Background: an optimization exercise with open tools, aiming at small area, a short achievable clock period and few clock cycles. Do not read the settings as production practice. Where RTL was checked, it was by simulation tests only, not by an equivalence proof against the original. Not every run is shown, and edits may drop behaviour that the tests do not exercise. For runs 2, 6 and 7, only the layout was checked, not whether the RTL still works.

### design/flow/design.v
module CONVCOR(	
	clk, 
	rst_n, 
	in_valid, 
	in_a,
	in_b,
	in_mode,	
	out_valid, 
	out
);
input              clk;
input              rst_n;
input              in_valid;
input 	[15:0]     in_a;
input 	[15:0]     in_b;
input 	           in_mode;
output  reg        out_valid;
output  reg [35:0] out;
reg signed [7:0] a_real, a_img, b_real, b_img;
reg signed [7:0] a0_real, a0_img, a1_real, a1_img, a2_real, a2_img, a3_real, a3_img, a4_real, a4_img;
reg signed [7:0] b0_real, b0_img, b1_real, b1_img, b2_real, b2_img;
reg signed [17:0] out_real, out_img;
reg mode, mode_chk;
reg a_chk, b_chk, a0_chk, a1_chk, a2_chk, a3_chk, a4_chk, b0_chk, b1_chk, b2_chk;
reg cal_valid, clear;
reg signed [35:0] out_tmp;
always @( posedge clk ) 
begin
	if (!rst_n) 
	begin
		out <= 0;
		out_valid <= 0;
		out_tmp <= 0;
		cal_valid <= 0;
		clear <= 0;
		mode <= 0;
		mode_chk <= 0;
		{a_real,a_img} <= 0;
		{b_real,b_img} <= 0;
		{out_real,out_img} <= 0;
		{a0_real,a0_img} <= 0;
		{a1_real,a1_img} <= 0;
		{a2_real,a2_img} <= 0;
		{a3_real,a3_img} <= 0;
		{a4_real,a4_img} <= 0;
		{b0_real,b0_img} <= 0;
		{b1_real,b1_img} <= 0;
		{b2_real,b2_img} <= 0;
		a_chk <= 0;
		b_chk <= 0;
		a0_chk <= 0;
		a1_chk <= 0;
		a2_chk <= 0;
		a3_chk <= 0;
		a4_chk <= 0;
		b0_chk <= 0;
		b1_chk <= 0;
		b2_chk <= 0;
	end
	else
	begin
	if (in_valid) 
	begin
		{a_real,a_img,a_chk} <= {in_a,1'b1};
		{b_real,b_img,b_chk} <= {in_b,1'b1};
	end
	else if (!cal_valid)
	begin
		out_valid <= 0;
		out <= 0;
	end
	else if (cal_valid)
	begin
		out <= {out_real,out_img};
		out_valid <= 1;
	end
	if (mode==1 && mode_chk==1)
	begin
		out_real <= out_real + ((a_real*b_real)-(a_img*-b_img));
		out_img <= out_img + ((a_real*-b_img)+(a_img*b_real));
		if (!in_valid)
		begin
			cal_valid <= 1;
			clear <= 1;
		end
	end
	else if (mode==0 && mode_chk==1)
	begin
		if (!(b2_chk))
		begin
			{a0_real,a0_img,a0_chk} <= {a_real,a_img,a_chk};
			{a1_real,a1_img,a1_chk} <= {a0_real,a0_img,a0_chk};
			{a2_real,a2_img,a2_chk} <= {a1_real,a1_img,a1_chk};
			{b0_real,b0_img,b0_chk} <= {b_real,b_img,b_chk};
			{b1_real,b1_img,b1_chk} <= {b0_real,b0_img,b0_chk};
			{b2_real,b2_img,b2_chk} <= {b1_real,b1_img,b1_chk};
		end
		else if (b2_chk)
		begin
			out_real <= ( ((a2_real*b2_real)-(a2_img*b2_img))+((a3_real*b1_real)-(a3_img*b1_img))+((a4_real*b0_real)-(a4_img*b0_img)) );
			out_img <= ( ((a2_img*b2_real)+(a2_real*b2_img))+((a3_img*b1_real)+(a3_real*b1_img))+((a4_img*b0_real)+(a4_real*b0_img)) );
			{a0_real,a0_img,a0_chk} <= 0;
			{a1_real,a1_img,a1_chk} <= {a0_real,a0_img,a0_chk};
			{a2_real,a2_img,a2_chk} <= {a1_real,a1_img,a1_chk};
			{a3_real,a3_img,a3_chk} <= {a2_real,a2_img,a2_chk};
			{a4_real,a4_img,a4_chk} <= {a3_real,a3_img,a3_chk};
			if (a2_chk||a3_chk||a4_chk) 
			begin
				cal_valid <= 1;
			end
			else 
			begin
				cal_valid <= 0;
				clear <= 1;
			end
		end 
	end
	if (in_valid && !mode_chk) 
	begin
		mode <= in_mode;
		mode_chk <= 1;
	end
	if (clear)
	begin
		cal_valid <= 0;
		mode <= 0;
		mode_chk <= 0;
		{a_real,a_img,a_chk} <= 0;
		{b_real,b_img,b_chk} <= 0;
		{a0_real,a0_img,a0_chk} <= 0;
		{a1_real,a1_img,a1_chk} <= 0;
		{a2_real,a2_img,a2_chk} <= 0;
		{a3_real,a3_img,a3_chk} <= 0;
		{a4_real,a4_img,a4_chk} <= 0;
		{b0_real,b0_img,b0_chk} <= 0;
		{b1_real,b1_img,b1_chk} <= 0;
		{b2_real,b2_img,b2_chk} <= 0;
		{out_real,out_img} <= 0;
		clear <= 0;
	end
	end
end
endmodule
### design/flow/run.sh
#!/bin/bash
# synth_recipe.tcl (not shown) runs the flow's synth.tcl, then flattens the netlist and writes it again
# the make line also repeats each setting of config.mk as NAME=value (left out here)
make -C /OpenROAD-flow-scripts/flow DESIGN_CONFIG=/design/flow/config.mk WORK_HOME=/design/flow/orfs CLKGATE_MAP_FILE= SYNTH_SCRIPT=/design/flow/synth_recipe.tcl finish
### design/flow/config.mk
export PLATFORM = sky130hd
export DESIGN_NAME = CONVCOR
export DESIGN_NICKNAME = CONVCOR
export VERILOG_FILES = /design/flow/design.v
export SDC_FILE = /design/flow/constraint.sdc
export NUM_CORES = 4
export LEC_CHECK = 0
export CAP_MARGIN = 20
export CORE_MARGIN = 2
export CORE_UTILIZATION = 40
export SLEW_MARGIN = 20
### design/flow/constraint.sdc
create_clock -name core_clock -period 10.0 [get_ports {clk}]
set_input_delay 2.0000 -clock core_clock [delete_from_list [all_inputs] [get_ports {clk}]]
set_output_delay 2.0000 -clock core_clock [all_outputs]
set_load 0.01 [all_outputs]
==> flow_metrics.py, run 1 <==
metrics = {
    "layout": {
        "top_regs": "out x36, out_img x18, out_real x18",
        "design_area_mm2": 0.0594,
        "n_all_buffers": 191,
        "multi_input_area_share_pct": 74.4,
        "largestClassByArea": "multi-input gates",
        "num-fill-cells": 13370,
        "layout_common_cells": "inv_1, fa_1, nand2_1",
        "fin_util_pct": 43.2,
        "multi_input_area_mm2": 0.0442,
        "final_common_cell": "inv_1",
        "antenna_cells": 2,
        "buf_share_pct": 2.71,
        "seq_area_share_pct": 8.29,
        "final_cells": 7668,
        "n_clock_buffer": 44,
        "final_layout_size_suffix_gt1_share_pct": 3.27,
    },
    "die": {
        "initial_core_util_pct": 40.3,
        "fp.coreArea_mm2": 0.137,
        "well_tap_count": 1794,
        "num_io_pins": 73,
        "die_height_um": 376,
    },
    "logic_synthesis": {
        "synth_nets": 7684,
        "ys_seq_area_share_pct": 8.89,
        "synth_ff_type": "dfxtp_1",
        "yosys_warnings": 1,
        "synth_area_mm2": 0.0554,
        "synth_largest_area_cell": "fa_1",
        "synth-seq-cells": 246,
        "synth_edf_count": 0,
        "syn_avg_cell_area_um2": 9.41,
    },
    "timing": {
        "setup_viol": 0,
        "rsz0062_at_grt": "no",
        "fin_tns_setup_ns": 0,
        "finalHoldViolations": 0,
        "fmax_mhz": 116,
        "layout_min_cycle_time_ns": 8.62,
        "post-route-period-util_pct": 86.2,
        "max_slew_margin_pct": 20.1,
    },
    "setup_path": {
        "critPathRequiredTime_ns": 10.49,
        "worstReg2RegEnd": "out_img[17]",
        "cpMostUsedCell": "fa_1",
        "worstRegToRegCells": 25,
        "setup.worst_path.end": "out_img[17]",
        "path_buf_inv": 5,
        "path_class": "flop to flop",
        "reg2reg_from": "b0_real[0]",
        "start_kind": "flop",
        "crit_family": "adder cells",
        "crit_fanout": 18,
    },
    "cts": {
        "cts_sinks": 246,
        "clock_path_buffers": 3,
        "cts_buffers": 31,
        "clock_latency_ns": 0.62,
        "htree_levels": 1,
    },
    "placed_design": {
        "pre_cts_ws_ns": 1.43,
        "io_buffers": 72,
        "placed_area_mm2": 0.0583,
        "place_congestion": 0.929,
    },
    "grt": {
        "grt_pass1_wl_um": 256000,
        "grt_start_max_net_pins": 77,
        "grt_most_used_layer": "met2",
        "grt.met2_usage_pct": 38.2,
        "grt_pass1_vias": 42002,
    },
    "min_path": {
        "hold_start": "a0_img[7]",
        "hold_end": "a1_img[7]",
    },
    "outcome": {
        "outcome": "timing/DRC/antenna clean",
    },
    "drt": {
        "postRouteAntennaNets": 0,
        "viasPerCell": 5.02,
    },
}
Testbench counts for the RTL of run 1, summed over its fixed seeds: cycles 20,290.
==> run 1: worst register-to-register path: stages, from the launching register on <==
cell,delay [ns]
dfxtp_1,1.01
nand2_1,0.29
inv_1,0.39
fa_1,0.51
fa_1,0.58
fa_1,0.45
fa_1,0.51
inv_1,0.05
fa_1,0.46
fa_1,0.52
inv_1,0.06
fa_1,0.50
fa_1,0.50
inv_1,0.05
fa_1,0.47
inv_1,0.04
ha_1,0.22
nor3_1,0.26
o211ai_2,0.13
a31oi_1,0.38
o21bai_2,0.13
a2111oi_0,0.40
or3_1,0.21
o21ai_0,0.12
xnor2_1,0.17
a21oi_1,0.08
==> run 1: cells by family (layout without fill, tap and decap cells) <==
family,count (synthesis),count (layout),share of synthesized area (%)
AND/OR/NAND/NOR,1621,1621,14.6
other,0,2,0
AO/OA/AOI/OAI,379,379,4.08
multiplexers,34,34,0.616
flip-flops,246,246,8.89
XOR/XNOR,157,157,2.48
buffers and inverters,1689,1674,11.4
adder cells (fa/ha/maj),1761,1761,57.9
==> run 1: routing by layer <==
layer / up-vias / part of all wire, %
met5: - / 0.0080
met4: 2 / 4.1
met3: 195 / 7.0
met2: 1274 / 46
met1: 20006 / 43
li1: 17019 / -
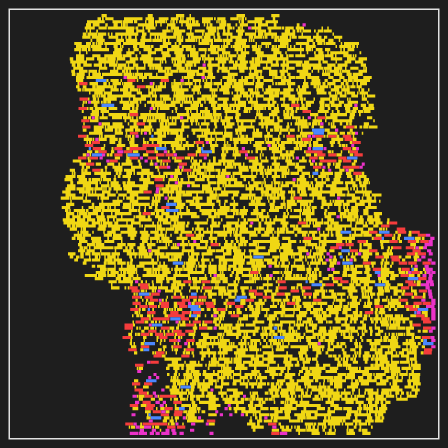
run_1/cell_classes.png
Red stands for flip-flops, cells 246, share of their area 8.6%. Yellow stands for all other logic, cells 5380, share of their area 87%. Magenta stands for other buffers and delay cells, cells 191, share of their area 2.8%. Blue stands for clock drivers and dummy loads, cells 55, share of their area 1.8%.

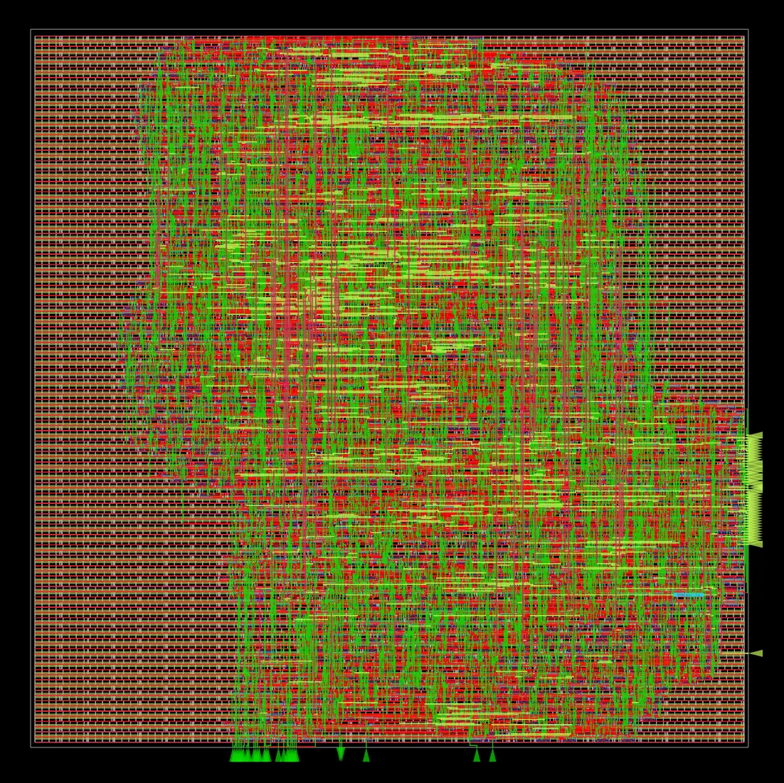
run_1/final_routing.png
Met1 Wirelength: 69500 um
wire length per cell: 21.1 um
total length of routed met2 wires: 74100 um
routed wl met3: 11300 um

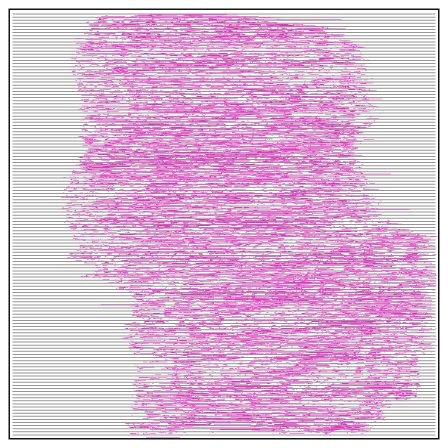
run_1/met1.png
Supply wires on this layer in gray.
The longest straight run is 120 um. The layer holds 43% of the routed length. The wires run mostly horizontal. The layer carries 69.5 mm of wire.
WL final: 162000 um
M1 GR Usage: 33.7%
routed via count: 38496

run_1/final_all.png
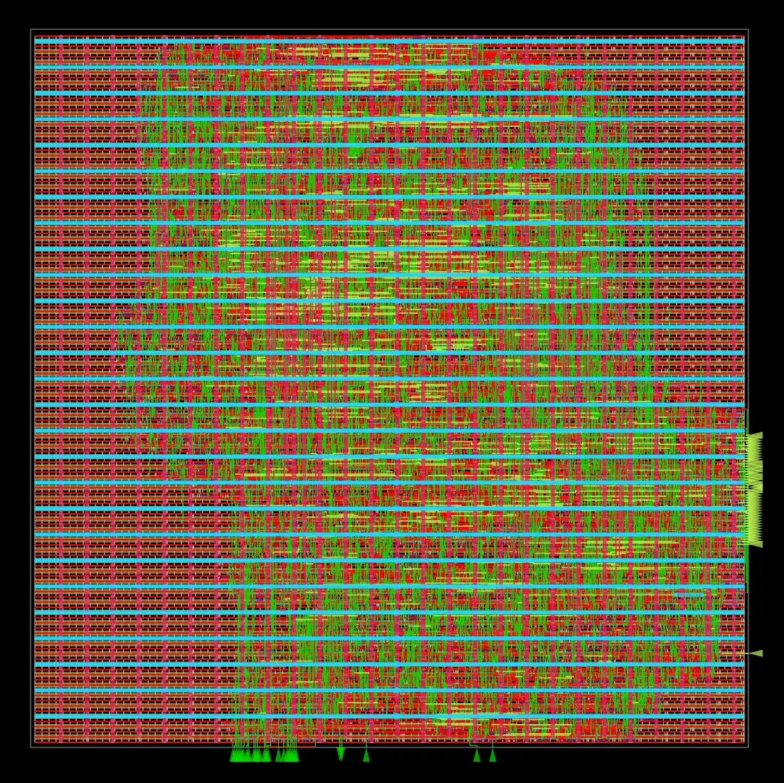

--- run 2 (changed files replaced; the others as in run 1) ---
==> design/flow/design.v <==
module CONVCOR(
  input             clk,
  input             rst_n,
  input             in_valid,
  input      [15:0] in_a,
  input      [15:0] in_b,
  input             in_mode,
  output            out_valid,
  output     [35:0] out
);
reg  [3:0]  cnt;
reg         mode;
reg  [15:0] a0, a1, a2, b0, b1, b2;
reg  [35:0] acc, hold, res;
reg         ov, ovn, ovc;
reg  [2:0]  sx, sy;           
reg         uacc, o_sum, o_h, o_acc, h_en;
wire        start  = (cnt == 4'd0) & in_valid;
wire        swp    = start ? in_mode : mode;
wire [15:0] a_in   = swp ? {in_a[7:0], in_a[15:8]} : in_a;
reg  [3:0]  cnt_nx;
reg         mode_nx;
always @(*) begin
  mode_nx = start ? in_mode : mode;
  if (!rst_n)                                          cnt_nx = 4'd0;
  else if (cnt == 4'd0)                                cnt_nx = in_valid ? 4'd2 : 4'd0;
  else if ((mode && cnt == 4'd5) || (!mode && cnt == 4'd11)) cnt_nx = 4'd0;
  else                                                 cnt_nx = cnt + 4'd1;
end
reg [2:0] sx_nx, sy_nx;
reg       uacc_nx, o_sum_nx, o_h_nx, o_acc_nx, h_en_nx, ov_nx;
always @(*) begin
  sx_nx = 3'b001; sy_nx = 3'b001;
  uacc_nx = 1'b0; o_sum_nx = 1'b0; o_h_nx = 1'b0; o_acc_nx = 1'b0; h_en_nx = 1'b0; ov_nx = 1'b0;
  if (mode_nx) begin
    case (cnt_nx)
      4'd2: begin sx_nx = 3'b001; sy_nx = 3'b001; end
      4'd3: begin sx_nx = 3'b010; sy_nx = 3'b010; uacc_nx = 1'b1; end
      4'd4: begin sx_nx = 3'b100; sy_nx = 3'b100; uacc_nx = 1'b1; o_sum_nx = 1'b1; end
      4'd5: ov_nx = 1'b1;
      default: ;
    endcase
  end else begin
    case (cnt_nx)
      4'd2:  begin sx_nx = 3'b001; sy_nx = 3'b001; o_sum_nx = 1'b1; end
      4'd3:  begin sx_nx = 3'b001; sy_nx = 3'b010; end
      4'd4:  begin sx_nx = 3'b010; sy_nx = 3'b001; uacc_nx = 1'b1; h_en_nx = 1'b1; end
      4'd5:  begin sx_nx = 3'b010; sy_nx = 3'b010; end
      4'd6:  begin sx_nx = 3'b001; sy_nx = 3'b100; uacc_nx = 1'b1; end
      4'd7:  begin sx_nx = 3'b100; sy_nx = 3'b001; uacc_nx = 1'b1; o_h_nx = 1'b1; ov_nx = 1'b1; end
      4'd8:  begin sx_nx = 3'b010; sy_nx = 3'b100; o_acc_nx = 1'b1; ov_nx = 1'b1; end
      4'd9:  begin sx_nx = 3'b100; sy_nx = 3'b010; uacc_nx = 1'b1; o_sum_nx = 1'b1; ov_nx = 1'b1; end
      4'd10: begin sx_nx = 3'b100; sy_nx = 3'b100; o_sum_nx = 1'b1; ov_nx = 1'b1; end
      4'd11: ov_nx = 1'b1;
      default: ;
    endcase
  end
end
always @(posedge clk) begin
  cnt  <= cnt_nx;
  mode <= mode_nx;
  sx <= sx_nx; sy <= sy_nx;
  uacc <= uacc_nx; o_sum <= o_sum_nx; o_h <= o_h_nx; o_acc <= o_acc_nx; h_en <= h_en_nx;
  ov  <= ov_nx;
  ovn <= ov_nx & ~mode_nx;
  ovc <= ov_nx & mode_nx;
end
always @(posedge clk) begin
  if (start)           begin a0 <= a_in; b0 <= in_b; end
  if (cnt == 4'd2)     begin a1 <= a_in; b1 <= in_b; end
  if (cnt == 4'd3)     begin a2 <= a_in; b2 <= in_b; end
end
wire [15:0] x = ({16{sx[0]}} & a0) | ({16{sx[1]}} & a1) | ({16{sx[2]}} & a2);
wire [15:0] y = ({16{sy[0]}} & b0) | ({16{sy[1]}} & b1) | ({16{sy[2]}} & b2);
wire [35:0] accg = {36{uacc}} & acc;
wire [17:0] sr, si;
cmac u_mac (.xr(x[15:8]), .xi(x[7:0]), .yr(y[15:8]), .yi(y[7:0]),
            .accr(accg[35:18]), .acci(accg[17:0]), .sr(sr), .si(si));
wire [35:0] sum = {sr, si};
always @(posedge clk) begin
  acc <= sum;
  if (h_en) hold <= sum;
  if (o_sum)      res <= sum;
  else if (o_h)   res <= hold;
  else if (o_acc) res <= acc;
end
assign out_valid = ov;
assign out = ({36{ovn}} & res) | ({36{ovc}} & {res[17:0], res[35:18]});
endmodule
module cmac(
  input  [7:0] xr, input [7:0] xi, input [7:0] yr, input [7:0] yi,
  input  [17:0] accr, input [17:0] acci,
  output [17:0] sr, output [17:0] si
);
  wire yr_one0 = yr[0] ^ 1'b0;
  wire yr_two0 = (yr[1] & ~yr[0] & ~1'b0) | (~yr[1] & yr[0] & 1'b0);
  wire yr_neg0 = yr[1];
  wire yr_one1 = yr[2] ^ yr[1];
  wire yr_two1 = (yr[3] & ~yr[2] & ~yr[1]) | (~yr[3] & yr[2] & yr[1]);
  wire yr_neg1 = yr[3];
  wire yr_one2 = yr[4] ^ yr[3];
  wire yr_two2 = (yr[5] & ~yr[4] & ~yr[3]) | (~yr[5] & yr[4] & yr[3]);
  wire yr_neg2 = yr[5];
  wire yr_one3 = yr[6] ^ yr[5];
  wire yr_two3 = (yr[7] & ~yr[6] & ~yr[5]) | (~yr[7] & yr[6] & yr[5]);
  wire yr_neg3 = yr[7];
  wire yi_one0 = yi[0] ^ 1'b0;
  wire yi_two0 = (yi[1] & ~yi[0] & ~1'b0) | (~yi[1] & yi[0] & 1'b0);
  wire yi_neg0 = yi[1];
  wire yi_one1 = yi[2] ^ yi[1];
  wire yi_two1 = (yi[3] & ~yi[2] & ~yi[1]) | (~yi[3] & yi[2] & yi[1]);
  wire yi_neg1 = yi[3];
  wire yi_one2 = yi[4] ^ yi[3];
  wire yi_two2 = (yi[5] & ~yi[4] & ~yi[3]) | (~yi[5] & yi[4] & yi[3]);
  wire yi_neg2 = yi[5];
  wire yi_one3 = yi[6] ^ yi[5];
  wire yi_two3 = (yi[7] & ~yi[6] & ~yi[5]) | (~yi[7] & yi[6] & yi[5]);
  wire yi_neg3 = yi[7];
  wire n_w1 = (yr_one0 & xr[0]) ^ yr_neg0;
  wire n_w2 = ((yr_one0 & xr[1]) | (yr_two0 & xr[0])) ^ yr_neg0;
  wire n_w3 = ((yr_one0 & xr[2]) | (yr_two0 & xr[1])) ^ yr_neg0;
  wire n_w4 = ((yr_one0 & xr[3]) | (yr_two0 & xr[2])) ^ yr_neg0;
  wire n_w5 = ((yr_one0 & xr[4]) | (yr_two0 & xr[3])) ^ yr_neg0;
  wire n_w6 = ((yr_one0 & xr[5]) | (yr_two0 & xr[4])) ^ yr_neg0;
  wire n_w7 = ((yr_one0 & xr[6]) | (yr_two0 & xr[5])) ^ yr_neg0;
  wire n_w8 = ((yr_one0 & xr[7]) | (yr_two0 & xr[6])) ^ yr_neg0;
  wire n_w9 = ((yr_one0 & xr[7]) | (yr_two0 & xr[7])) ^ yr_neg0;
  wire n_w10 = ~n_w9;
  wire n_w11 = yr_neg0;
  wire n_w12 = (yr_one1 & xr[0]) ^ yr_neg1;
  wire n_w13 = ((yr_one1 & xr[1]) | (yr_two1 & xr[0])) ^ yr_neg1;
  wire n_w14 = ((yr_one1 & xr[2]) | (yr_two1 & xr[1])) ^ yr_neg1;
  wire n_w15 = ((yr_one1 & xr[3]) | (yr_two1 & xr[2])) ^ yr_neg1;
  wire n_w16 = ((yr_one1 & xr[4]) | (yr_two1 & xr[3])) ^ yr_neg1;
  wire n_w17 = ((yr_one1 & xr[5]) | (yr_two1 & xr[4])) ^ yr_neg1;
  wire n_w18 = ((yr_one1 & xr[6]) | (yr_two1 & xr[5])) ^ yr_neg1;
  wire n_w19 = ((yr_one1 & xr[7]) | (yr_two1 & xr[6])) ^ yr_neg1;
  wire n_w20 = ((yr_one1 & xr[7]) | (yr_two1 & xr[7])) ^ yr_neg1;
  wire n_w21 = ~n_w20;
  wire n_w22 = yr_neg1;
  wire n_w23 = (yr_one2 & xr[0]) ^ yr_neg2;
  wire n_w24 = ((yr_one2 & xr[1]) | (yr_two2 & xr[0])) ^ yr_neg2;
  wire n_w25 = ((yr_one2 & xr[2]) | (yr_two2 & xr[1])) ^ yr_neg2;
  wire n_w26 = ((yr_one2 & xr[3]) | (yr_two2 & xr[2])) ^ yr_neg2;
  wire n_w27 = ((yr_one2 & xr[4]) | (yr_two2 & xr[3])) ^ yr_neg2;
  wire n_w28 = ((yr_one2 & xr[5]) | (yr_two2 & xr[4])) ^ yr_neg2;
  wire n_w29 = ((yr_one2 & xr[6]) | (yr_two2 & xr[5])) ^ yr_neg2;
  wire n_w30 = ((yr_one2 & xr[7]) | (yr_two2 & xr[6])) ^ yr_neg2;
  wire n_w31 = ((yr_one2 & xr[7]) | (yr_two2 & xr[7])) ^ yr_neg2;
  wire n_w32 = ~n_w31;
  wire n_w33 = yr_neg2;
  wire n_w34 = (yr_one3 & xr[0]) ^ yr_neg3;
  wire n_w35 = ((yr_one3 & xr[1]) | (yr_two3 & xr[0])) ^ yr_neg3;
  wire n_w36 = ((yr_one3 & xr[2]) | (yr_two3 & xr[1])) ^ yr_neg3;
  wire n_w37 = ((yr_one3 & xr[3]) | (yr_two3 & xr[2])) ^ yr_neg3;
  wire n_w38 = ((yr_one3 & xr[4]) | (yr_two3 & xr[3])) ^ yr_neg3;
  wire n_w39 = ((yr_one3 & xr[5]) | (yr_two3 & xr[4])) ^ yr_neg3;
  wire n_w40 = ((yr_one3 & xr[6]) | (yr_two3 & xr[5])) ^ yr_neg3;
  wire n_w41 = ((yr_one3 & xr[7]) | (yr_two3 & xr[6])) ^ yr_neg3;
  wire n_w42 = ((yr_one3 & xr[7]) | (yr_two3 & xr[7])) ^ yr_neg3;
  wire n_w43 = ~n_w42;
  wire n_w44 = yr_neg3;
  wire n_w45 = (yi_one0 & xi[0]) ^ ~yi_neg0;
  wire n_w46 = ((yi_one0 & xi[1]) | (yi_two0 & xi[0])) ^ ~yi_neg0;
  wire n_w47 = ((yi_one0 & xi[2]) | (yi_two0 & xi[1])) ^ ~yi_neg0;
  wire n_w48 = ((yi_one0 & xi[3]) | (yi_two0 & xi[2])) ^ ~yi_neg0;
  wire n_w49 = ((yi_one0 & xi[4]) | (yi_two0 & xi[3])) ^ ~yi_neg0;
  wire n_w50 = ((yi_one0 & xi[5]) | (yi_two0 & xi[4])) ^ ~yi_neg0;
  wire n_w51 = ((yi_one0 & xi[6]) | (yi_two0 & xi[5])) ^ ~yi_neg0;
  wire n_w52 = ((yi_one0 & xi[7]) | (yi_two0 & xi[6])) ^ ~yi_neg0;
  wire n_w53 = ((yi_one0 & xi[7]) | (yi_two0 & xi[7])) ^ ~yi_neg0;
  wire n_w54 = ~n_w53;
  wire n_w55 = ~yi_neg0;
  wire n_w56 = (yi_one1 & xi[0]) ^ ~yi_neg1;
  wire n_w57 = ((yi_one1 & xi[1]) | (yi_two1 & xi[0])) ^ ~yi_neg1;
  wire n_w58 = ((yi_one1 & xi[2]) | (yi_two1 & xi[1])) ^ ~yi_neg1;
  wire n_w59 = ((yi_one1 & xi[3]) | (yi_two1 & xi[2])) ^ ~yi_neg1;
  wire n_w60 = ((yi_one1 & xi[4]) | (yi_two1 & xi[3])) ^ ~yi_neg1;
  wire n_w61 = ((yi_one1 & xi[5]) | (yi_two1 & xi[4])) ^ ~yi_neg1;
  wire n_w62 = ((yi_one1 & xi[6]) | (yi_two1 & xi[5])) ^ ~yi_neg1;
  wire n_w63 = ((yi_one1 & xi[7]) | (yi_two1 & xi[6])) ^ ~yi_neg1;
  wire n_w64 = ((yi_one1 & xi[7]) | (yi_two1 & xi[7])) ^ ~yi_neg1;
  wire n_w65 = ~n_w64;
  wire n_w66 = ~yi_neg1;
  wire n_w67 = (yi_one2 & xi[0]) ^ ~yi_neg2;
  wire n_w68 = ((yi_one2 & xi[1]) | (yi_two2 & xi[0])) ^ ~yi_neg2;
  wire n_w69 = ((yi_one2 & xi[2]) | (yi_two2 & xi[1])) ^ ~yi_neg2;
  wire n_w70 = ((yi_one2 & xi[3]) | (yi_two2 & xi[2])) ^ ~yi_neg2;
  wire n_w71 = ((yi_one2 & xi[4]) | (yi_two2 & xi[3])) ^ ~yi_neg2;
  wire n_w72 = ((yi_one2 & xi[5]) | (yi_two2 & xi[4])) ^ ~yi_neg2;
  wire n_w73 = ((yi_one2 & xi[6]) | (yi_two2 & xi[5])) ^ ~yi_neg2;
  wire n_w74 = ((yi_one2 & xi[7]) | (yi_two2 & xi[6])) ^ ~yi_neg2;
  wire n_w75 = ((yi_one2 & xi[7]) | (yi_two2 & xi[7])) ^ ~yi_neg2;
  wire n_w76 = ~n_w75;
  wire n_w77 = ~yi_neg2;
  wire n_w78 = (yi_one3 & xi[0]) ^ ~yi_neg3;
  wire n_w79 = ((yi_one3 & xi[1]) | (yi_two3 & xi[0])) ^ ~yi_neg3;
  wire n_w80 = ((yi_one3 & xi[2]) | (yi_two3 & xi[1])) ^ ~yi_neg3;
  wire n_w81 = ((yi_one3 & xi[3]) | (yi_two3 & xi[2])) ^ ~yi_neg3;
  wire n_w82 = ((yi_one3 & xi[4]) | (yi_two3 & xi[3])) ^ ~yi_neg3;
  wire n_w83 = ((yi_one3 & xi[5]) | (yi_two3 & xi[4])) ^ ~yi_neg3;
  wire n_w84 = ((yi_one3 & xi[6]) | (yi_two3 & xi[5])) ^ ~yi_neg3;
  wire n_w85 = ((yi_one3 & xi[7]) | (yi_two3 & xi[6])) ^ ~yi_neg3;
  wire n_w86 = ((yi_one3 & xi[7]) | (yi_two3 & xi[7])) ^ ~yi_neg3;
  wire n_w87 = ~n_w86;
  wire n_w88 = ~yi_neg3;
  wire r_w89 = n_w7 ^ n_w16 ^ n_w25;
  wire r_w90 = (n_w7 & n_w16) | (n_w7 & n_w25) | (n_w16 & n_w25);
  wire r_w91 = n_w8 ^ n_w17;
  wire r_w92 = n_w8 & n_w17;
  wire r_w93 = n_w10 ^ n_w18;
  wire r_w94 = n_w10 & n_w18;
  wire r_w95 = n_w3 ^ n_w12;
  wire r_w96 = n_w3 & n_w12;
  wire r_w97 = n_w5 ^ n_w14 ^ n_w23;
  wire r_w98 = (n_w5 & n_w14) | (n_w5 & n_w23) | (n_w14 & n_w23);
  wire r_w99 = n_w33 ^ n_w49;
  wire r_w100 = n_w33 & n_w49;
  wire r_w101 = n_w6 ^ n_w15 ^ n_w24;
  wire r_w102 = (n_w6 & n_w15) | (n_w6 & n_w24) | (n_w15 & n_w24);
  wire r_w103 = n_w50 ^ n_w59;
  wire r_w104 = n_w50 & n_w59;
  wire r_w105 = n_w34 ^ n_w44 ^ n_w51;
  wire r_w106 = (n_w34 & n_w44) | (n_w34 & n_w51) | (n_w44 & n_w51);
  wire r_w107 = n_w60 ^ n_w69 ^ n_w78;
  wire r_w108 = (n_w60 & n_w69) | (n_w60 & n_w78) | (n_w69 & n_w78);
  wire r_w109 = n_w88 ^ accr[6];
  wire r_w110 = n_w88 & accr[6];
  wire r_w111 = n_w26 ^ n_w35 ^ n_w52;
  wire r_w112 = (n_w26 & n_w35) | (n_w26 & n_w52) | (n_w35 & n_w52);
  wire r_w113 = n_w61 ^ n_w70 ^ n_w79;
  wire r_w114 = (n_w61 & n_w70) | (n_w61 & n_w79) | (n_w70 & n_w79);
  wire r_w115 = accr[7] ^ r_w91 ^ r_w90;
  wire r_w116 = (accr[7] & r_w91) | (accr[7] & r_w90) | (r_w91 & r_w90);
  wire r_w117 = n_w27 ^ n_w36 ^ n_w54;
  wire r_w118 = (n_w27 & n_w36) | (n_w27 & n_w54) | (n_w36 & n_w54);
  wire r_w119 = n_w62 ^ n_w71 ^ n_w80;
  wire r_w120 = (n_w62 & n_w71) | (n_w62 & n_w80) | (n_w71 & n_w80);
  wire r_w121 = accr[8] ^ r_w93 ^ r_w92;
  wire r_w122 = (accr[8] & r_w93) | (accr[8] & r_w92) | (r_w93 & r_w92);
  wire r_w123 = n_w19 ^ n_w28 ^ n_w37;
  wire r_w124 = (n_w19 & n_w28) | (n_w19 & n_w37) | (n_w28 & n_w37);
  wire r_w125 = n_w63 ^ n_w72 ^ n_w81;
  wire r_w126 = (n_w63 & n_w72) | (n_w63 & n_w81) | (n_w72 & n_w81);
  wire r_w127 = accr[9] ^ 1'b1 ^ r_w94;
  wire r_w128 = (accr[9] & 1'b1) | (accr[9] & r_w94) | (1'b1 & r_w94);
  wire r_w129 = n_w21 ^ n_w29 ^ n_w38;
  wire r_w130 = (n_w21 & n_w29) | (n_w21 & n_w38) | (n_w29 & n_w38);
  wire r_w131 = n_w65 ^ n_w73 ^ n_w82;
  wire r_w132 = (n_w65 & n_w73) | (n_w65 & n_w82) | (n_w73 & n_w82);
  wire r_w133 = accr[10] ^ 1'b1;
  wire r_w134 = accr[10] & 1'b1;
  wire r_w135 = n_w30 ^ n_w39 ^ n_w74;
  wire r_w136 = (n_w30 & n_w39) | (n_w30 & n_w74) | (n_w39 & n_w74);
  wire r_w137 = n_w32 ^ n_w40;
  wire r_w138 = n_w32 & n_w40;
  wire r_w139 = n_w1 ^ n_w11;
  wire r_w140 = n_w1 & n_w11;
  wire r_w141 = n_w22 ^ n_w47 ^ n_w56;
  wire r_w142 = (n_w22 & n_w47) | (n_w22 & n_w56) | (n_w47 & n_w56);
  wire r_w143 = n_w4 ^ n_w13 ^ n_w48;
  wire r_w144 = (n_w4 & n_w13) | (n_w4 & n_w48) | (n_w13 & n_w48);
  wire r_w145 = n_w57 ^ accr[3];
  wire r_w146 = n_w57 & accr[3];
  wire r_w147 = n_w58 ^ n_w67 ^ n_w77;
  wire r_w148 = (n_w58 & n_w67) | (n_w58 & n_w77) | (n_w67 & n_w77);
  wire r_w149 = accr[4] ^ r_w97 ^ r_w99;
  wire r_w150 = (accr[4] & r_w97) | (accr[4] & r_w99) | (r_w97 & r_w99);
  wire r_w151 = n_w68 ^ accr[5] ^ r_w101;
  wire r_w152 = (n_w68 & accr[5]) | (n_w68 & r_w101) | (accr[5] & r_w101);
  wire r_w153 = r_w103 ^ r_w98 ^ r_w100;
  wire r_w154 = (r_w103 & r_w98) | (r_w103 & r_w100) | (r_w98 & r_w100);
  wire r_w155 = r_w89 ^ r_w105 ^ r_w107;
  wire r_w156 = (r_w89 & r_w105) | (r_w89 & r_w107) | (r_w105 & r_w107);
  wire r_w157 = r_w109 ^ r_w102 ^ r_w104;
  wire r_w158 = (r_w109 & r_w102) | (r_w109 & r_w104) | (r_w102 & r_w104);
  wire r_w159 = r_w111 ^ r_w113 ^ r_w115;
  wire r_w160 = (r_w111 & r_w113) | (r_w111 & r_w115) | (r_w113 & r_w115);
  wire r_w161 = r_w106 ^ r_w108 ^ r_w110;
  wire r_w162 = (r_w106 & r_w108) | (r_w106 & r_w110) | (r_w108 & r_w110);
  wire r_w163 = r_w117 ^ r_w119 ^ r_w121;
  wire r_w164 = (r_w117 & r_w119) | (r_w117 & r_w121) | (r_w119 & r_w121);
  wire r_w165 = r_w112 ^ r_w114 ^ r_w116;
  wire r_w166 = (r_w112 & r_w114) | (r_w112 & r_w116) | (r_w114 & r_w116);
  wire r_w167 = r_w123 ^ r_w125 ^ r_w127;
  wire r_w168 = (r_w123 & r_w125) | (r_w123 & r_w127) | (r_w125 & r_w127);
  wire r_w169 = r_w118 ^ r_w120 ^ r_w122;
  wire r_w170 = (r_w118 & r_w120) | (r_w118 & r_w122) | (r_w120 & r_w122);
  wire r_w171 = r_w129 ^ r_w131 ^ r_w133;
  wire r_w172 = (r_w129 & r_w131) | (r_w129 & r_w133) | (r_w131 & r_w133);
  wire r_w173 = r_w124 ^ r_w126 ^ r_w128;
  wire r_w174 = (r_w124 & r_w126) | (r_w124 & r_w128) | (r_w126 & r_w128);
  wire r_w175 = n_w83 ^ accr[11] ^ r_w135;
  wire r_w176 = (n_w83 & accr[11]) | (n_w83 & r_w135) | (accr[11] & r_w135);
  wire r_w177 = r_w130 ^ r_w132 ^ r_w134;
  wire r_w178 = (r_w130 & r_w132) | (r_w130 & r_w134) | (r_w132 & r_w134);
  wire r_w179 = n_w76 ^ n_w84 ^ accr[12];
  wire r_w180 = (n_w76 & n_w84) | (n_w76 & accr[12]) | (n_w84 & accr[12]);
  wire r_w181 = 1'b1 ^ r_w137 ^ r_w136;
  wire r_w182 = (1'b1 & r_w137) | (1'b1 & r_w136) | (r_w137 & r_w136);
  wire r_w183 = n_w41 ^ n_w85 ^ accr[13];
  wire r_w184 = (n_w41 & n_w85) | (n_w41 & accr[13]) | (n_w85 & accr[13]);
  wire r_w185 = n_w43 ^ n_w87;
  wire r_w186 = n_w43 & n_w87;
  wire r_w187 = n_w45 ^ n_w55;
  wire r_w188 = n_w45 & n_w55;
  wire r_w189 = n_w2 ^ n_w46 ^ accr[1];
  wire r_w190 = (n_w2 & n_w46) | (n_w2 & accr[1]) | (n_w46 & accr[1]);
  wire r_w191 = n_w66 ^ accr[2] ^ r_w95;
  wire r_w192 = (n_w66 & accr[2]) | (n_w66 & r_w95) | (accr[2] & r_w95);
  wire r_w193 = r_w96 ^ r_w143 ^ r_w145;
  wire r_w194 = (r_w96 & r_w143) | (r_w96 & r_w145) | (r_w143 & r_w145);
  wire r_w195 = r_w147 ^ r_w149 ^ r_w144;
  wire r_w196 = (r_w147 & r_w149) | (r_w147 & r_w144) | (r_w149 & r_w144);
  wire r_w197 = r_w151 ^ r_w153 ^ r_w148;
  wire r_w198 = (r_w151 & r_w153) | (r_w151 & r_w148) | (r_w153 & r_w148);
  wire r_w199 = r_w155 ^ r_w157 ^ r_w152;
  wire r_w200 = (r_w155 & r_w157) | (r_w155 & r_w152) | (r_w157 & r_w152);
  wire r_w201 = r_w159 ^ r_w161 ^ r_w156;
  wire r_w202 = (r_w159 & r_w161) | (r_w159 & r_w156) | (r_w161 & r_w156);
  wire r_w203 = r_w163 ^ r_w165 ^ r_w160;
  wire r_w204 = (r_w163 & r_w165) | (r_w163 & r_w160) | (r_w165 & r_w160);
  wire r_w205 = r_w167 ^ r_w169 ^ r_w164;
  wire r_w206 = (r_w167 & r_w169) | (r_w167 & r_w164) | (r_w169 & r_w164);
  wire r_w207 = r_w171 ^ r_w173 ^ r_w168;
  wire r_w208 = (r_w171 & r_w173) | (r_w171 & r_w168) | (r_w173 & r_w168);
  wire r_w209 = r_w175 ^ r_w177 ^ r_w172;
  wire r_w210 = (r_w175 & r_w177) | (r_w175 & r_w172) | (r_w177 & r_w172);
  wire r_w211 = r_w179 ^ r_w181 ^ r_w176;
  wire r_w212 = (r_w179 & r_w181) | (r_w179 & r_w176) | (r_w181 & r_w176);
  wire r_w213 = r_w138 ^ r_w183 ^ r_w180;
  wire r_w214 = (r_w138 & r_w183) | (r_w138 & r_w180) | (r_w183 & r_w180);
  wire r_w215 = accr[14] ^ 1'b1 ^ r_w185;
  wire r_w216 = (accr[14] & 1'b1) | (accr[14] & r_w185) | (1'b1 & r_w185);
  wire r_w217 = accr[0] ^ r_w139;
  wire r_w218 = accr[0] & r_w139;
  wire r_w219 = r_w140 ^ r_w189 ^ r_w188;
  wire r_w220 = (r_w140 & r_w189) | (r_w140 & r_w188) | (r_w189 & r_w188);
  wire r_w221 = r_w141 ^ r_w191 ^ r_w190;
  wire r_w222 = (r_w141 & r_w191) | (r_w141 & r_w190) | (r_w191 & r_w190);
  wire r_w223 = r_w142 ^ r_w193 ^ r_w192;
  wire r_w224 = (r_w142 & r_w193) | (r_w142 & r_w192) | (r_w193 & r_w192);
  wire r_w225 = r_w146 ^ r_w195 ^ r_w194;
  wire r_w226 = (r_w146 & r_w195) | (r_w146 & r_w194) | (r_w195 & r_w194);
  wire r_w227 = r_w150 ^ r_w197 ^ r_w196;
  wire r_w228 = (r_w150 & r_w197) | (r_w150 & r_w196) | (r_w197 & r_w196);
  wire r_w229 = r_w154 ^ r_w199 ^ r_w198;
  wire r_w230 = (r_w154 & r_w199) | (r_w154 & r_w198) | (r_w199 & r_w198);
  wire r_w231 = r_w158 ^ r_w201 ^ r_w200;
  wire r_w232 = (r_w158 & r_w201) | (r_w158 & r_w200) | (r_w201 & r_w200);
  wire r_w233 = r_w162 ^ r_w203 ^ r_w202;
  wire r_w234 = (r_w162 & r_w203) | (r_w162 & r_w202) | (r_w203 & r_w202);
  wire r_w235 = r_w166 ^ r_w205 ^ r_w204;
  wire r_w236 = (r_w166 & r_w205) | (r_w166 & r_w204) | (r_w205 & r_w204);
  wire r_w237 = r_w170 ^ r_w207 ^ r_w206;
  wire r_w238 = (r_w170 & r_w207) | (r_w170 & r_w206) | (r_w207 & r_w206);
  wire r_w239 = r_w174 ^ r_w209 ^ r_w208;
  wire r_w240 = (r_w174 & r_w209) | (r_w174 & r_w208) | (r_w209 & r_w208);
  wire r_w241 = r_w178 ^ r_w211 ^ r_w210;
  wire r_w242 = (r_w178 & r_w211) | (r_w178 & r_w210) | (r_w211 & r_w210);
  wire r_w243 = r_w182 ^ r_w213 ^ r_w212;
  wire r_w244 = (r_w182 & r_w213) | (r_w182 & r_w212) | (r_w213 & r_w212);
  wire r_w245 = r_w184 ^ r_w215 ^ r_w214;
  wire r_w246 = (r_w184 & r_w215) | (r_w184 & r_w214) | (r_w215 & r_w214);
  wire r_w247 = accr[15] ^ r_w186 ^ r_w216;
  wire r_w248 = (accr[15] & r_w186) | (accr[15] & r_w216) | (r_w186 & r_w216);
  wire r_w249 = accr[16] ^ 1'b1;
  wire r_w250 = accr[16] & 1'b1;
  wire r_w251 = accr[17] ^ 1'b1;
  wire r_w252 = accr[17] & 1'b1;
  wire [17:0] r_ra = {r_w251, r_w249, r_w247, r_w245, r_w243, r_w241, r_w239, r_w237, r_w235, r_w233, r_w231, r_w229, r_w227, r_w225, r_w223, r_w221, r_w219, r_w187};
  wire [17:0] r_rb = {r_w250, r_w248, r_w246, r_w244, r_w242, r_w240, r_w238, r_w236, r_w234, r_w232, r_w230, r_w228, r_w226, r_w224, r_w222, r_w220, r_w218, r_w217};
  assign sr = r_ra + r_rb;
  wire r_w253 = (yi_one0 & xr[0]) ^ yi_neg0;
  wire r_w254 = ((yi_one0 & xr[1]) | (yi_two0 & xr[0])) ^ yi_neg0;
  wire r_w255 = ((yi_one0 & xr[2]) | (yi_two0 & xr[1])) ^ yi_neg0;
  wire r_w256 = ((yi_one0 & xr[3]) | (yi_two0 & xr[2])) ^ yi_neg0;
  wire r_w257 = ((yi_one0 & xr[4]) | (yi_two0 & xr[3])) ^ yi_neg0;
  wire r_w258 = ((yi_one0 & xr[5]) | (yi_two0 & xr[4])) ^ yi_neg0;
  wire r_w259 = ((yi_one0 & xr[6]) | (yi_two0 & xr[5])) ^ yi_neg0;
  wire r_w260 = ((yi_one0 & xr[7]) | (yi_two0 & xr[6])) ^ yi_neg0;
  wire r_w261 = ((yi_one0 & xr[7]) | (yi_two0 & xr[7])) ^ yi_neg0;
  wire r_w262 = ~r_w261;
  wire r_w263 = yi_neg0;
  wire r_w264 = (yi_one1 & xr[0]) ^ yi_neg1;
  wire r_w265 = ((yi_one1 & xr[1]) | (yi_two1 & xr[0])) ^ yi_neg1;
  wire r_w266 = ((yi_one1 & xr[2]) | (yi_two1 & xr[1])) ^ yi_neg1;
  wire r_w267 = ((yi_one1 & xr[3]) | (yi_two1 & xr[2])) ^ yi_neg1;
  wire r_w268 = ((yi_one1 & xr[4]) | (yi_two1 & xr[3])) ^ yi_neg1;
  wire r_w269 = ((yi_one1 & xr[5]) | (yi_two1 & xr[4])) ^ yi_neg1;
  wire r_w270 = ((yi_one1 & xr[6]) | (yi_two1 & xr[5])) ^ yi_neg1;
  wire r_w271 = ((yi_one1 & xr[7]) | (yi_two1 & xr[6])) ^ yi_neg1;
  wire r_w272 = ((yi_one1 & xr[7]) | (yi_two1 & xr[7])) ^ yi_neg1;
  wire r_w273 = ~r_w272;
  wire r_w274 = yi_neg1;
  wire r_w275 = (yi_one2 & xr[0]) ^ yi_neg2;
  wire r_w276 = ((yi_one2 & xr[1]) | (yi_two2 & xr[0])) ^ yi_neg2;
  wire r_w277 = ((yi_one2 & xr[2]) | (yi_two2 & xr[1])) ^ yi_neg2;
  wire r_w278 = ((yi_one2 & xr[3]) | (yi_two2 & xr[2])) ^ yi_neg2;
  wire r_w279 = ((yi_one2 & xr[4]) | (yi_two2 & xr[3])) ^ yi_neg2;
  wire r_w280 = ((yi_one2 & xr[5]) | (yi_two2 & xr[4])) ^ yi_neg2;
  wire r_w281 = ((yi_one2 & xr[6]) | (yi_two2 & xr[5])) ^ yi_neg2;
  wire r_w282 = ((yi_one2 & xr[7]) | (yi_two2 & xr[6])) ^ yi_neg2;
  wire r_w283 = ((yi_one2 & xr[7]) | (yi_two2 & xr[7])) ^ yi_neg2;
  wire r_w284 = ~r_w283;
  wire r_w285 = yi_neg2;
  wire r_w286 = (yi_one3 & xr[0]) ^ yi_neg3;
  wire r_w287 = ((yi_one3 & xr[1]) | (yi_two3 & xr[0])) ^ yi_neg3;
  wire r_w288 = ((yi_one3 & xr[2]) | (yi_two3 & xr[1])) ^ yi_neg3;
  wire r_w289 = ((yi_one3 & xr[3]) | (yi_two3 & xr[2])) ^ yi_neg3;
  wire r_w290 = ((yi_one3 & xr[4]) | (yi_two3 & xr[3])) ^ yi_neg3;
  wire r_w291 = ((yi_one3 & xr[5]) | (yi_two3 & xr[4])) ^ yi_neg3;
  wire r_w292 = ((yi_one3 & xr[6]) | (yi_two3 & xr[5])) ^ yi_neg3;
  wire r_w293 = ((yi_one3 & xr[7]) | (yi_two3 & xr[6])) ^ yi_neg3;
  wire r_w294 = ((yi_one3 & xr[7]) | (yi_two3 & xr[7])) ^ yi_neg3;
  wire r_w295 = ~r_w294;
  wire r_w296 = yi_neg3;
  wire r_w297 = (yr_one0 & xi[0]) ^ yr_neg0;
  wire r_w298 = ((yr_one0 & xi[1]) | (yr_two0 & xi[0])) ^ yr_neg0;
  wire r_w299 = ((yr_one0 & xi[2]) | (yr_two0 & xi[1])) ^ yr_neg0;
  wire r_w300 = ((yr_one0 & xi[3]) | (yr_two0 & xi[2])) ^ yr_neg0;
  wire r_w301 = ((yr_one0 & xi[4]) | (yr_two0 & xi[3])) ^ yr_neg0;
  wire r_w302 = ((yr_one0 & xi[5]) | (yr_two0 & xi[4])) ^ yr_neg0;
  wire r_w303 = ((yr_one0 & xi[6]) | (yr_two0 & xi[5])) ^ yr_neg0;
  wire r_w304 = ((yr_one0 & xi[7]) | (yr_two0 & xi[6])) ^ yr_neg0;
  wire r_w305 = ((yr_one0 & xi[7]) | (yr_two0 & xi[7])) ^ yr_neg0;
  wire r_w306 = ~r_w305;
  wire r_w307 = yr_neg0;
  wire r_w308 = (yr_one1 & xi[0]) ^ yr_neg1;
  wire r_w309 = ((yr_one1 & xi[1]) | (yr_two1 & xi[0])) ^ yr_neg1;
  wire r_w310 = ((yr_one1 & xi[2]) | (yr_two1 & xi[1])) ^ yr_neg1;
  wire r_w311 = ((yr_one1 & xi[3]) | (yr_two1 & xi[2])) ^ yr_neg1;
  wire r_w312 = ((yr_one1 & xi[4]) | (yr_two1 & xi[3])) ^ yr_neg1;
  wire r_w313 = ((yr_one1 & xi[5]) | (yr_two1 & xi[4])) ^ yr_neg1;
  wire r_w314 = ((yr_one1 & xi[6]) | (yr_two1 & xi[5])) ^ yr_neg1;
  wire r_w315 = ((yr_one1 & xi[7]) | (yr_two1 & xi[6])) ^ yr_neg1;
  wire r_w316 = ((yr_one1 & xi[7]) | (yr_two1 & xi[7])) ^ yr_neg1;
  wire r_w317 = ~r_w316;
  wire r_w318 = yr_neg1;
  wire r_w319 = (yr_one2 & xi[0]) ^ yr_neg2;
  wire r_w320 = ((yr_one2 & xi[1]) | (yr_two2 & xi[0])) ^ yr_neg2;
  wire r_w321 = ((yr_one2 & xi[2]) | (yr_two2 & xi[1])) ^ yr_neg2;
  wire r_w322 = ((yr_one2 & xi[3]) | (yr_two2 & xi[2])) ^ yr_neg2;
  wire r_w323 = ((yr_one2 & xi[4]) | (yr_two2 & xi[3])) ^ yr_neg2;
  wire r_w324 = ((yr_one2 & xi[5]) | (yr_two2 & xi[4])) ^ yr_neg2;
  wire r_w325 = ((yr_one2 & xi[6]) | (yr_two2 & xi[5])) ^ yr_neg2;
  wire r_w326 = ((yr_one2 & xi[7]) | (yr_two2 & xi[6])) ^ yr_neg2;
  wire r_w327 = ((yr_one2 & xi[7]) | (yr_two2 & xi[7])) ^ yr_neg2;
  wire r_w328 = ~r_w327;
  wire r_w329 = yr_neg2;
  wire r_w330 = (yr_one3 & xi[0]) ^ yr_neg3;
  wire r_w331 = ((yr_one3 & xi[1]) | (yr_two3 & xi[0])) ^ yr_neg3;
  wire r_w332 = ((yr_one3 & xi[2]) | (yr_two3 & xi[1])) ^ yr_neg3;
  wire r_w333 = ((yr_one3 & xi[3]) | (yr_two3 & xi[2])) ^ yr_neg3;
  wire r_w334 = ((yr_one3 & xi[4]) | (yr_two3 & xi[3])) ^ yr_neg3;
  wire r_w335 = ((yr_one3 & xi[5]) | (yr_two3 & xi[4])) ^ yr_neg3;
  wire r_w336 = ((yr_one3 & xi[6]) | (yr_two3 & xi[5])) ^ yr_neg3;
  wire r_w337 = ((yr_one3 & xi[7]) | (yr_two3 & xi[6])) ^ yr_neg3;
  wire r_w338 = ((yr_one3 & xi[7]) | (yr_two3 & xi[7])) ^ yr_neg3;
  wire r_w339 = ~r_w338;
  wire r_w340 = yr_neg3;
  wire i_w341 = r_w259 ^ r_w268 ^ r_w277;
  wire i_w342 = (r_w259 & r_w268) | (r_w259 & r_w277) | (r_w268 & r_w277);
  wire i_w343 = r_w260 ^ r_w269;
  wire i_w344 = r_w260 & r_w269;
  wire i_w345 = r_w262 ^ r_w270;
  wire i_w346 = r_w262 & r_w270;
  wire i_w347 = r_w255 ^ r_w264;
  wire i_w348 = r_w255 & r_w264;
  wire i_w349 = r_w257 ^ r_w266 ^ r_w275;
  wire i_w350 = (r_w257 & r_w266) | (r_w257 & r_w275) | (r_w266 & r_w275);
  wire i_w351 = r_w285 ^ r_w301;
  wire i_w352 = r_w285 & r_w301;
  wire i_w353 = r_w258 ^ r_w267 ^ r_w276;
  wire i_w354 = (r_w258 & r_w267) | (r_w258 & r_w276) | (r_w267 & r_w276);
  wire i_w355 = r_w302 ^ r_w311;
  wire i_w356 = r_w302 & r_w311;
  wire i_w357 = r_w286 ^ r_w296 ^ r_w303;
  wire i_w358 = (r_w286 & r_w296) | (r_w286 & r_w303) | (r_w296 & r_w303);
  wire i_w359 = r_w312 ^ r_w321 ^ r_w330;
  wire i_w360 = (r_w312 & r_w321) | (r_w312 & r_w330) | (r_w321 & r_w330);
  wire i_w361 = r_w340 ^ acci[6];
  wire i_w362 = r_w340 & acci[6];
  wire i_w363 = r_w278 ^ r_w287 ^ r_w304;
  wire i_w364 = (r_w278 & r_w287) | (r_w278 & r_w304) | (r_w287 & r_w304);
  wire i_w365 = r_w313 ^ r_w322 ^ r_w331;
  wire i_w366 = (r_w313 & r_w322) | (r_w313 & r_w331) | (r_w322 & r_w331);
  wire i_w367 = acci[7] ^ i_w343 ^ i_w342;
  wire i_w368 = (acci[7] & i_w343) | (acci[7] & i_w342) | (i_w343 & i_w342);
  wire i_w369 = r_w279 ^ r_w288 ^ r_w306;
  wire i_w370 = (r_w279 & r_w288) | (r_w279 & r_w306) | (r_w288 & r_w306);
  wire i_w371 = r_w314 ^ r_w323 ^ r_w332;
  wire i_w372 = (r_w314 & r_w323) | (r_w314 & r_w332) | (r_w323 & r_w332);
  wire i_w373 = acci[8] ^ i_w345 ^ i_w344;
  wire i_w374 = (acci[8] & i_w345) | (acci[8] & i_w344) | (i_w345 & i_w344);
  wire i_w375 = r_w271 ^ r_w280 ^ r_w289;
  wire i_w376 = (r_w271 & r_w280) | (r_w271 & r_w289) | (r_w280 & r_w289);
  wire i_w377 = r_w315 ^ r_w324 ^ r_w333;
  wire i_w378 = (r_w315 & r_w324) | (r_w315 & r_w333) | (r_w324 & r_w333);
  wire i_w379 = acci[9] ^ 1'b1 ^ i_w346;
  wire i_w380 = (acci[9] & 1'b1) | (acci[9] & i_w346) | (1'b1 & i_w346);
  wire i_w381 = r_w273 ^ r_w281 ^ r_w290;
  wire i_w382 = (r_w273 & r_w281) | (r_w273 & r_w290) | (r_w281 & r_w290);
  wire i_w383 = r_w317 ^ r_w325 ^ r_w334;
  wire i_w384 = (r_w317 & r_w325) | (r_w317 & r_w334) | (r_w325 & r_w334);
  wire i_w385 = acci[10] ^ 1'b1;
  wire i_w386 = acci[10] & 1'b1;
  wire i_w387 = r_w282 ^ r_w291 ^ r_w326;
  wire i_w388 = (r_w282 & r_w291) | (r_w282 & r_w326) | (r_w291 & r_w326);
  wire i_w389 = r_w284 ^ r_w292;
  wire i_w390 = r_w284 & r_w292;
  wire i_w391 = r_w253 ^ r_w263;
  wire i_w392 = r_w253 & r_w263;
  wire i_w393 = r_w274 ^ r_w299 ^ r_w308;
  wire i_w394 = (r_w274 & r_w299) | (r_w274 & r_w308) | (r_w299 & r_w308);
  wire i_w395 = r_w256 ^ r_w265 ^ r_w300;
  wire i_w396 = (r_w256 & r_w265) | (r_w256 & r_w300) | (r_w265 & r_w300);
  wire i_w397 = r_w309 ^ acci[3];
  wire i_w398 = r_w309 & acci[3];
  wire i_w399 = r_w310 ^ r_w319 ^ r_w329;
  wire i_w400 = (r_w310 & r_w319) | (r_w310 & r_w329) | (r_w319 & r_w329);
  wire i_w401 = acci[4] ^ i_w349 ^ i_w351;
  wire i_w402 = (acci[4] & i_w349) | (acci[4] & i_w351) | (i_w349 & i_w351);
  wire i_w403 = r_w320 ^ acci[5] ^ i_w353;
  wire i_w404 = (r_w320 & acci[5]) | (r_w320 & i_w353) | (acci[5] & i_w353);
  wire i_w405 = i_w355 ^ i_w350 ^ i_w352;
  wire i_w406 = (i_w355 & i_w350) | (i_w355 & i_w352) | (i_w350 & i_w352);
  wire i_w407 = i_w341 ^ i_w357 ^ i_w359;
  wire i_w408 = (i_w341 & i_w357) | (i_w341 & i_w359) | (i_w357 & i_w359);
  wire i_w409 = i_w361 ^ i_w354 ^ i_w356;
  wire i_w410 = (i_w361 & i_w354) | (i_w361 & i_w356) | (i_w354 & i_w356);
  wire i_w411 = i_w363 ^ i_w365 ^ i_w367;
  wire i_w412 = (i_w363 & i_w365) | (i_w363 & i_w367) | (i_w365 & i_w367);
  wire i_w413 = i_w358 ^ i_w360 ^ i_w362;
  wire i_w414 = (i_w358 & i_w360) | (i_w358 & i_w362) | (i_w360 & i_w362);
  wire i_w415 = i_w369 ^ i_w371 ^ i_w373;
  wire i_w416 = (i_w369 & i_w371) | (i_w369 & i_w373) | (i_w371 & i_w373);
  wire i_w417 = i_w364 ^ i_w366 ^ i_w368;
  wire i_w418 = (i_w364 & i_w366) | (i_w364 & i_w368) | (i_w366 & i_w368);
  wire i_w419 = i_w375 ^ i_w377 ^ i_w379;
  wire i_w420 = (i_w375 & i_w377) | (i_w375 & i_w379) | (i_w377 & i_w379);
  wire i_w421 = i_w370 ^ i_w372 ^ i_w374;
  wire i_w422 = (i_w370 & i_w372) | (i_w370 & i_w374) | (i_w372 & i_w374);
  wire i_w423 = i_w381 ^ i_w383 ^ i_w385;
  wire i_w424 = (i_w381 & i_w383) | (i_w381 & i_w385) | (i_w383 & i_w385);
  wire i_w425 = i_w376 ^ i_w378 ^ i_w380;
  wire i_w426 = (i_w376 & i_w378) | (i_w376 & i_w380) | (i_w378 & i_w380);
  wire i_w427 = r_w335 ^ acci[11] ^ i_w387;
  wire i_w428 = (r_w335 & acci[11]) | (r_w335 & i_w387) | (acci[11] & i_w387);
  wire i_w429 = i_w382 ^ i_w384 ^ i_w386;
  wire i_w430 = (i_w382 & i_w384) | (i_w382 & i_w386) | (i_w384 & i_w386);
  wire i_w431 = r_w328 ^ r_w336 ^ acci[12];
  wire i_w432 = (r_w328 & r_w336) | (r_w328 & acci[12]) | (r_w336 & acci[12]);
  wire i_w433 = 1'b1 ^ i_w389 ^ i_w388;
  wire i_w434 = (1'b1 & i_w389) | (1'b1 & i_w388) | (i_w389 & i_w388);
  wire i_w435 = r_w293 ^ r_w337 ^ acci[13];
  wire i_w436 = (r_w293 & r_w337) | (r_w293 & acci[13]) | (r_w337 & acci[13]);
  wire i_w437 = r_w295 ^ r_w339;
  wire i_w438 = r_w295 & r_w339;
  wire i_w439 = r_w297 ^ r_w307;
  wire i_w440 = r_w297 & r_w307;
  wire i_w441 = r_w254 ^ r_w298 ^ acci[1];
  wire i_w442 = (r_w254 & r_w298) | (r_w254 & acci[1]) | (r_w298 & acci[1]);
  wire i_w443 = r_w318 ^ acci[2] ^ i_w347;
  wire i_w444 = (r_w318 & acci[2]) | (r_w318 & i_w347) | (acci[2] & i_w347);
  wire i_w445 = i_w348 ^ i_w395 ^ i_w397;
  wire i_w446 = (i_w348 & i_w395) | (i_w348 & i_w397) | (i_w395 & i_w397);
  wire i_w447 = i_w399 ^ i_w401 ^ i_w396;
  wire i_w448 = (i_w399 & i_w401) | (i_w399 & i_w396) | (i_w401 & i_w396);
  wire i_w449 = i_w403 ^ i_w405 ^ i_w400;
  wire i_w450 = (i_w403 & i_w405) | (i_w403 & i_w400) | (i_w405 & i_w400);
  wire i_w451 = i_w407 ^ i_w409 ^ i_w404;
  wire i_w452 = (i_w407 & i_w409) | (i_w407 & i_w404) | (i_w409 & i_w404);
  wire i_w453 = i_w411 ^ i_w413 ^ i_w408;
  wire i_w454 = (i_w411 & i_w413) | (i_w411 & i_w408) | (i_w413 & i_w408);
  wire i_w455 = i_w415 ^ i_w417 ^ i_w412;
  wire i_w456 = (i_w415 & i_w417) | (i_w415 & i_w412) | (i_w417 & i_w412);
  wire i_w457 = i_w419 ^ i_w421 ^ i_w416;
  wire i_w458 = (i_w419 & i_w421) | (i_w419 & i_w416) | (i_w421 & i_w416);
  wire i_w459 = i_w423 ^ i_w425 ^ i_w420;
  wire i_w460 = (i_w423 & i_w425) | (i_w423 & i_w420) | (i_w425 & i_w420);
  wire i_w461 = i_w427 ^ i_w429 ^ i_w424;
  wire i_w462 = (i_w427 & i_w429) | (i_w427 & i_w424) | (i_w429 & i_w424);
  wire i_w463 = i_w431 ^ i_w433 ^ i_w428;
  wire i_w464 = (i_w431 & i_w433) | (i_w431 & i_w428) | (i_w433 & i_w428);
  wire i_w465 = i_w390 ^ i_w435 ^ i_w432;
  wire i_w466 = (i_w390 & i_w435) | (i_w390 & i_w432) | (i_w435 & i_w432);
  wire i_w467 = acci[14] ^ 1'b1 ^ i_w437;
  wire i_w468 = (acci[14] & 1'b1) | (acci[14] & i_w437) | (1'b1 & i_w437);
  wire i_w469 = acci[0] ^ i_w391;
  wire i_w470 = acci[0] & i_w391;
  wire i_w471 = i_w392 ^ i_w441 ^ i_w440;
  wire i_w472 = (i_w392 & i_w441) | (i_w392 & i_w440) | (i_w441 & i_w440);
  wire i_w473 = i_w393 ^ i_w443 ^ i_w442;
  wire i_w474 = (i_w393 & i_w443) | (i_w393 & i_w442) | (i_w443 & i_w442);
  wire i_w475 = i_w394 ^ i_w445 ^ i_w444;
  wire i_w476 = (i_w394 & i_w445) | (i_w394 & i_w444) | (i_w445 & i_w444);
  wire i_w477 = i_w398 ^ i_w447 ^ i_w446;
  wire i_w478 = (i_w398 & i_w447) | (i_w398 & i_w446) | (i_w447 & i_w446);
  wire i_w479 = i_w402 ^ i_w449 ^ i_w448;
  wire i_w480 = (i_w402 & i_w449) | (i_w402 & i_w448) | (i_w449 & i_w448);
  wire i_w481 = i_w406 ^ i_w451 ^ i_w450;
  wire i_w482 = (i_w406 & i_w451) | (i_w406 & i_w450) | (i_w451 & i_w450);
  wire i_w483 = i_w410 ^ i_w453 ^ i_w452;
  wire i_w484 = (i_w410 & i_w453) | (i_w410 & i_w452) | (i_w453 & i_w452);
  wire i_w485 = i_w414 ^ i_w455 ^ i_w454;
  wire i_w486 = (i_w414 & i_w455) | (i_w414 & i_w454) | (i_w455 & i_w454);
  wire i_w487 = i_w418 ^ i_w457 ^ i_w456;
  wire i_w488 = (i_w418 & i_w457) | (i_w418 & i_w456) | (i_w457 & i_w456);
  wire i_w489 = i_w422 ^ i_w459 ^ i_w458;
  wire i_w490 = (i_w422 & i_w459) | (i_w422 & i_w458) | (i_w459 & i_w458);
  wire i_w491 = i_w426 ^ i_w461 ^ i_w460;
  wire i_w492 = (i_w426 & i_w461) | (i_w426 & i_w460) | (i_w461 & i_w460);
  wire i_w493 = i_w430 ^ i_w463 ^ i_w462;
  wire i_w494 = (i_w430 & i_w463) | (i_w430 & i_w462) | (i_w463 & i_w462);
  wire i_w495 = i_w434 ^ i_w465 ^ i_w464;
  wire i_w496 = (i_w434 & i_w465) | (i_w434 & i_w464) | (i_w465 & i_w464);
  wire i_w497 = i_w436 ^ i_w467 ^ i_w466;
  wire i_w498 = (i_w436 & i_w467) | (i_w436 & i_w466) | (i_w467 & i_w466);
  wire i_w499 = acci[15] ^ i_w438 ^ i_w468;
  wire i_w500 = (acci[15] & i_w438) | (acci[15] & i_w468) | (i_w438 & i_w468);
  wire i_w501 = acci[16] ^ 1'b1;
  wire i_w502 = acci[16] & 1'b1;
  wire i_w503 = acci[17] ^ 1'b1;
  wire i_w504 = acci[17] & 1'b1;
  wire [17:0] i_ra = {i_w503, i_w501, i_w499, i_w497, i_w495, i_w493, i_w491, i_w489, i_w487, i_w485, i_w483, i_w481, i_w479, i_w477, i_w475, i_w473, i_w471, i_w439};
  wire [17:0] i_rb = {i_w502, i_w500, i_w498, i_w496, i_w494, i_w492, i_w490, i_w488, i_w486, i_w484, i_w482, i_w480, i_w478, i_w476, i_w474, i_w472, i_w470, i_w469};
  assign si = i_ra + i_rb;
endmodule
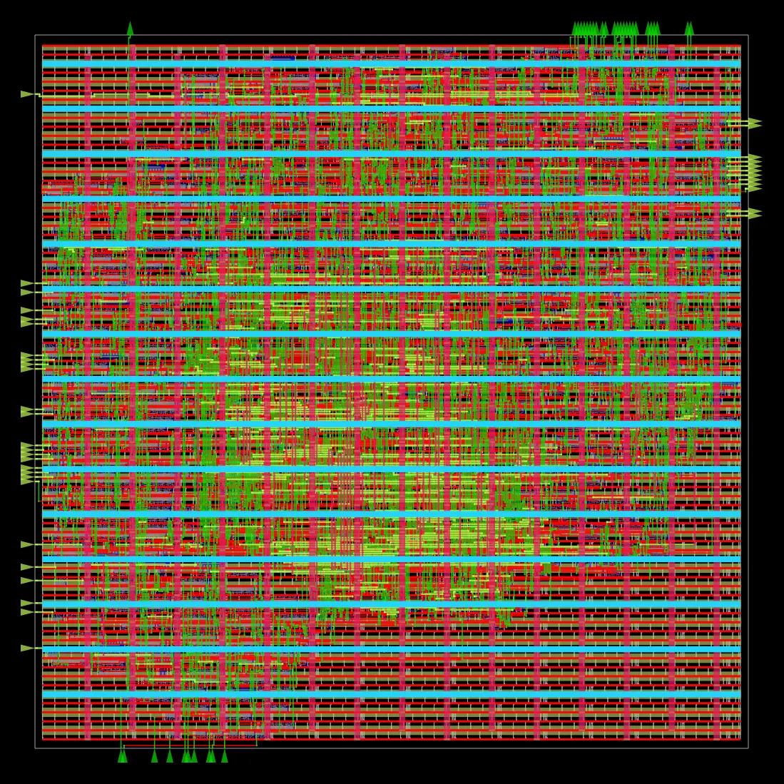
run_2/final_all.png
post-layout util: 44.5%
die area: 0.0464 mm^2
WL final: 55500 um
Die W: 215 um

==> flow_metrics.py, run 2 <==
metrics = {
    "setup_path": {
        "cp-end-kind": "flop",
        "crit_family": "adder cells",
        "slowest_delay_ns": 0.93,
        "crit_path_cell_trace": "a22oi_1 > and2_1 > inv_2 > nor2_1 > a221oi_1 > fa_1 > fa_1 > fa_1 > fa_1 > inv_1 > fa_1 > inv_1 > ha_1 > a21oi_1 > o221a_2 > o21a_1 > a211o_1 > nand3_1 > o21a_1",
        "reg2reg_from": "sy[0]",
        "path_class": "flop to flop",
        "critPathRequiredTime_ns": 10.28,
        "cpMostUsedCell": "fa_1",
        "slowest_stage": "nor2_1",
        "path_depth": 19,
        "setup.worst_path.end": "res[34]",
        "startpoint": "sy[0]",
        "crit_fanout": 34,
        "worstRegToRegCells": 19,
        "cp_data_arrival_time_ns": 7.73,
        "worstReg2RegEnd": "res[34]",
        "r2r_slack_ns": 2.55,
        "start_kind": "flop",
        "path_buf_inv": 3,
    },
    "placed_design": {
        "place_congestion": 0.986,
        "place_inst": 2440,
        "dp_hpwl_um": 40300,
        "placed_area_mm2": 0.0189,
        "pre_cts_ws_ns": 2.65,
        "io_buffers": 72,
    },
    "logic_synthesis": {
        "yosysMostFrequentCell": "nand2_1",
        "synth_area_mm2": 0.0179,
        "synth_ff_type": "edfxtp_1",
        "synth-seq-cells": 223,
        "yosys_warnings": 1,
        "synth_nets": 2151,
        "ys_seq_area_share_pct": 34.4,
        "synth_edf_count": 168,
        "synth.area.top_cells": "edfxtp_1, fa_1, dfxtp_1",
        "async_flop_share_pct": 0,
        "synth_largest_area_cell": "edfxtp_1",
        "syn_avg_cell_area_um2": 9.33,
        "synthTopCellsByCount": "nand2_1, edfxtp_1, inv_1",
        "postSynthCellCount": 1916,
        "synth_cell_types": 69,
        "netlist.area_leader.share_pct": 28.2,
    },
    "cts": {
        "cts_root_buffer": "clkbuf_16",
        "holdBufCountCts": 0,
        "clock_path_buffers": 3,
        "clk_pin_slew_ns": 0.06,
        "clock_latency_ns": 0.54,
        "cts_tree": "built",
        "htree_levels": 1,
        "postCtsSetupBuffers": 0,
        "post_cts_resized": 0,
        "cts_buffers": 25,
        "cts_sinks": 223,
    },
    "min_path": {
        "hold_path.class": "flop to flop",
        "holdPathStages": 2,
        "hold_start": "hold[4]",
        "hold_end": "res[4]",
    },
    "layout": {
        "final_layout_size_suffix_gt1_share_pct": 5.07,
        "final_common_cell": "nand2_1",
        "layout_common_cells": "nand2_1, edfxtp_1, inv_1",
        "antenna_cells": 0,
        "design_area_mm2": 0.0196,
        "top_regs": "acc x36, hold x36, res x36",
        "final_cells": 2486,
        "area_growth_pct": 9.80,
        "final_nets": 2110,
    },
    "timing": {
        "fin_tns_setup_ns": 0,
        "slew_violations": 0,
        "post-route-period-util_pct": 74.5,
        "hold-worst-slack_ns": 0.614,
        "fmax_mhz": 134,
        "finalHoldViolations": 0,
        "max_slew_margin_pct": 27.7,
        "skew_ns": 0.0172,
        "setup_viol": 0,
        "setup_ws_ns": 2.55,
        "tightest_slew_ns": 1.08,
        "layout_min_cycle_time_ns": 7.45,
        "rsz0062_at_grt": "no",
    },
    "outcome": {
        "outcome": "timing/DRC/antenna clean",
    },
    "die": {
        "num_rows": 77,
        "num_io_pins": 73,
        "initial_core_util_pct": 40.5,
        "fp.coreArea_mm2": 0.0441,
    },
    "grt": {
        "grt_pass1_vias": 14168,
        "grt_usage_pct": 23.6,
        "antenna_found_initial": 1,
        "grt_start_max_net_pins": 66,
        "grt_overflow_total": 0,
        "grt_pass1_wl_um": 84400,
    },
    "run": {
        "maxCapViolations": 0,
    },
    "drt": {
        "postRouteAntennaNets": 0,
        "drt_iter0_markers": 1381,
        "viasPerCell": 5.85,
        "dr.pass1.iters": 6,
        "drc": 0,
    },
}
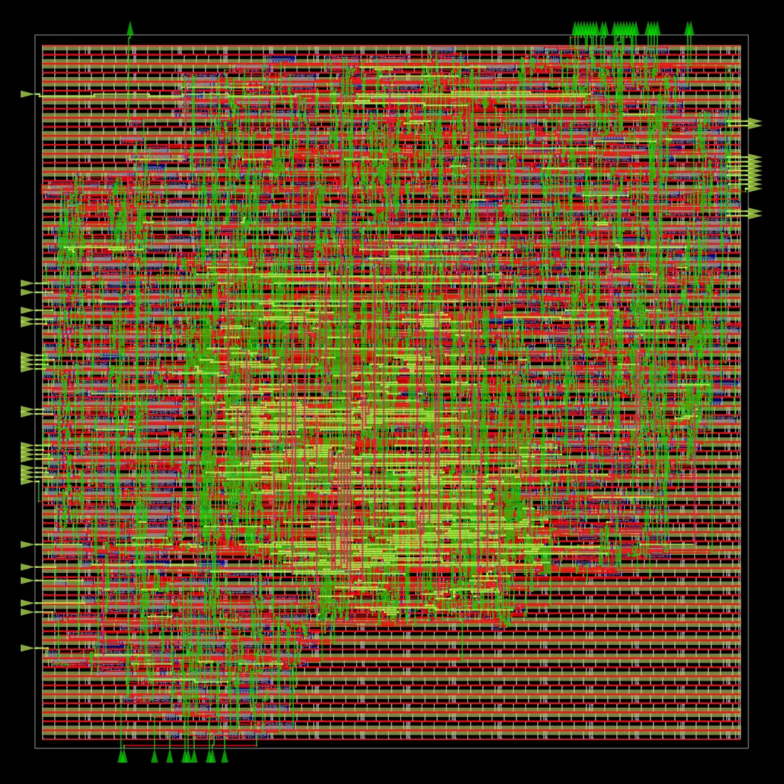
run_2/final_routing.png
routed via count: 14548
routed wl met3: 4880 um
total length of routed met2 wires: 24900 um
wire length per cell: 22.3 um
top sig layer: met4

-- run 2: logic make-up (layout without fill, tap and decap cells) --
family	Yosys count	count (layout)	synth area share (%)
AOI/OAI and AO/OA	627	627	22.8
and+or+nand+nor	427	427	10.7
buffers and inverters	334	312	7.46
DFF	223	223	34.4
adders and majority gates	205	205	19.5
xor gates and xnor gates	58	58	2.84
muxes	42	42	2.38
-- run 2: final cells by class --
| type | count | area (um^2) |
|---|---|---|
| inverter | 161 | 604 |
| timing repair buffer | 105 | 968 |
| sequential | 223 | 6150 |
| tap | 592 | 741 |
| multi-input combinational | 1359 | 10400 |
| fill | 4371 | 24500 |
| clock buffer | 32 | 662 |
| clock inverter | 14 | 106 |
-- run 2: metal layers --
| metal | up-vias | global-route usage, % | part of all wire, % |
|---|---|---|---|
| met5 | - | 0 | 0 |
| met4 | 0 | 9.82 | 4.5 |
| met3 | 145 | 5.06 | 8.8 |
| met2 | 658 | 36.8 | 45 |
| met1 | 6977 | 32.0 | 42 |
| li1 | 6768 | - | - |
run_2/met1.png
Supply wires on this layer in gray.
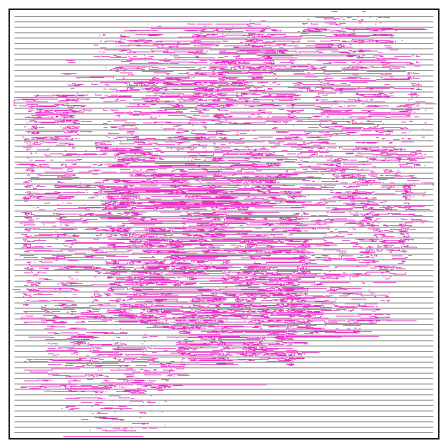

--- run 3: outline of the changes from run 2 ---
design/flow/design.v: 629 -> 625 lines; modules unchanged: 0
  CONVCOR: edited, 89 -> 107 lines
  cmac_e: new, 518 lines
  removed: cmac
==> module CONVCOR as of run 3 <==
module CONVCOR(
  input             clk,
  input             rst_n,
  input             in_valid,
  input      [15:0] in_a,
  input      [15:0] in_b,
  input             in_mode,
  output            out_valid,
  output     [35:0] out
);
reg  [3:0]  cnt;           
reg         mode;
reg  [15:0] a0, a1, a2, b0, b1, b2;
reg  [15:0] x;             
reg  [3:0]  yr_one, yr_two, yr_neg, yi_one, yi_two, yi_neg;
reg  [35:0] acc, r, q;
reg         uacc;          
reg         ld_r, ld_q;
reg         ov, o_r, o_q, o_a, o_s;
wire        start  = (cnt == 4'd0) & in_valid;
wire        mode_nx = start ? in_mode : mode;
wire [15:0] a_in   = mode_nx ? {in_a[7:0], in_a[15:8]} : in_a;
reg  [3:0]  cnt_nx;
always @(*) begin
  if (!rst_n)                                          cnt_nx = 4'd0;
  else if (cnt == 4'd0)                                cnt_nx = in_valid ? 4'd2 : 4'd0;
  else if ((mode && cnt == 4'd5) || (!mode && cnt == 4'd11)) cnt_nx = 4'd0;
  else                                                 cnt_nx = cnt + 4'd1;
end
reg [1:0] xs, ys;
reg       uacc_nx, ld_r_nx, ld_q_nx, ov_nx, o_r_nx, o_q_nx, o_a_nx, o_s_nx;
always @(*) begin
  xs = 2'd3; ys = 2'd3;
  uacc_nx = 1'b0; ld_r_nx = 1'b0; ld_q_nx = 1'b0;
  ov_nx = 1'b0; o_r_nx = 1'b0; o_q_nx = 1'b0; o_a_nx = 1'b0; o_s_nx = 1'b0;
  if (mode_nx) begin
    case (cnt_nx)
      4'd3: uacc_nx = 1'b1;
      4'd4: uacc_nx = 1'b1;
      4'd5: begin ov_nx = 1'b1; o_s_nx = 1'b1; end
      default: ;
    endcase
  end else begin
    case (cnt_nx)
      4'd2:  begin ld_r_nx = 1'b1; end
      4'd3:  begin xs = 2'd0; end
      4'd4:  begin xs = 2'd1; ys = 2'd0; uacc_nx = 1'b1; ld_q_nx = 1'b1; end
      4'd5:  begin xs = 2'd1; ys = 2'd1; end
      4'd6:  begin xs = 2'd0; ys = 2'd2; uacc_nx = 1'b1; end
      4'd7:  begin xs = 2'd2; ys = 2'd0; uacc_nx = 1'b1; ld_r_nx = 1'b1; ov_nx = 1'b1; o_r_nx = 1'b1; end
      4'd8:  begin xs = 2'd1; ys = 2'd2; ov_nx = 1'b1; o_q_nx = 1'b1; end
      4'd9:  begin xs = 2'd2; ys = 2'd1; uacc_nx = 1'b1; ld_q_nx = 1'b1; ov_nx = 1'b1; o_r_nx = 1'b1; end
      4'd10: begin xs = 2'd2; ys = 2'd2; ov_nx = 1'b1; o_q_nx = 1'b1; end
      4'd11: begin ov_nx = 1'b1; o_a_nx = 1'b1; end
      default: ;
    endcase
  end
end
always @(posedge clk) begin
  cnt  <= cnt_nx;
  mode <= mode_nx;
  uacc <= uacc_nx; ld_r <= ld_r_nx; ld_q <= ld_q_nx;
  ov  <= ov_nx; o_r <= o_r_nx; o_q <= o_q_nx; o_a <= o_a_nx; o_s <= o_s_nx;
end
always @(posedge clk) begin
  if (start)           begin a0 <= a_in; b0 <= in_b; end
  if (cnt == 4'd2)     begin a1 <= a_in; b1 <= in_b; end
  if (cnt == 4'd3)     begin a2 <= a_in; b2 <= in_b; end
end
wire [15:0] x_nx = (xs == 2'd0) ? a0 : (xs == 2'd1) ? a1 : (xs == 2'd2) ? a2 : a_in;
wire [15:0] y_nx = (ys == 2'd0) ? b0 : (ys == 2'd1) ? b1 : (ys == 2'd2) ? b2 : in_b;
function [11:0] booth;   
  input [7:0] v;
  integer k;
  reg b2, b1, b0;
  begin
    for (k = 0; k < 4; k = k + 1) begin
      b2 = v[2*k+1]; b1 = v[2*k]; b0 = (k == 0) ? 1'b0 : v[2*k-1];
      booth[k]     = b1 ^ b0;
      booth[4+k]   = (b2 & ~b1 & ~b0) | (~b2 & b1 & b0);
      booth[8+k]   = b2;
    end
  end
endfunction
wire [11:0] eyr = booth(y_nx[15:8]);
wire [11:0] eyi = booth(y_nx[7:0]);
always @(posedge clk) begin
  x <= x_nx;
  {yr_neg[3:0], yr_two[3:0], yr_one[3:0]} <= eyr;
  {yi_neg[3:0], yi_two[3:0], yi_one[3:0]} <= eyi;
end
wire [35:0] accg = {36{uacc}} & acc;
wire [17:0] sr, si;
cmac_e u_mac (.xr(x[15:8]), .xi(x[7:0]),
              .yr_one(yr_one[3:0]), .yr_two(yr_two[3:0]), .yr_neg(yr_neg[3:0]),
              .yi_one(yi_one[3:0]), .yi_two(yi_two[3:0]), .yi_neg(yi_neg[3:0]),
              .accr(accg[35:18]), .acci(accg[17:0]), .sr(sr), .si(si));
wire [35:0] sum = {sr, si};
always @(posedge clk) begin
  acc <= sum;
  if (ld_r) r <= sum;
  if (ld_q) q <= sum;
end
assign out_valid = ov;
assign out = ({36{o_r}} & r) | ({36{o_q}} & q) | ({36{o_a}} & acc) |
             ({36{o_s}} & {acc[17:0], acc[35:18]});
endmodule
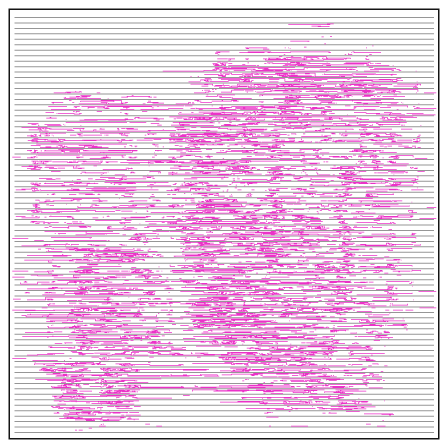
run_3/met1.png
Supply wires on this layer in gray.
The layer holds 47% of the routed length. 1725 nets have wire on it. The layer carries 20.5 mm of wire. The wires run mostly horizontal.

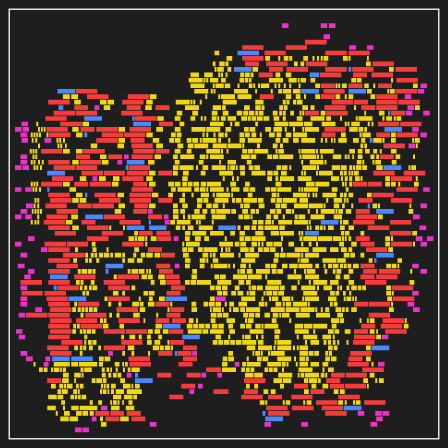
run_3/cell_classes.png
Magenta stands for other buffers and delay cells, cells 93, share of their area 4.7%. Blue stands for clock drivers and dummy loads, cells 49, share of their area 4.6%. Yellow stands for all other logic, cells 1264, share of their area 54%. Red stands for flip-flops, cells 257, share of their area 36%.

==> flow_metrics.py, run 3 <==
metrics = {
    "outcome": {
        "outcome": "timing/DRC/antenna clean",
    },
    "grt": {
        "antenna_found_initial": 0,
        "grt_pass1_wl_um": 70100,
        "grt_start_max_net_pins": 37,
        "grt_overflow_total": 0,
        "grt_usage_pct": 19.8,
        "grt_pass1_vias": 12446,
    },
    "timing": {
        "setup_ws_ns": 2.94,
        "fin_tns_setup_ns": 0,
        "post-route-period-util_pct": 70.6,
        "setup_viol": 0,
        "finalHoldViolations": 0,
        "tightest_slew_ns": 1.07,
        "fmax_mhz": 142,
        "hold-worst-slack_ns": 0.510,
        "layout_min_cycle_time_ns": 7.06,
        "max_slew_margin_pct": 28.9,
        "skew_ns": 0.0104,
        "rsz0062_at_grt": "no",
        "slew_violations": 0,
    },
    "die": {
        "initial_core_util_pct": 40.5,
        "num_io_pins": 73,
        "die_width_um": 213,
        "die_height_um": 213,
        "num_rows": 76,
        "fp.coreArea_mm2": 0.0432,
        "die_area_mm2": 0.0454,
    },
    "layout": {
        "fin_util_pct": 45.3,
        "design_area_mm2": 0.0196,
        "num-fill-cells": 4093,
        "final_layout_size_suffix_gt1_share_pct": 5.11,
        "antenna_cells": 0,
        "top_regs": "acc x36, q x36, r x36",
        "final_cells": 2248,
        "layout_common_cells": "a22oi_1, edfxtp_1, inv_1",
        "final_common_cell": "a22oi_1",
        "final_nets": 1875,
        "area_growth_pct": 11.9,
    },
    "logic_synthesis": {
        "synth_edf_count": 168,
        "async_flop_share_pct": 0,
        "syn_avg_cell_area_um2": 10.7,
        "synth_fa_ha_area_share_pct": 19.4,
        "synth_top_family_by_area": "adder cells",
        "synth_ff_type": "edfxtp_1",
        "postSynthCellCount": 1634,
        "yosys-mux-area-fraction_pct": 3.51,
        "synth.area.top_cells": "edfxtp_1, fa_1, dfxtp_1",
        "synthTopCellsByCount": "a22oi_1, edfxtp_1, inv_1",
        "synth_largest_area_cell": "edfxtp_1",
        "synth-seq-cells": 257,
        "synth_nets": 1866,
        "synth_compound_gate_area_share_pct": 14.4,
        "yosysMostFrequentCell": "a22oi_1",
        "synth-simple-area-share_pct": 9.01,
        "ys_seq_area_share_pct": 39.0,
        "synth_area_mm2": 0.0175,
        "yosys_warnings": 1,
        "synth_xor_area_share_pct": 8.71,
        "netlist.area_leader.share_pct": 28.8,
        "synth_cell_types": 68,
    },
    "setup_path": {
        "critPathRequiredTime_ns": 10.25,
        "path_class": "flop to flop",
        "path_depth": 13,
        "cp_data_arrival_time_ns": 7.30,
        "slowest_delay_ns": 1.02,
        "cpMostUsedCell": "fa_1",
        "path_buf_inv": 2,
        "slowest_stage": "dfxtp_1",
        "start_kind": "flop",
        "crit_family": "compound AO/OA/AOI/OAI gates",
        "cp-end-kind": "flop",
        "crit_path_cell_trace": "clkinv_1 > xnor2_1 > fa_1 > fa_1 > inv_1 > fa_1 > fa_1 > ha_1 > a2111oi_0 > a211oi_1 > o41ai_1 > mux2i_1 > a2111oi_0",
        "worstRegToRegCells": 13,
        "crit_fanout": 15,
    },
    "cts": {
        "post_cts_resized": 0,
        "clock_latency_ns": 0.56,
        "clock_path_buffers": 3,
        "holdBufCountCts": 0,
        "cts_tree": "built",
        "htree_levels": 1,
        "postCtsSetupBuffers": 0,
        "cts_buffers": 27,
        "clk_pin_slew_ns": 0.06,
        "cts_root_buffer": "clkbuf_16",
        "cts_sinks": 257,
    },
    "placed_design": {
        "pre_cts_ws_ns": 2.75,
        "dp_hpwl_um": 31000,
        "place_congestion": 0.852,
        "io_buffers": 72,
        "place_inst": 2198,
        "placed_area_mm2": 0.0187,
    },
    "drt": {
        "postRouteAntennaNets": 0,
        "drt_wl_total_um": 43900,
        "drt_iter0_markers": 941,
        "dr.pass1.iters": 5,
        "wl_per_cell_um": 19.5,
        "viasPerCell": 5.41,
        "vias": 12166,
        "drc": 0,
    },
    "run": {
        "maxCapViolations": 0,
    },
    "min_path": {
        "hold_path.class": "flop to flop",
        "holdPathStages": 2,
    },
}
Testbench counts for the RTL of run 3, summed over its fixed seeds: cycles 19,068.
## run 3: metal layers
layer	GRT usage, %	vias up	part of all wire [%]
met3	2.66	67	6.1
li1	-	5726	-
met2	31.6	402	45
met4	4.93	0	2.2
met1	28.4	5971	47
met5	0	-	0
## run 3: layout make-up
cell class | instances | area, um^2 | area share, %
clock buffer | 31 | 701 | 3.58
clock inverter | 18 | 175 | 0.895
inverter | 160 | 601 | 3.07
multi-input combinational | 1104 | 9650 | 49.3
sequential | 257 | 6830 | 34.9
tap | 585 | 732 | 3.74
timing repair buffer | 93 | 886 | 4.52
## run 3: worst paths after layout
check	startpoint	end	slack, ns
max reg2reg	yr_neg[1]	r[17]	2.94
max	yr_neg[1]	r[17]	2.94
min reg2reg	a2[15]	x[15]	0.51
min	a2[15]	x[15]	0.51
run_3/drive_strength.png
The bar under the picture is 50 um long.
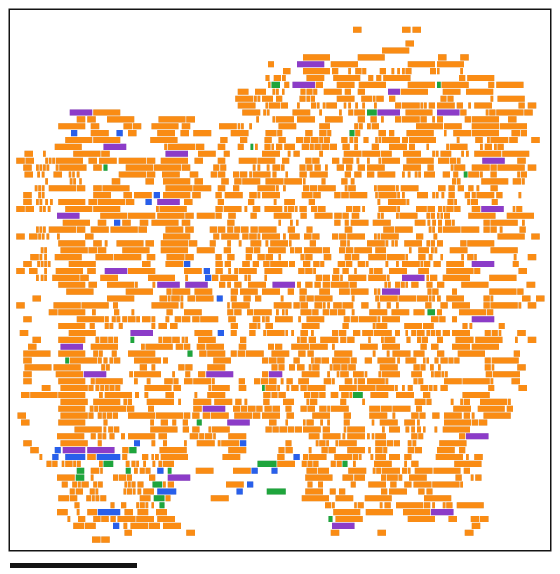

==> run 4: changes to the inputs <==
--- a/design/flow/config.mk
+++ b/design/flow/config.mk
@@ -9,3 +9,4 @@
 export CORE_MARGIN = 2
 export CORE_UTILIZATION = 40
+export SETUP_SLACK_MARGIN = 5
 export SLEW_MARGIN = 20
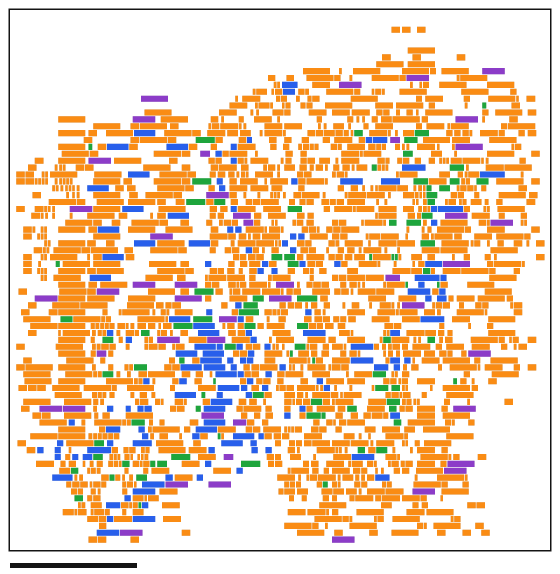
run_4/drive_strength.png
The bar under the picture is 50 um long.
Purple stands for drive 6 and up, cells 45, share 2.6%. Green stands for drive 2, cells 87, share 5.0%. Blue stands for drive 3 to 4, cells 148, share 8.5%. Orange stands for drive 1 or less, cells 1453, share 84%.

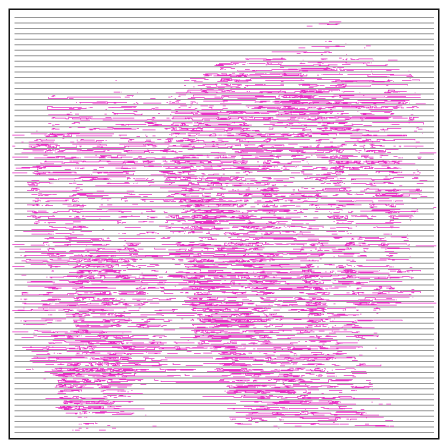
run_4/met1.png
Supply wires on this layer in gray.
The longest straight run is 52.0 um. 1803 nets have wire on it. The wires run mostly horizontal. The layer carries 21.2 mm of wire. The layer holds 45% of the routed length.
routed via count: 12629
WL final: 47200 um
M1 GR Usage: 29.3%

==> flow_metrics.py, run 4 <==
metrics = {
    "grt": {
        "grt_overflow_total": 0,
        "grt_most_used_layer": "met2",
        "grt_util_met3_pct": 2.54,
        "grt_usage_pct": 20.9,
        "grt_pass1_vias": 12858,
        "grt.met2_usage_pct": 34.3,
        "grt_pass1_wl_um": 73200,
        "antenna_found_initial": 0,
        "grt_start_max_net_pins": 37,
    },
    "timing": {
        "finalHoldViolations": 0,
        "setup_ws_ns": 4.97,
        "skew_ns": 0.0230,
        "slew_violations": 0,
        "post-route-period-util_pct": 50.3,
        "max_slew_margin_pct": 29.3,
        "rsz0062_at_grt": "yes",
        "hold-worst-slack_ns": 0.501,
        "layout_min_cycle_time_ns": 5.03,
        "fin_tns_setup_ns": 0,
        "fmax_mhz": 199,
        "tightest_slew_ns": 1.06,
        "setup_viol": 0,
    },
    "layout": {
        "area_growth_pct": 19.7,
        "fin_util_pct": 48.5,
        "num-fill-cells": 3969,
        "top_regs": "acc x36, q x36, r x36",
        "final_cells": 2318,
        "final_layout_size_suffix_gt1_share_pct": 16.2,
        "final_common_cell": "a22oi_1",
        "regArea_mm2": 0.00695,
        "final_nets": 1943,
        "multi_input_area_mm2": 0.0102,
        "layout_common_cells": "a22oi_1, edfxtp_1, inv_1",
        "design_area_mm2": 0.0209,
        "antenna_cells": 0,
    },
    "setup_path": {
        "worstRegToRegCells": 17,
        "crit_path_cell_trace": "a22oi_2 > xnor2_2 > ha_1 > inv_2 > fa_1 > inv_2 > fa_1 > inv_2 > fa_1 > inv_2 > fa_1 > ha_4 > a2111oi_4 > a211oi_2 > o41ai_4 > mux2i_2 > a2111oi_4",
        "setup.worst_path.end": "q[17]",
        "crit_fanout": 6,
        "startpoint": "x[13]",
        "start_kind": "flop",
        "cp-end-kind": "flop",
        "path_class": "flop to flop",
        "worstReg2RegEnd": "q[17]",
        "path_depth": 17,
        "r2r_slack_ns": 4.97,
        "slowest_delay_ns": 0.54,
        "cp_data_arrival_time_ns": 5.37,
        "reg2reg_from": "x[13]",
        "path_buf_inv": 4,
        "critPathRequiredTime_ns": 10.33,
        "slowest_stage": "fa_1",
        "crit_family": "adder cells",
    },
    "drt": {
        "drt_iter0_markers": 990,
        "drc": 0,
        "wl_per_cell_um": 20.3,
        "wl_met3_um": 2720,
        "wl_met2_um": 22300,
        "met1_length_um": 21200,
        "top_layer": "met4",
        "postRouteAntennaNets": 0,
        "dr.pass1.iters": 6,
        "viasPerCell": 5.45,
    },
    "cts": {
        "clock_latency_ns": 0.56,
        "post_cts_resized": 121,
        "cts_buffers": 28,
        "holdBufCountCts": 0,
        "cts_tree": "built",
        "htree_levels": 1,
        "cts_root_buffer": "clkbuf_16",
        "clock_path_buffers": 3,
        "clk_pin_slew_ns": 0.06,
        "postCtsSetupBuffers": 53,
        "cts_sinks": 257,
    },
    "run": {
        "maxCapViolations": 0,
    },
    "die": {
        "die_width_um": 213,
        "die_height_um": 213,
        "initial_core_util_pct": 40.5,
        "fp.coreArea_mm2": 0.0432,
        "num_io_pins": 73,
        "num_rows": 76,
        "die_area_mm2": 0.0454,
    },
    "logic_synthesis": {
        "synthTopCellsByCount": "a22oi_1, edfxtp_1, inv_1",
        "syn_avg_cell_area_um2": 10.7,
        "async_flop_share_pct": 0,
        "synth.area.top_cells": "edfxtp_1, fa_1, dfxtp_1",
        "ys_seq_area_share_pct": 39.0,
        "synth-seq-cells": 257,
        "synth_edf_count": 168,
        "yosysMostFrequentCell": "a22oi_1",
        "postSynthCellCount": 1634,
        "synth_nets": 1866,
        "yosys_warnings": 1,
        "netlist.area_leader.share_pct": 28.8,
        "synth_largest_area_cell": "edfxtp_1",
        "synth_area_mm2": 0.0175,
        "synth_cell_types": 68,
        "synth_ff_type": "edfxtp_1",
    },
    "min_path": {
        "hold_path.class": "flop to flop",
        "hold_end": "yi_neg[3]",
        "holdPathStages": 2,
        "hold_start": "b0[7]",
    },
    "placed_design": {
        "place_inst": 2191,
        "io_buffers": 72,
        "place_congestion": 0.851,
        "pre_cts_ws_ns": 2.86,
        "placed_area_mm2": 0.0188,
        "dp_hpwl_um": 31400,
    },
    "outcome": {
        "outcome": "timing/DRC/antenna clean",
    },
}
[run 4: layout make-up]
class | count | share of cell area [%]
Clock inverter | 18 | 1.13
Clock buffer | 34 | 3.45
Multi-Input combinational cell | 1105 | 48.9
Sequential cell | 257 | 33.2
Inverter | 160 | 2.93
Tap cell | 585 | 3.49
Timing Repair Buffer | 158 | 6.95
Timing Repair inverter | 1 | 0.0239
[run 4: kinds of logic after synthesis]
kind of cell             after synthesis  share of synthesized area, %
AO/OA/AOI/OAI                        350                          14.4
multiplexers                          61                          3.51
adder cells (fa/ha/maj)              196                          19.4
XOR/XNOR                             174                          8.71
buffers and inverters                273                          5.98
flip-flops                           257                          39.0
AND/OR/NAND/NOR                      323                          9.01
[run 4: worst reg2reg max path, stage by stage (launching register included)]
cell and delay [ns]:
dfxtp_4 0.38, a22oi_2 0.25, xnor2_2 0.11, ha_1 0.30, inv_2 0.04, fa_1 0.51, inv_2 0.04, fa_1 0.49
inv_2 0.05, fa_1 0.54, inv_2 0.04, fa_1 0.54, ha_4 0.22, a2111oi_4 0.37, a211oi_2 0.16, o41ai_4 0.30
mux2i_2 0.13, a2111oi_4 0.35
run_4/clock_map.png
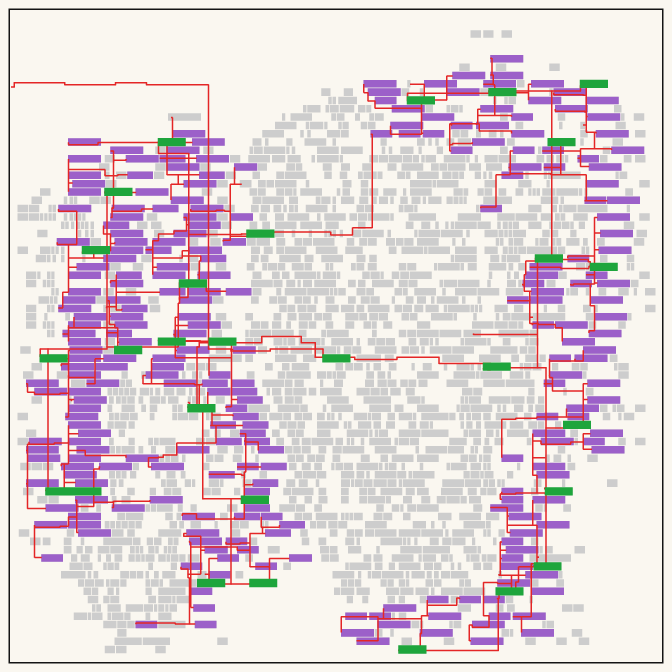

==> run 5: changes to the inputs <==
==> design/flow/flow/run.sh (new file) <==
#!/bin/bash
set -euo pipefail
bash standard.sh SETUP_SLACK_MARGIN=7 finish > make_finish.log 2>&1
==> design/flow/standard.sh (new file) <==
#!/bin/bash
# synth_recipe.tcl (not shown) runs the flow's synth.tcl, then flattens the netlist and writes it again
# the make line also repeats each setting of config.mk as NAME=value (left out here)
make -C /OpenROAD-flow-scripts/flow DESIGN_CONFIG=/design/flow/config.mk WORK_HOME=/design/flow/orfs CLKGATE_MAP_FILE= SYNTH_SCRIPT=/design/flow/synth_recipe.tcl "${@:-finish}"
--- a/design/flow/config.mk
+++ b/design/flow/config.mk
@@ -9,4 +9,3 @@
 export CORE_MARGIN = 2
 export CORE_UTILIZATION = 40
-export SETUP_SLACK_MARGIN = 5
 export SLEW_MARGIN = 20
removed: design/flow/run.sh
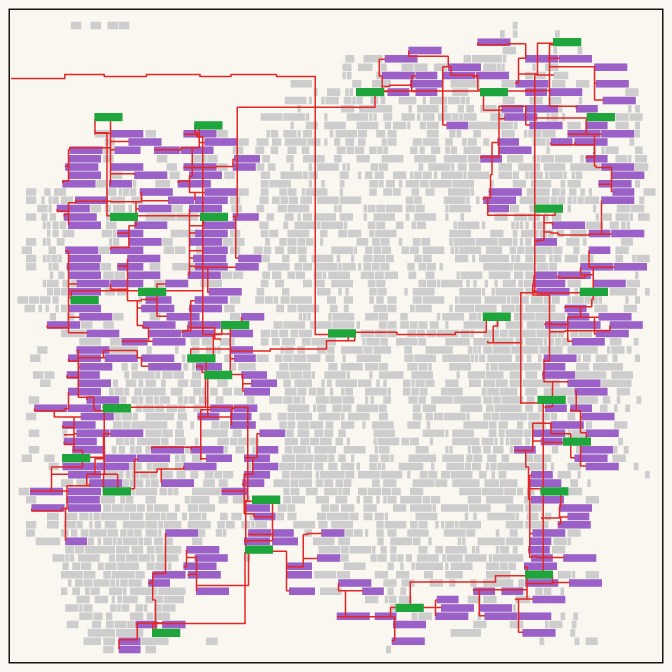
run_5/clock_map.png
Green stands for cells driving clock nets, count 28. Red stands for clock wires, length 3270 um. Purple stands for flip-flops, count 257.
Position of the flops: spread over the die.

==> flow_metrics.py, run 5 <==
metrics = {
    "outcome": {
        "outcome": "timing/DRC/antenna clean",
    },
    "logic_synthesis": {
        "synth.area.top_cells": "edfxtp_1, fa_1, dfxtp_1",
        "synth_top_family_by_area": "adder cells",
        "synth_compound_gate_area_share_pct": 14.4,
        "yosys_warnings": 1,
        "synth-simple-area-share_pct": 9.01,
        "synth_xor_area_share_pct": 8.71,
        "async_flop_share_pct": 0,
        "postSynthCellCount": 1634,
        "netlist.area_leader.share_pct": 28.8,
        "synth-seq-cells": 257,
        "synth_nets": 1866,
        "ys_seq_area_share_pct": 39.0,
        "syn_avg_cell_area_um2": 10.7,
        "synth_ff_type": "edfxtp_1",
        "synth_cell_types": 68,
        "synth_edf_count": 168,
        "yosysMostFrequentCell": "a22oi_1",
    },
    "min_path": {
        "hold_path.class": "flop to flop",
        "hold_end": "yi_neg[3]",
        "hold_start": "b0[7]",
    },
    "timing": {
        "layout_min_cycle_time_ns": 5.12,
        "skew_ns": 0.00945,
        "fin_tns_setup_ns": 0,
        "rsz0062_at_grt": "yes",
        "setup_ws_ns": 4.88,
        "setup_viol": 0,
        "max_slew_margin_pct": 28.0,
        "tightest_slew_ns": 1.08,
        "slew_violations": 0,
        "finalHoldViolations": 0,
    },
    "drt": {
        "drt_wl_total_um": 55900,
        "viasPerCell": 5.58,
        "wl_met3_um": 3690,
        "wl_met2_um": 27000,
        "dr.pass1.iters": 6,
        "wl_per_cell_um": 22.9,
        "postRouteAntennaNets": 0,
        "vias": 13635,
        "drc": 0,
        "drt_iter0_markers": 1061,
        "met1_length_um": 23100,
    },
    "layout": {
        "layout_common_cells": "edfxtp_1, inv_1, fa_1",
        "final_common_cell": "edfxtp_1",
        "area_growth_pct": 36.5,
        "top_regs": "acc x36, q x36, r x36",
        "num-fill-cells": 3598,
        "final_nets": 2070,
        "antenna_cells": 0,
        "fin_util_pct": 55.3,
    },
    "die": {
        "die_height_um": 213,
        "die_width_um": 213,
        "fp.coreArea_mm2": 0.0432,
    },
    "setup_path": {
        "r2r_slack_ns": 4.88,
        "path_depth": 17,
        "cp-end-kind": "flop",
        "critPathRequiredTime_ns": 10.34,
        "worstRegToRegCells": 17,
        "path_buf_inv": 5,
        "crit_family": "adder cells",
        "slowest_delay_ns": 0.59,
        "reg2reg_from": "yi_one[3]",
        "start_kind": "flop",
        "crit_fanout": 18,
        "setup.worst_path.end": "q[16]",
        "crit_path_cell_trace": "a22oi_1 > xnor2_1 > fa_1 > inv_1 > fa_1 > inv_1 > fa_1 > inv_1 > fa_1 > ha_4 > a2111oi_4 > buf_4 > buf_6 > a21boi_4 > o21ai_2 > a211o_1 > o211ai_1",
    },
    "placed_design": {
        "dp_hpwl_um": 31600,
        "place_congestion": 0.857,
        "io_buffers": 72,
    },
    "cts": {
        "cts_buffers": 28,
        "htree_levels": 1,
        "clock_latency_ns": 0.56,
        "cts_root_buffer": "clkbuf_16",
        "holdBufCountCts": 0,
        "clock_path_buffers": 3,
        "clk_pin_slew_ns": 0.06,
        "cts_sinks": 257,
    },
    "grt": {
        "grt_start_max_net_pins": 37,
        "grt_pass1_wl_um": 83300,
        "grt_util_met3_pct": 3.59,
        "grt_usage_pct": 24.1,
        "grt_pass1_vias": 14120,
        "use_met1_pct": 31.2,
        "antenna_found_initial": 0,
        "grt.met2_usage_pct": 41.0,
    },
    "run": {
        "maxCapViolations": 0,
    },
}
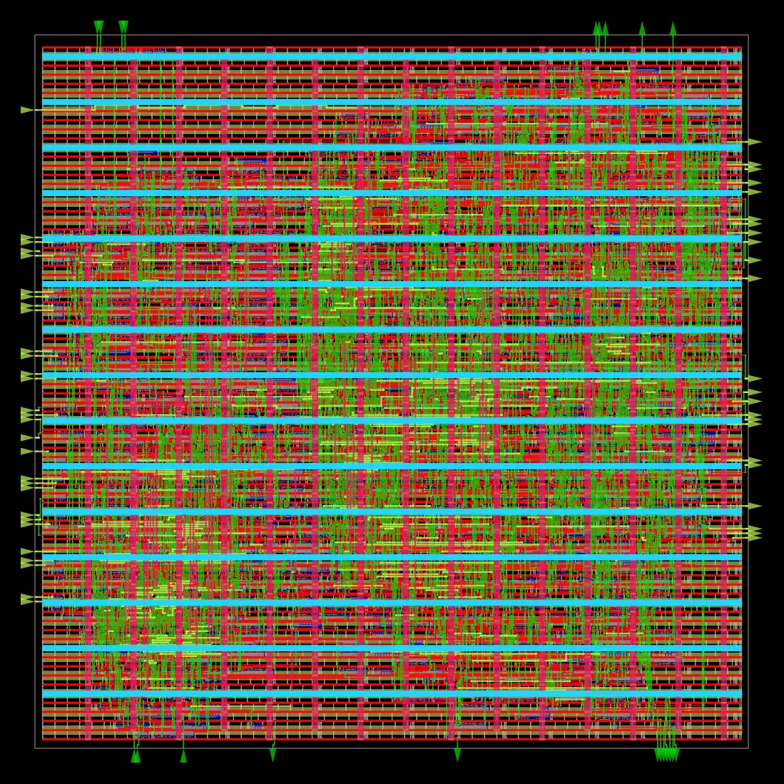
run_5/final_all.png
final instance area: 0.0239 mm^2
site row count: 76
die area: 0.0454 mm^2

## run 5: per-stage QoR
stage / cells / hold WS [ns] / area, um^2
floorplan: 1634 / 0.440 / 18500
global route: 2445 / 0.519 / 23900
finish: 2445 / 0.498 / 23900
detailed placement: 2196 / 0.478 / 19200
CTS: 2411 / 0.498 / 23000
global placement: 2196 / 0.471 / 19200
## run 5: area by class of cell
cell class	count	area [um^2]	area share [%]
Tap cell	585	732	3.06
Timing Repair Buffer	281	2970	12.4
Sequential cell	257	6950	29.1
Timing Repair inverter	2	15.0	0.0628
Clock inverter	11	92.6	0.388
Multi-Input combinational cell	1108	11700	48.8
Clock buffer	41	863	3.61
Inverter	160	622	2.60
## run 5: cells by family after synthesis
| group | after synthesis |
|---|---|
| adder cells (fa/ha/maj) | 196 |
| flip-flops | 257 |
| AND/OR/NAND/NOR | 323 |
| XOR/XNOR | 174 |
| AO/OA/AOI/OAI | 350 |
| multiplexers | 61 |
| buffers and inverters | 273 |
## run 5: repair_timing
item,in CTS,in global routing
buffers inserted,146,31
pin swaps,136,77
endpoints found under the setup margin,237,230
cloned,17,3
resized for setup,521,126
run_5/final_routing.png
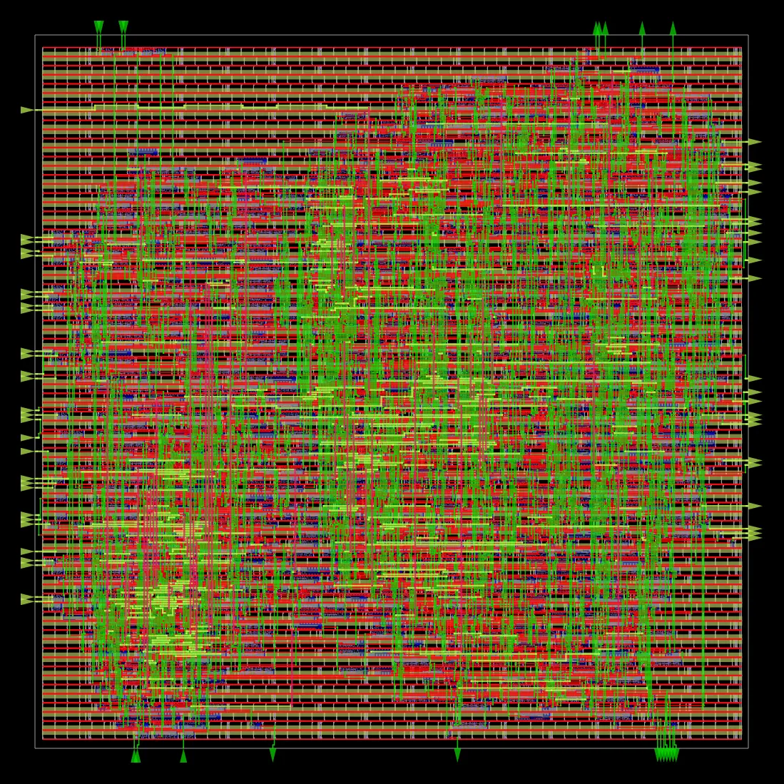

--- run 6: outline of the changes from run 5 ---
design/flow/design.v: 625 -> 551 lines; modules unchanged: 0
  CONVCOR: edited, 107 -> 127 lines
  ptree: new, 424 lines
  removed: cmac_e
==> design/flow/run.sh (new file) <==
#!/bin/bash
# synth_recipe.tcl (not shown) runs the flow's synth.tcl, then flattens the netlist and writes it again
# the make line also repeats each setting of config.mk as NAME=value (left out here)
make -C /OpenROAD-flow-scripts/flow DESIGN_CONFIG=/design/flow/config.mk WORK_HOME=/design/flow/orfs CLKGATE_MAP_FILE= SYNTH_SCRIPT=/design/flow/synth_recipe.tcl finish
--- a/design/flow/config.mk
+++ b/design/flow/config.mk
@@ -9,3 +9,4 @@
 export CORE_MARGIN = 2
 export CORE_UTILIZATION = 40
+export SETUP_SLACK_MARGIN = 5
 export SLEW_MARGIN = 20
removed: design/flow/flow/run.sh
removed: design/flow/standard.sh
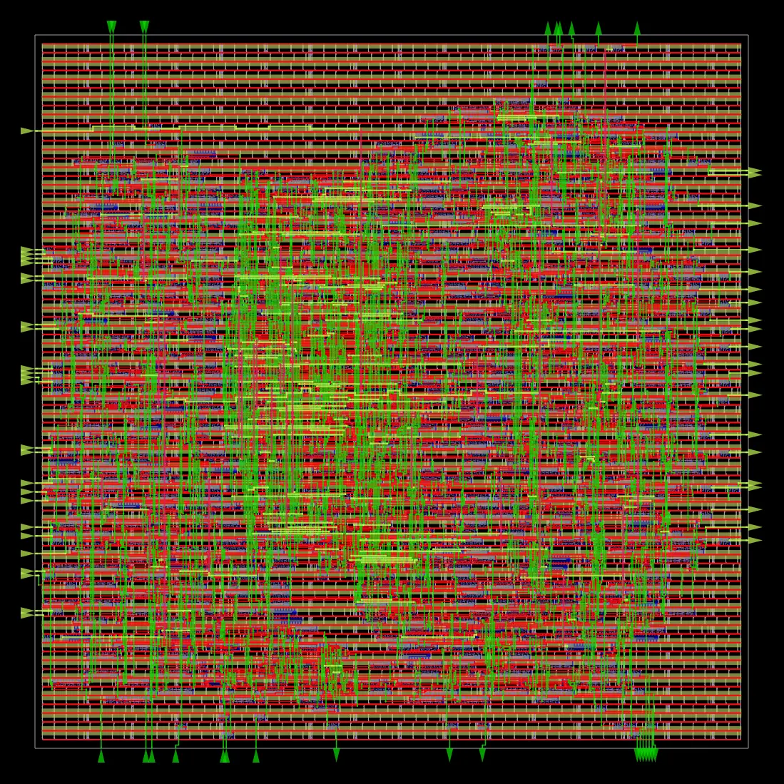
run_6/final_routing.png
routed via count: 12025
Met1 Wirelength: 19500 um
routed wl met3: 2790 um
total length of routed met2 wires: 19400 um
wire length per cell: 18.6 um

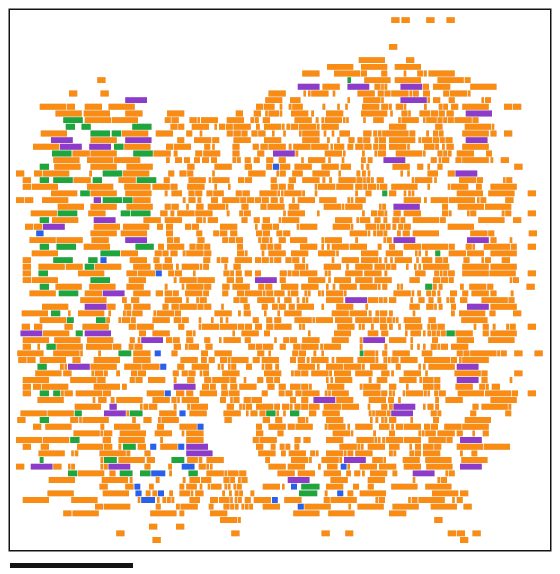
run_6/drive_strength.png
The bar under the picture is 50 um long.
Orange stands for drive 1 or less, cells 1552, share 92%. Green stands for drive 2, cells 64, share 3.8%. Purple stands for drive 6 and up, cells 48, share 2.8%. Blue stands for drive 3 to 4, cells 22, share 1.3%.

==> flow_metrics.py, run 6 <==
metrics = {
    "cts": {
        "htree_levels": 2,
        "cts_root_buffer": "clkbuf_16",
        "clk_pin_slew_ns": 0.07,
        "cts_sinks": 325,
        "post_cts_resized": 0,
        "holdBufCountCts": 0,
        "clock_path_buffers": 3,
        "cts_buffers": 36,
        "clock_latency_ns": 0.56,
        "postCtsSetupBuffers": 0,
    },
    "logic_synthesis": {
        "synth_top_family_by_area": "adder cells",
        "yosysMostFrequentCell": "inv_1",
        "synth_fa_ha_area_share_pct": 18.1,
        "synth_cell_types": 64,
        "yosys_warnings": 1,
        "synth-simple-area-share_pct": 5.67,
        "ys_seq_area_share_pct": 43.8,
        "synth_largest_area_cell": "edfxtp_1",
        "synth_xor_area_share_pct": 7.86,
        "netlist.area_leader.share_pct": 27.1,
        "synth-seq-cells": 325,
        "syn_avg_cell_area_um2": 11.4,
        "synth_nets": 1874,
        "synth_ff_type": "edfxtp_1",
        "async_flop_share_pct": 0,
        "synth.area.top_cells": "edfxtp_1, dfxtp_1, fa_1",
        "synth_area_mm2": 0.0187,
        "synth_compound_gate_area_share_pct": 12.3,
        "synth_edf_count": 169,
        "postSynthCellCount": 1645,
        "yosys-mux-area-fraction_pct": 5.07,
        "synthTopCellsByCount": "inv_1, a22oi_1, edfxtp_1",
    },
    "timing": {
        "fin_tns_setup_ns": 0,
        "max_slew_margin_pct": 26.7,
        "slew_violations": 0,
        "skew_ns": 0.0295,
        "post-route-period-util_pct": 45.6,
        "setup_viol": 0,
        "setup_ws_ns": 5.44,
        "rsz0062_at_grt": "no",
        "fmax_mhz": 219,
        "finalHoldViolations": 0,
        "hold-worst-slack_ns": 0.525,
        "layout_min_cycle_time_ns": 4.56,
        "tightest_slew_ns": 1.10,
    },
    "placed_design": {
        "placed_area_mm2": 0.0199,
        "place_inst": 2227,
        "dp_hpwl_um": 28500,
        "io_buffers": 72,
        "pre_cts_ws_ns": 5.24,
        "place_congestion": 0.848,
    },
    "setup_path": {
        "slowest_stage": "a2111oi_1",
        "crit_path_cell_trace": "buf_4 > nand2_1 > fa_1 > inv_1 > ha_1 > fa_1 > a21o_1 > a21o_1 > a2111oi_1 > o31ai_1 > mux2i_1 > a2111oi_0",
        "critPathRequiredTime_ns": 10.26,
        "cp_data_arrival_time_ns": 4.82,
        "path_buf_inv": 2,
        "crit_family": "compound AO/OA/AOI/OAI gates",
        "r2r_slack_ns": 5.44,
        "start_kind": "flop",
        "crit_fanout": 36,
        "cp-end-kind": "flop",
        "slowest_delay_ns": 0.74,
    },
    "grt": {
        "grt_overflow_total": 0,
        "grt_start_max_net_pins": 37,
        "grt_pass1_wl_um": 68300,
        "antenna_found_initial": 0,
        "grt_usage_pct": 18.0,
        "grt_pass1_vias": 12379,
    },
    "layout": {
        "fin_util_pct": 45.7,
        "antenna_cells": 0,
        "final_nets": 1887,
        "final_cells": 2293,
        "multi_input_area_mm2": 0.00921,
        "final_common_cell": "inv_1",
        "top_regs": "acc x36, q x36, r x36",
        "layout_common_cells": "inv_1, a22oi_1, edfxtp_1",
        "area_growth_pct": 13.1,
        "num-fill-cells": 4264,
        "design_area_mm2": 0.0212,
        "regArea_mm2": 0.00820,
        "final_layout_size_suffix_gt1_share_pct": 7.95,
    },
    "drt": {
        "drt_wl_total_um": 42700,
        "drt_iter0_markers": 825,
        "dr.pass1.iters": 5,
        "drc": 0,
        "viasPerCell": 5.24,
        "postRouteAntennaNets": 0,
    },
    "min_path": {
        "hold_path.class": "flop to flop",
    },
    "die": {
        "die_area_mm2": 0.0486,
        "num_rows": 79,
        "die_width_um": 220,
        "die_height_um": 220,
        "fp.coreArea_mm2": 0.0464,
        "num_io_pins": 73,
    },
    "run": {
        "maxCapViolations": 0,
    },
    "outcome": {
        "outcome": "timing/DRC/antenna clean",
    },
}
[run 6: area by class of cell]
type / instances / share of cell area [%]
clock buffers: 46 / 4.83
clock inverters: 20 / 1.22
inverters: 237 / 4.20
multi-input cells: 970 / 43.5
flip-flops and latches: 325 / 38.7
well taps: 607 / 3.59
repair buffers: 88 / 3.97
[run 6: worst paths after layout]
kind	startpoint	endpoint	depth (start not counted)
setup / recovery	uacc	q[35]	12
setup reg to reg	uacc	q[35]	12
hold / removal	a1[15]	x[15]	1
hold reg to reg	a1[15]	x[15]	1
[run 6: cells by family after synthesis]
kind of cell               Yosys count
adders and majority gates          193
and+or+nand+nor                    223
xor gates and xnor gates           168
AOI/OAI and AO/OA                  315
buffers and inverters              350
DFF                                325
muxes                               71
[run 6: routing by layer]
layer | GRT usage (%) | wire [um] | share of wire (%)
met1 | 25.1 | 19500 | 46
met2 | 28.6 | 19400 | 46
met3 | 3.19 | 2790 | 6.5
met4 | 5.77 | 1020 | 2.4
met5 | 0 | 0 | 0
run_6/cell_classes.png
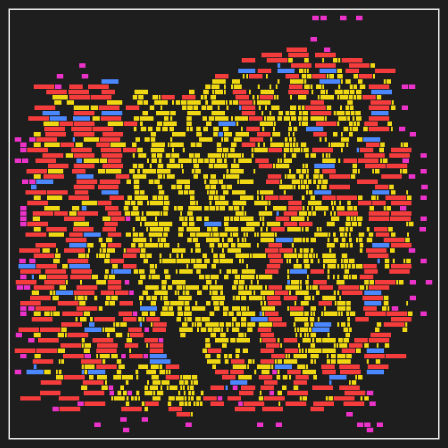

==> run 7: changes to the inputs <==
==> design/flow/flow/run.sh (new file) <==
#!/bin/bash
set -euo pipefail
bash standard.sh SETUP_SLACK_MARGIN=7 finish > make_finish.log 2>&1
==> design/flow/standard.sh (new file) <==
#!/bin/bash
# synth_recipe.tcl (not shown) runs the flow's synth.tcl, then flattens the netlist and writes it again
# the make line also repeats each setting of config.mk as NAME=value (left out here)
make -C /OpenROAD-flow-scripts/flow DESIGN_CONFIG=/design/flow/config.mk WORK_HOME=/design/flow/orfs CLKGATE_MAP_FILE= SYNTH_SCRIPT=/design/flow/synth_recipe.tcl "${@:-finish}"
--- a/design/flow/config.mk
+++ b/design/flow/config.mk
@@ -9,4 +9,3 @@
 export CORE_MARGIN = 2
 export CORE_UTILIZATION = 40
-export SETUP_SLACK_MARGIN = 5
 export SLEW_MARGIN = 20
removed: design/flow/run.sh
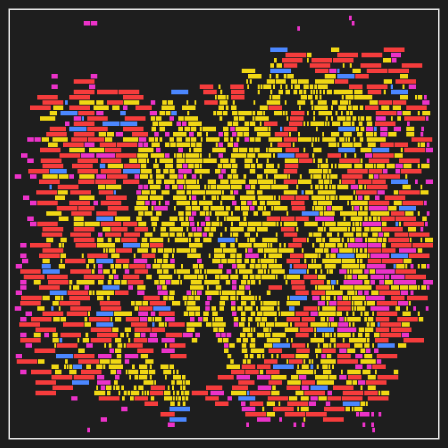
run_7/cell_classes.png
Blue stands for clock drivers and dummy loads, cells 68, share of their area 5.2%. Magenta stands for other buffers and delay cells, cells 275, share of their area 12%. Red stands for flip-flops, cells 325, share of their area 35%. Yellow stands for all other logic, cells 1207, share of their area 48%.

==> flow_metrics.py, run 7 <==
metrics = {
    "setup_path": {
        "worstRegToRegCells": 12,
        "reg2reg_from": "uacc",
        "critPathRequiredTime_ns": 8.00,
        "setup.worst_path.end": "out[34]",
        "startpoint": "o_r",
        "r2r_slack_ns": 6.58,
        "worstReg2RegEnd": "q[35]",
        "crit_fanout": 6,
        "path_class": "flop to output port",
        "cp-end-kind": "output port",
        "cp_data_arrival_time_ns": 1.68,
        "start_kind": "flop",
    },
    "logic_synthesis": {
        "synthTopCellsByCount": "inv_1, a22oi_1, edfxtp_1",
        "postSynthCellCount": 1645,
        "synth_edf_count": 169,
        "synth_xor_area_share_pct": 7.86,
        "yosysMostFrequentCell": "inv_1",
        "synth_fa_ha_area_share_pct": 18.1,
        "ys_seq_area_share_pct": 43.8,
        "synth.area.top_cells": "edfxtp_1, dfxtp_1, fa_1",
        "synth_cell_types": 64,
        "synth-simple-area-share_pct": 5.67,
        "synth_nets": 1874,
        "synth-seq-cells": 325,
        "synth_ff_type": "edfxtp_1",
        "synth_compound_gate_area_share_pct": 12.3,
        "async_flop_share_pct": 0,
        "synth_area_mm2": 0.0187,
        "synth_largest_area_cell": "edfxtp_1",
        "syn_avg_cell_area_um2": 11.4,
        "yosys-mux-area-fraction_pct": 5.07,
        "yosys_warnings": 1,
        "synth_top_family_by_area": "adder cells",
        "netlist.area_leader.share_pct": 27.1,
    },
    "layout": {
        "seq_area_share_pct": 33.9,
        "final_layout_size_suffix_gt1_share_pct": 32.6,
        "antenna_cells": 0,
        "final_cells": 2482,
        "final_common_cell": "inv_1",
        "clock_area_share_pct": 5.02,
        "top_regs": "acc x36, q x36, r x36",
        "regArea_mm2": 0.00834,
        "layout_common_cells": "inv_1, edfxtp_1, buf_4",
        "multi_input_area_mm2": 0.0105,
        "largestClassByArea": "multi-input gates",
        "buf_share_pct": 11.5,
        "nonClockInverterCount": 237,
        "nFlopsAndLatches": 325,
        "multi_input_area_share_pct": 42.8,
        "n_all_buffers": 275,
        "final_nets": 2075,
        "area_growth_pct": 31.4,
        "num-fill-cells": 3911,
        "num-multi-input-gates": 970,
        "n_clock_buffer": 52,
    },
    "die": {
        "num_io_pins": 73,
        "die_area_mm2": 0.0486,
        "die_height_um": 220,
        "well_tap_count": 607,
        "die_width_um": 220,
        "fp.coreArea_mm2": 0.0464,
        "num_rows": 79,
        "initial_core_util_pct": 40.4,
    },
    "grt": {
        "grt_usage_pct": 20.7,
        "antenna_found_initial": 0,
        "grt_start_max_net_pins": 37,
        "grt_pass1_wl_um": 77200,
        "grt_overflow_total": 0,
        "grt_pass1_vias": 13461,
    },
    "timing": {
        "tightest_slew_ns": 0.884,
        "max_slew_margin_pct": 39.5,
        "layout_min_cycle_time_ns": 3.68,
        "skew_ns": 0.0267,
        "setup_viol": 0,
        "post-route-period-util_pct": 36.8,
        "rsz0062_at_grt": "yes",
        "finalHoldViolations": 0,
        "fmax_mhz": 272,
        "slew_violations": 0,
        "fin_tns_setup_ns": 0,
    },
    "cts": {
        "cts_sinks": 325,
        "clock_latency_ns": 0.56,
        "postCtsSetupBuffers": 93,
        "cts_tree": "built",
        "htree_levels": 2,
        "post_cts_resized": 404,
        "clk_pin_slew_ns": 0.05,
        "cts_buffers": 37,
        "holdBufCountCts": 0,
        "cts_root_buffer": "clkbuf_16",
        "clock_path_buffers": 3,
    },
    "placed_design": {
        "place_congestion": 0.853,
        "dp_hpwl_um": 29400,
        "io_buffers": 72,
        "place_inst": 2229,
    },
    "drt": {
        "postRouteAntennaNets": 0,
        "dr.pass1.iters": 5,
        "drt_iter0_markers": 984,
        "drc": 0,
        "wl_per_cell_um": 20.9,
        "viasPerCell": 5.32,
    },
    "min_path": {
        "hold_start": "cnt[0]",
        "holdPathStages": 1,
        "hold_end": "cnt[0]",
        "hold_path.class": "flop to flop",
    },
    "outcome": {
        "outcome": "timing/DRC/antenna clean",
    },
    "run": {
        "maxCapViolations": 0,
    },
}
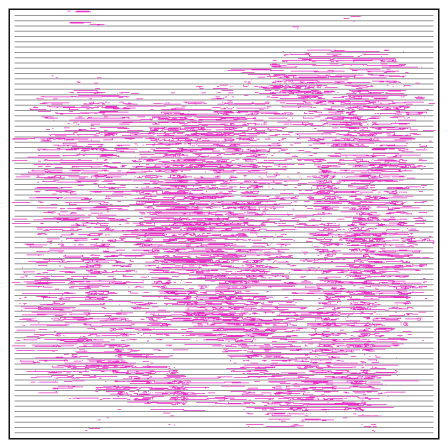
run_7/met1.png
Supply wires on this layer in gray.
The longest straight run is 49.7 um. The layer holds 44% of the routed length. 1939 nets have wire on it. The wires run mostly horizontal.
routed via count: 13206
WL final: 51900 um
M1 GR Usage: 27.7%

-- run 7: cell counts after synthesis --
Identical to the previous run, type by type.
-- run 7: layer usage --
layer  up-vias  global-route usage (%)  part of all wire (%)
met5         -                       0                     0
met1      6624                    27.7                    44
met3        96                    3.19                   5.8
met2       451                    34.1                    47
li1       6035                       -                     -
met4         0                    7.29                   3.1
-- run 7: through the flow --
step	cell area, um^2	setup WS [ns]	hold slack (ns)	util (%)
final	24600	6.32	0.518	53.1
after CTS	23200	6.28	0.521	50.1
after global routing	24600	6.27	0.528	53.1
after global placement	20100	5.90	0.537	43.4
after floorplan	19400	6.72	0.493	-
after detailed placement	20100	5.88	0.547	43.4
-- run 7: kinds of logic (layout without fill, tap and decap cells) --
family / count (synthesis) / after routing
adders and majority gates: 193 / 193
buffers and inverters: 350 / 580
xor gates and xnor gates: 168 / 168
DFF: 325 / 325
muxes: 71 / 71
AOI/OAI and AO/OA: 315 / 315
and+or+nand+nor: 223 / 223
-- run 7: worst max-delay path: stages, from the launching register on --
cell	delay, ns
dfxtp_4	0.40
buf_12	0.16
buf_8	0.13
a22oi_2	0.19
nand2_1	0.09
buf_2	0.14

## Gallery

Routed clock nets over the placement.
(a)
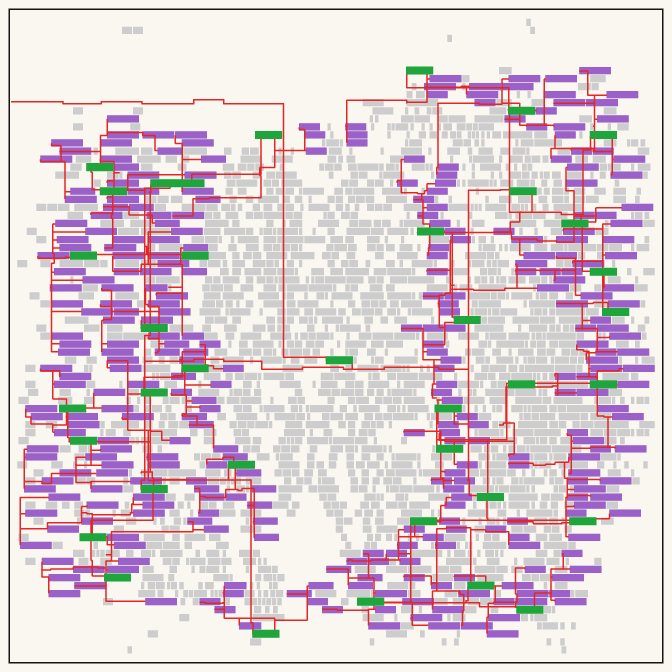
(b)
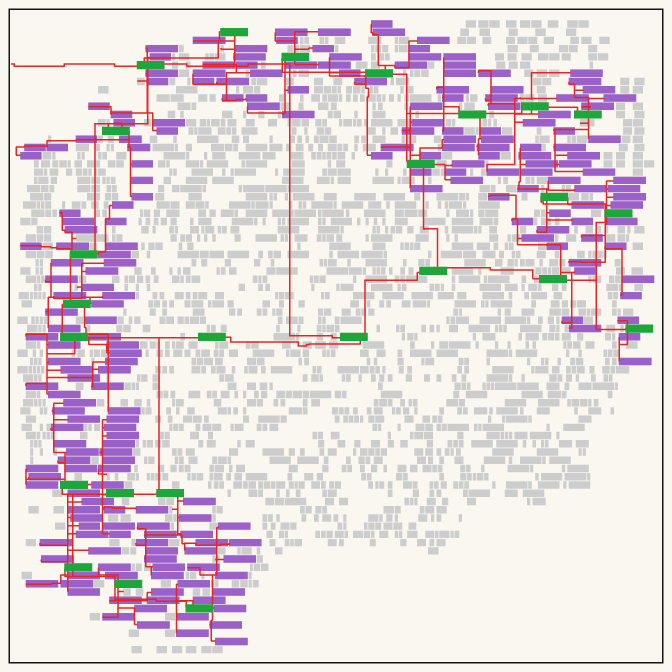
(c)
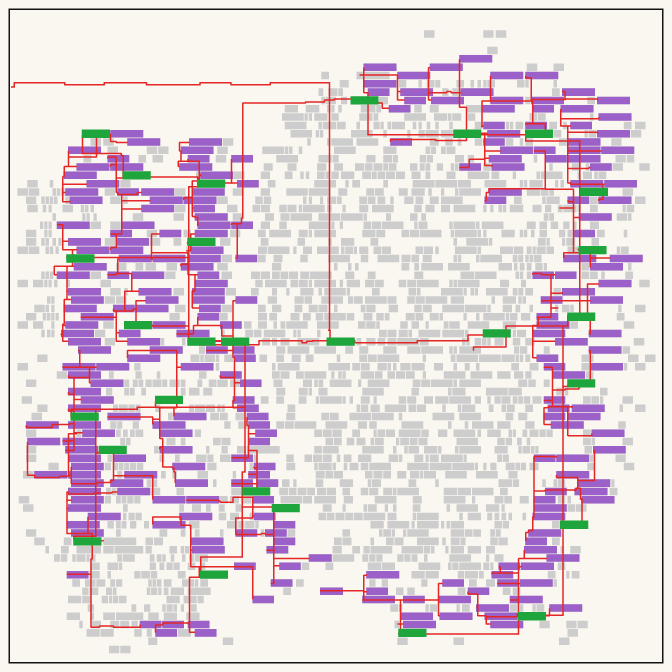
(d)
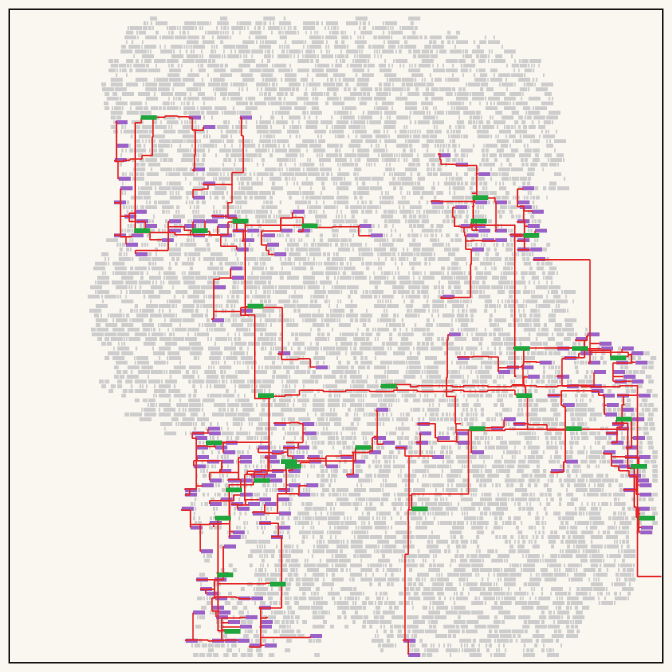
Of these, most sequential cells: (a)
(d) -> run 1
(b) -> run 2
(a) -> run 7
(c) -> run 3

Key to (c):
Purple stands for flip-flops, count 257. Red stands for clock wires, length 3180 um. Green stands for cells driving clock nets, count 27.
There are 28 routed clock nets. Position of the flops: spread over the die.


==> notes/layouts.md <==
Pictures saved along the way, in no particular order.

Cell sizes after repair.
shot_01.png
The bar under the picture is 50 um long.
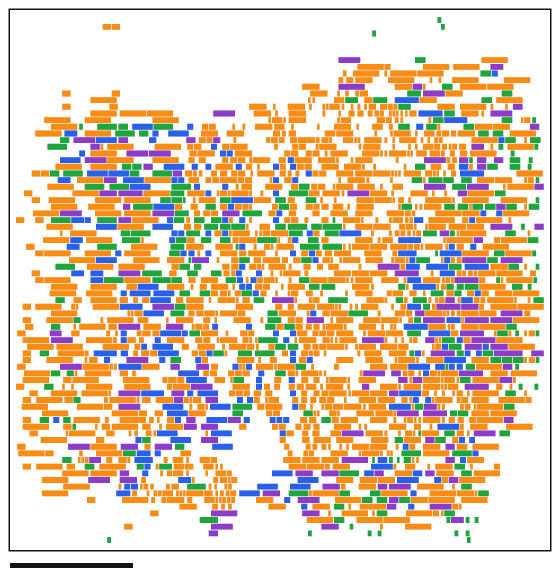
shot_02.png
The bar under the picture is 50 um long.
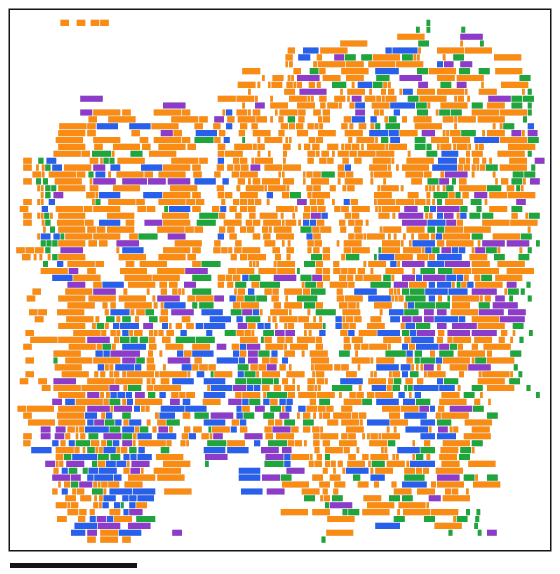
shot_03.png
The bar under the picture is 50 um long.
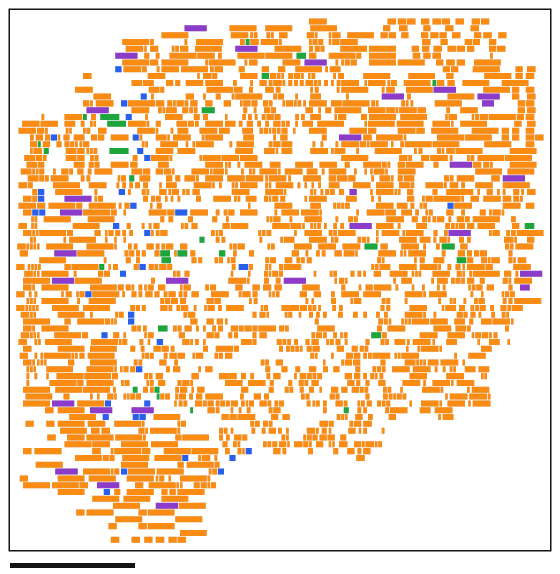
shot_04.png
The bar under the picture is 100 um long.
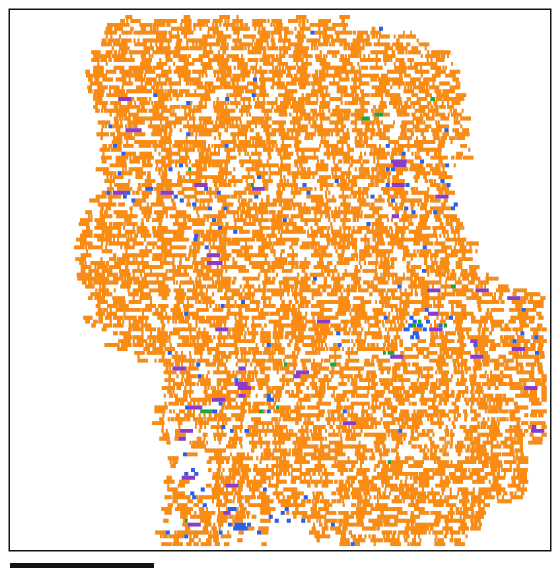
- run 2 = shot_03.png
- run 7 = shot_01.png
- run 1 = shot_04.png
- run 5 = shot_02.png

Key to shot_04.png:
Purple stands for drive 6 and up, cells 43, share 0.73%. Green stands for drive 2, cells 18, share 0.31%. Blue stands for drive 3 to 4, cells 131, share 2.2%. Orange stands for drive 1 or less, cells 5680, share 97%.

==> what the ideal ports hide <==
In the flow no input, the clock included, has a driving cell. The finished layouts below were timed again as built, in two steps.
Step 1: set_driving_cell puts a clkbuf_16 on clk and a buf_2 on each other input, an assumption about the parent block.
Step 2, shift: input delay + t, output delay - t, t = (earliest + latest rising clock arrival at the registers) / 2. This alone moves slack from input paths to output paths.
a / b / c = ideal / step 1 / step 2; a / b = the first two.
run	t, ns	slack for setup (ns)	hold WS [ns]
run 1	0.677	1.376 / 1.376 / 1.376	0.449 / 0.449 / 0.449
run 2	0.587	2.550 / 2.550 / 2.550	0.614 / 0.614 / 0.614
run 3	0.601	2.941 / 2.941 / 2.925	0.510 / 0.510 / 0.510
run 4	0.603	4.970 / 4.970 / 4.559	0.501 / 0.501 / 0.501
run 5	0.611	4.884 / 4.884 / 4.884	0.498 / 0.498 / 0.498
run 6	0.595	5.438 / 5.438 / 5.438	0.525 / 0.525 / 0.525
run 7	0.599	6.321 / 6.269 / 6.472	0.518 / 0.518 / 0.518
After both steps setup and hold are still met in every run listed. For run 4, which loses most, drivers alone change the setup slack by 0.000 ns; drivers and shift together by -0.411 ns.
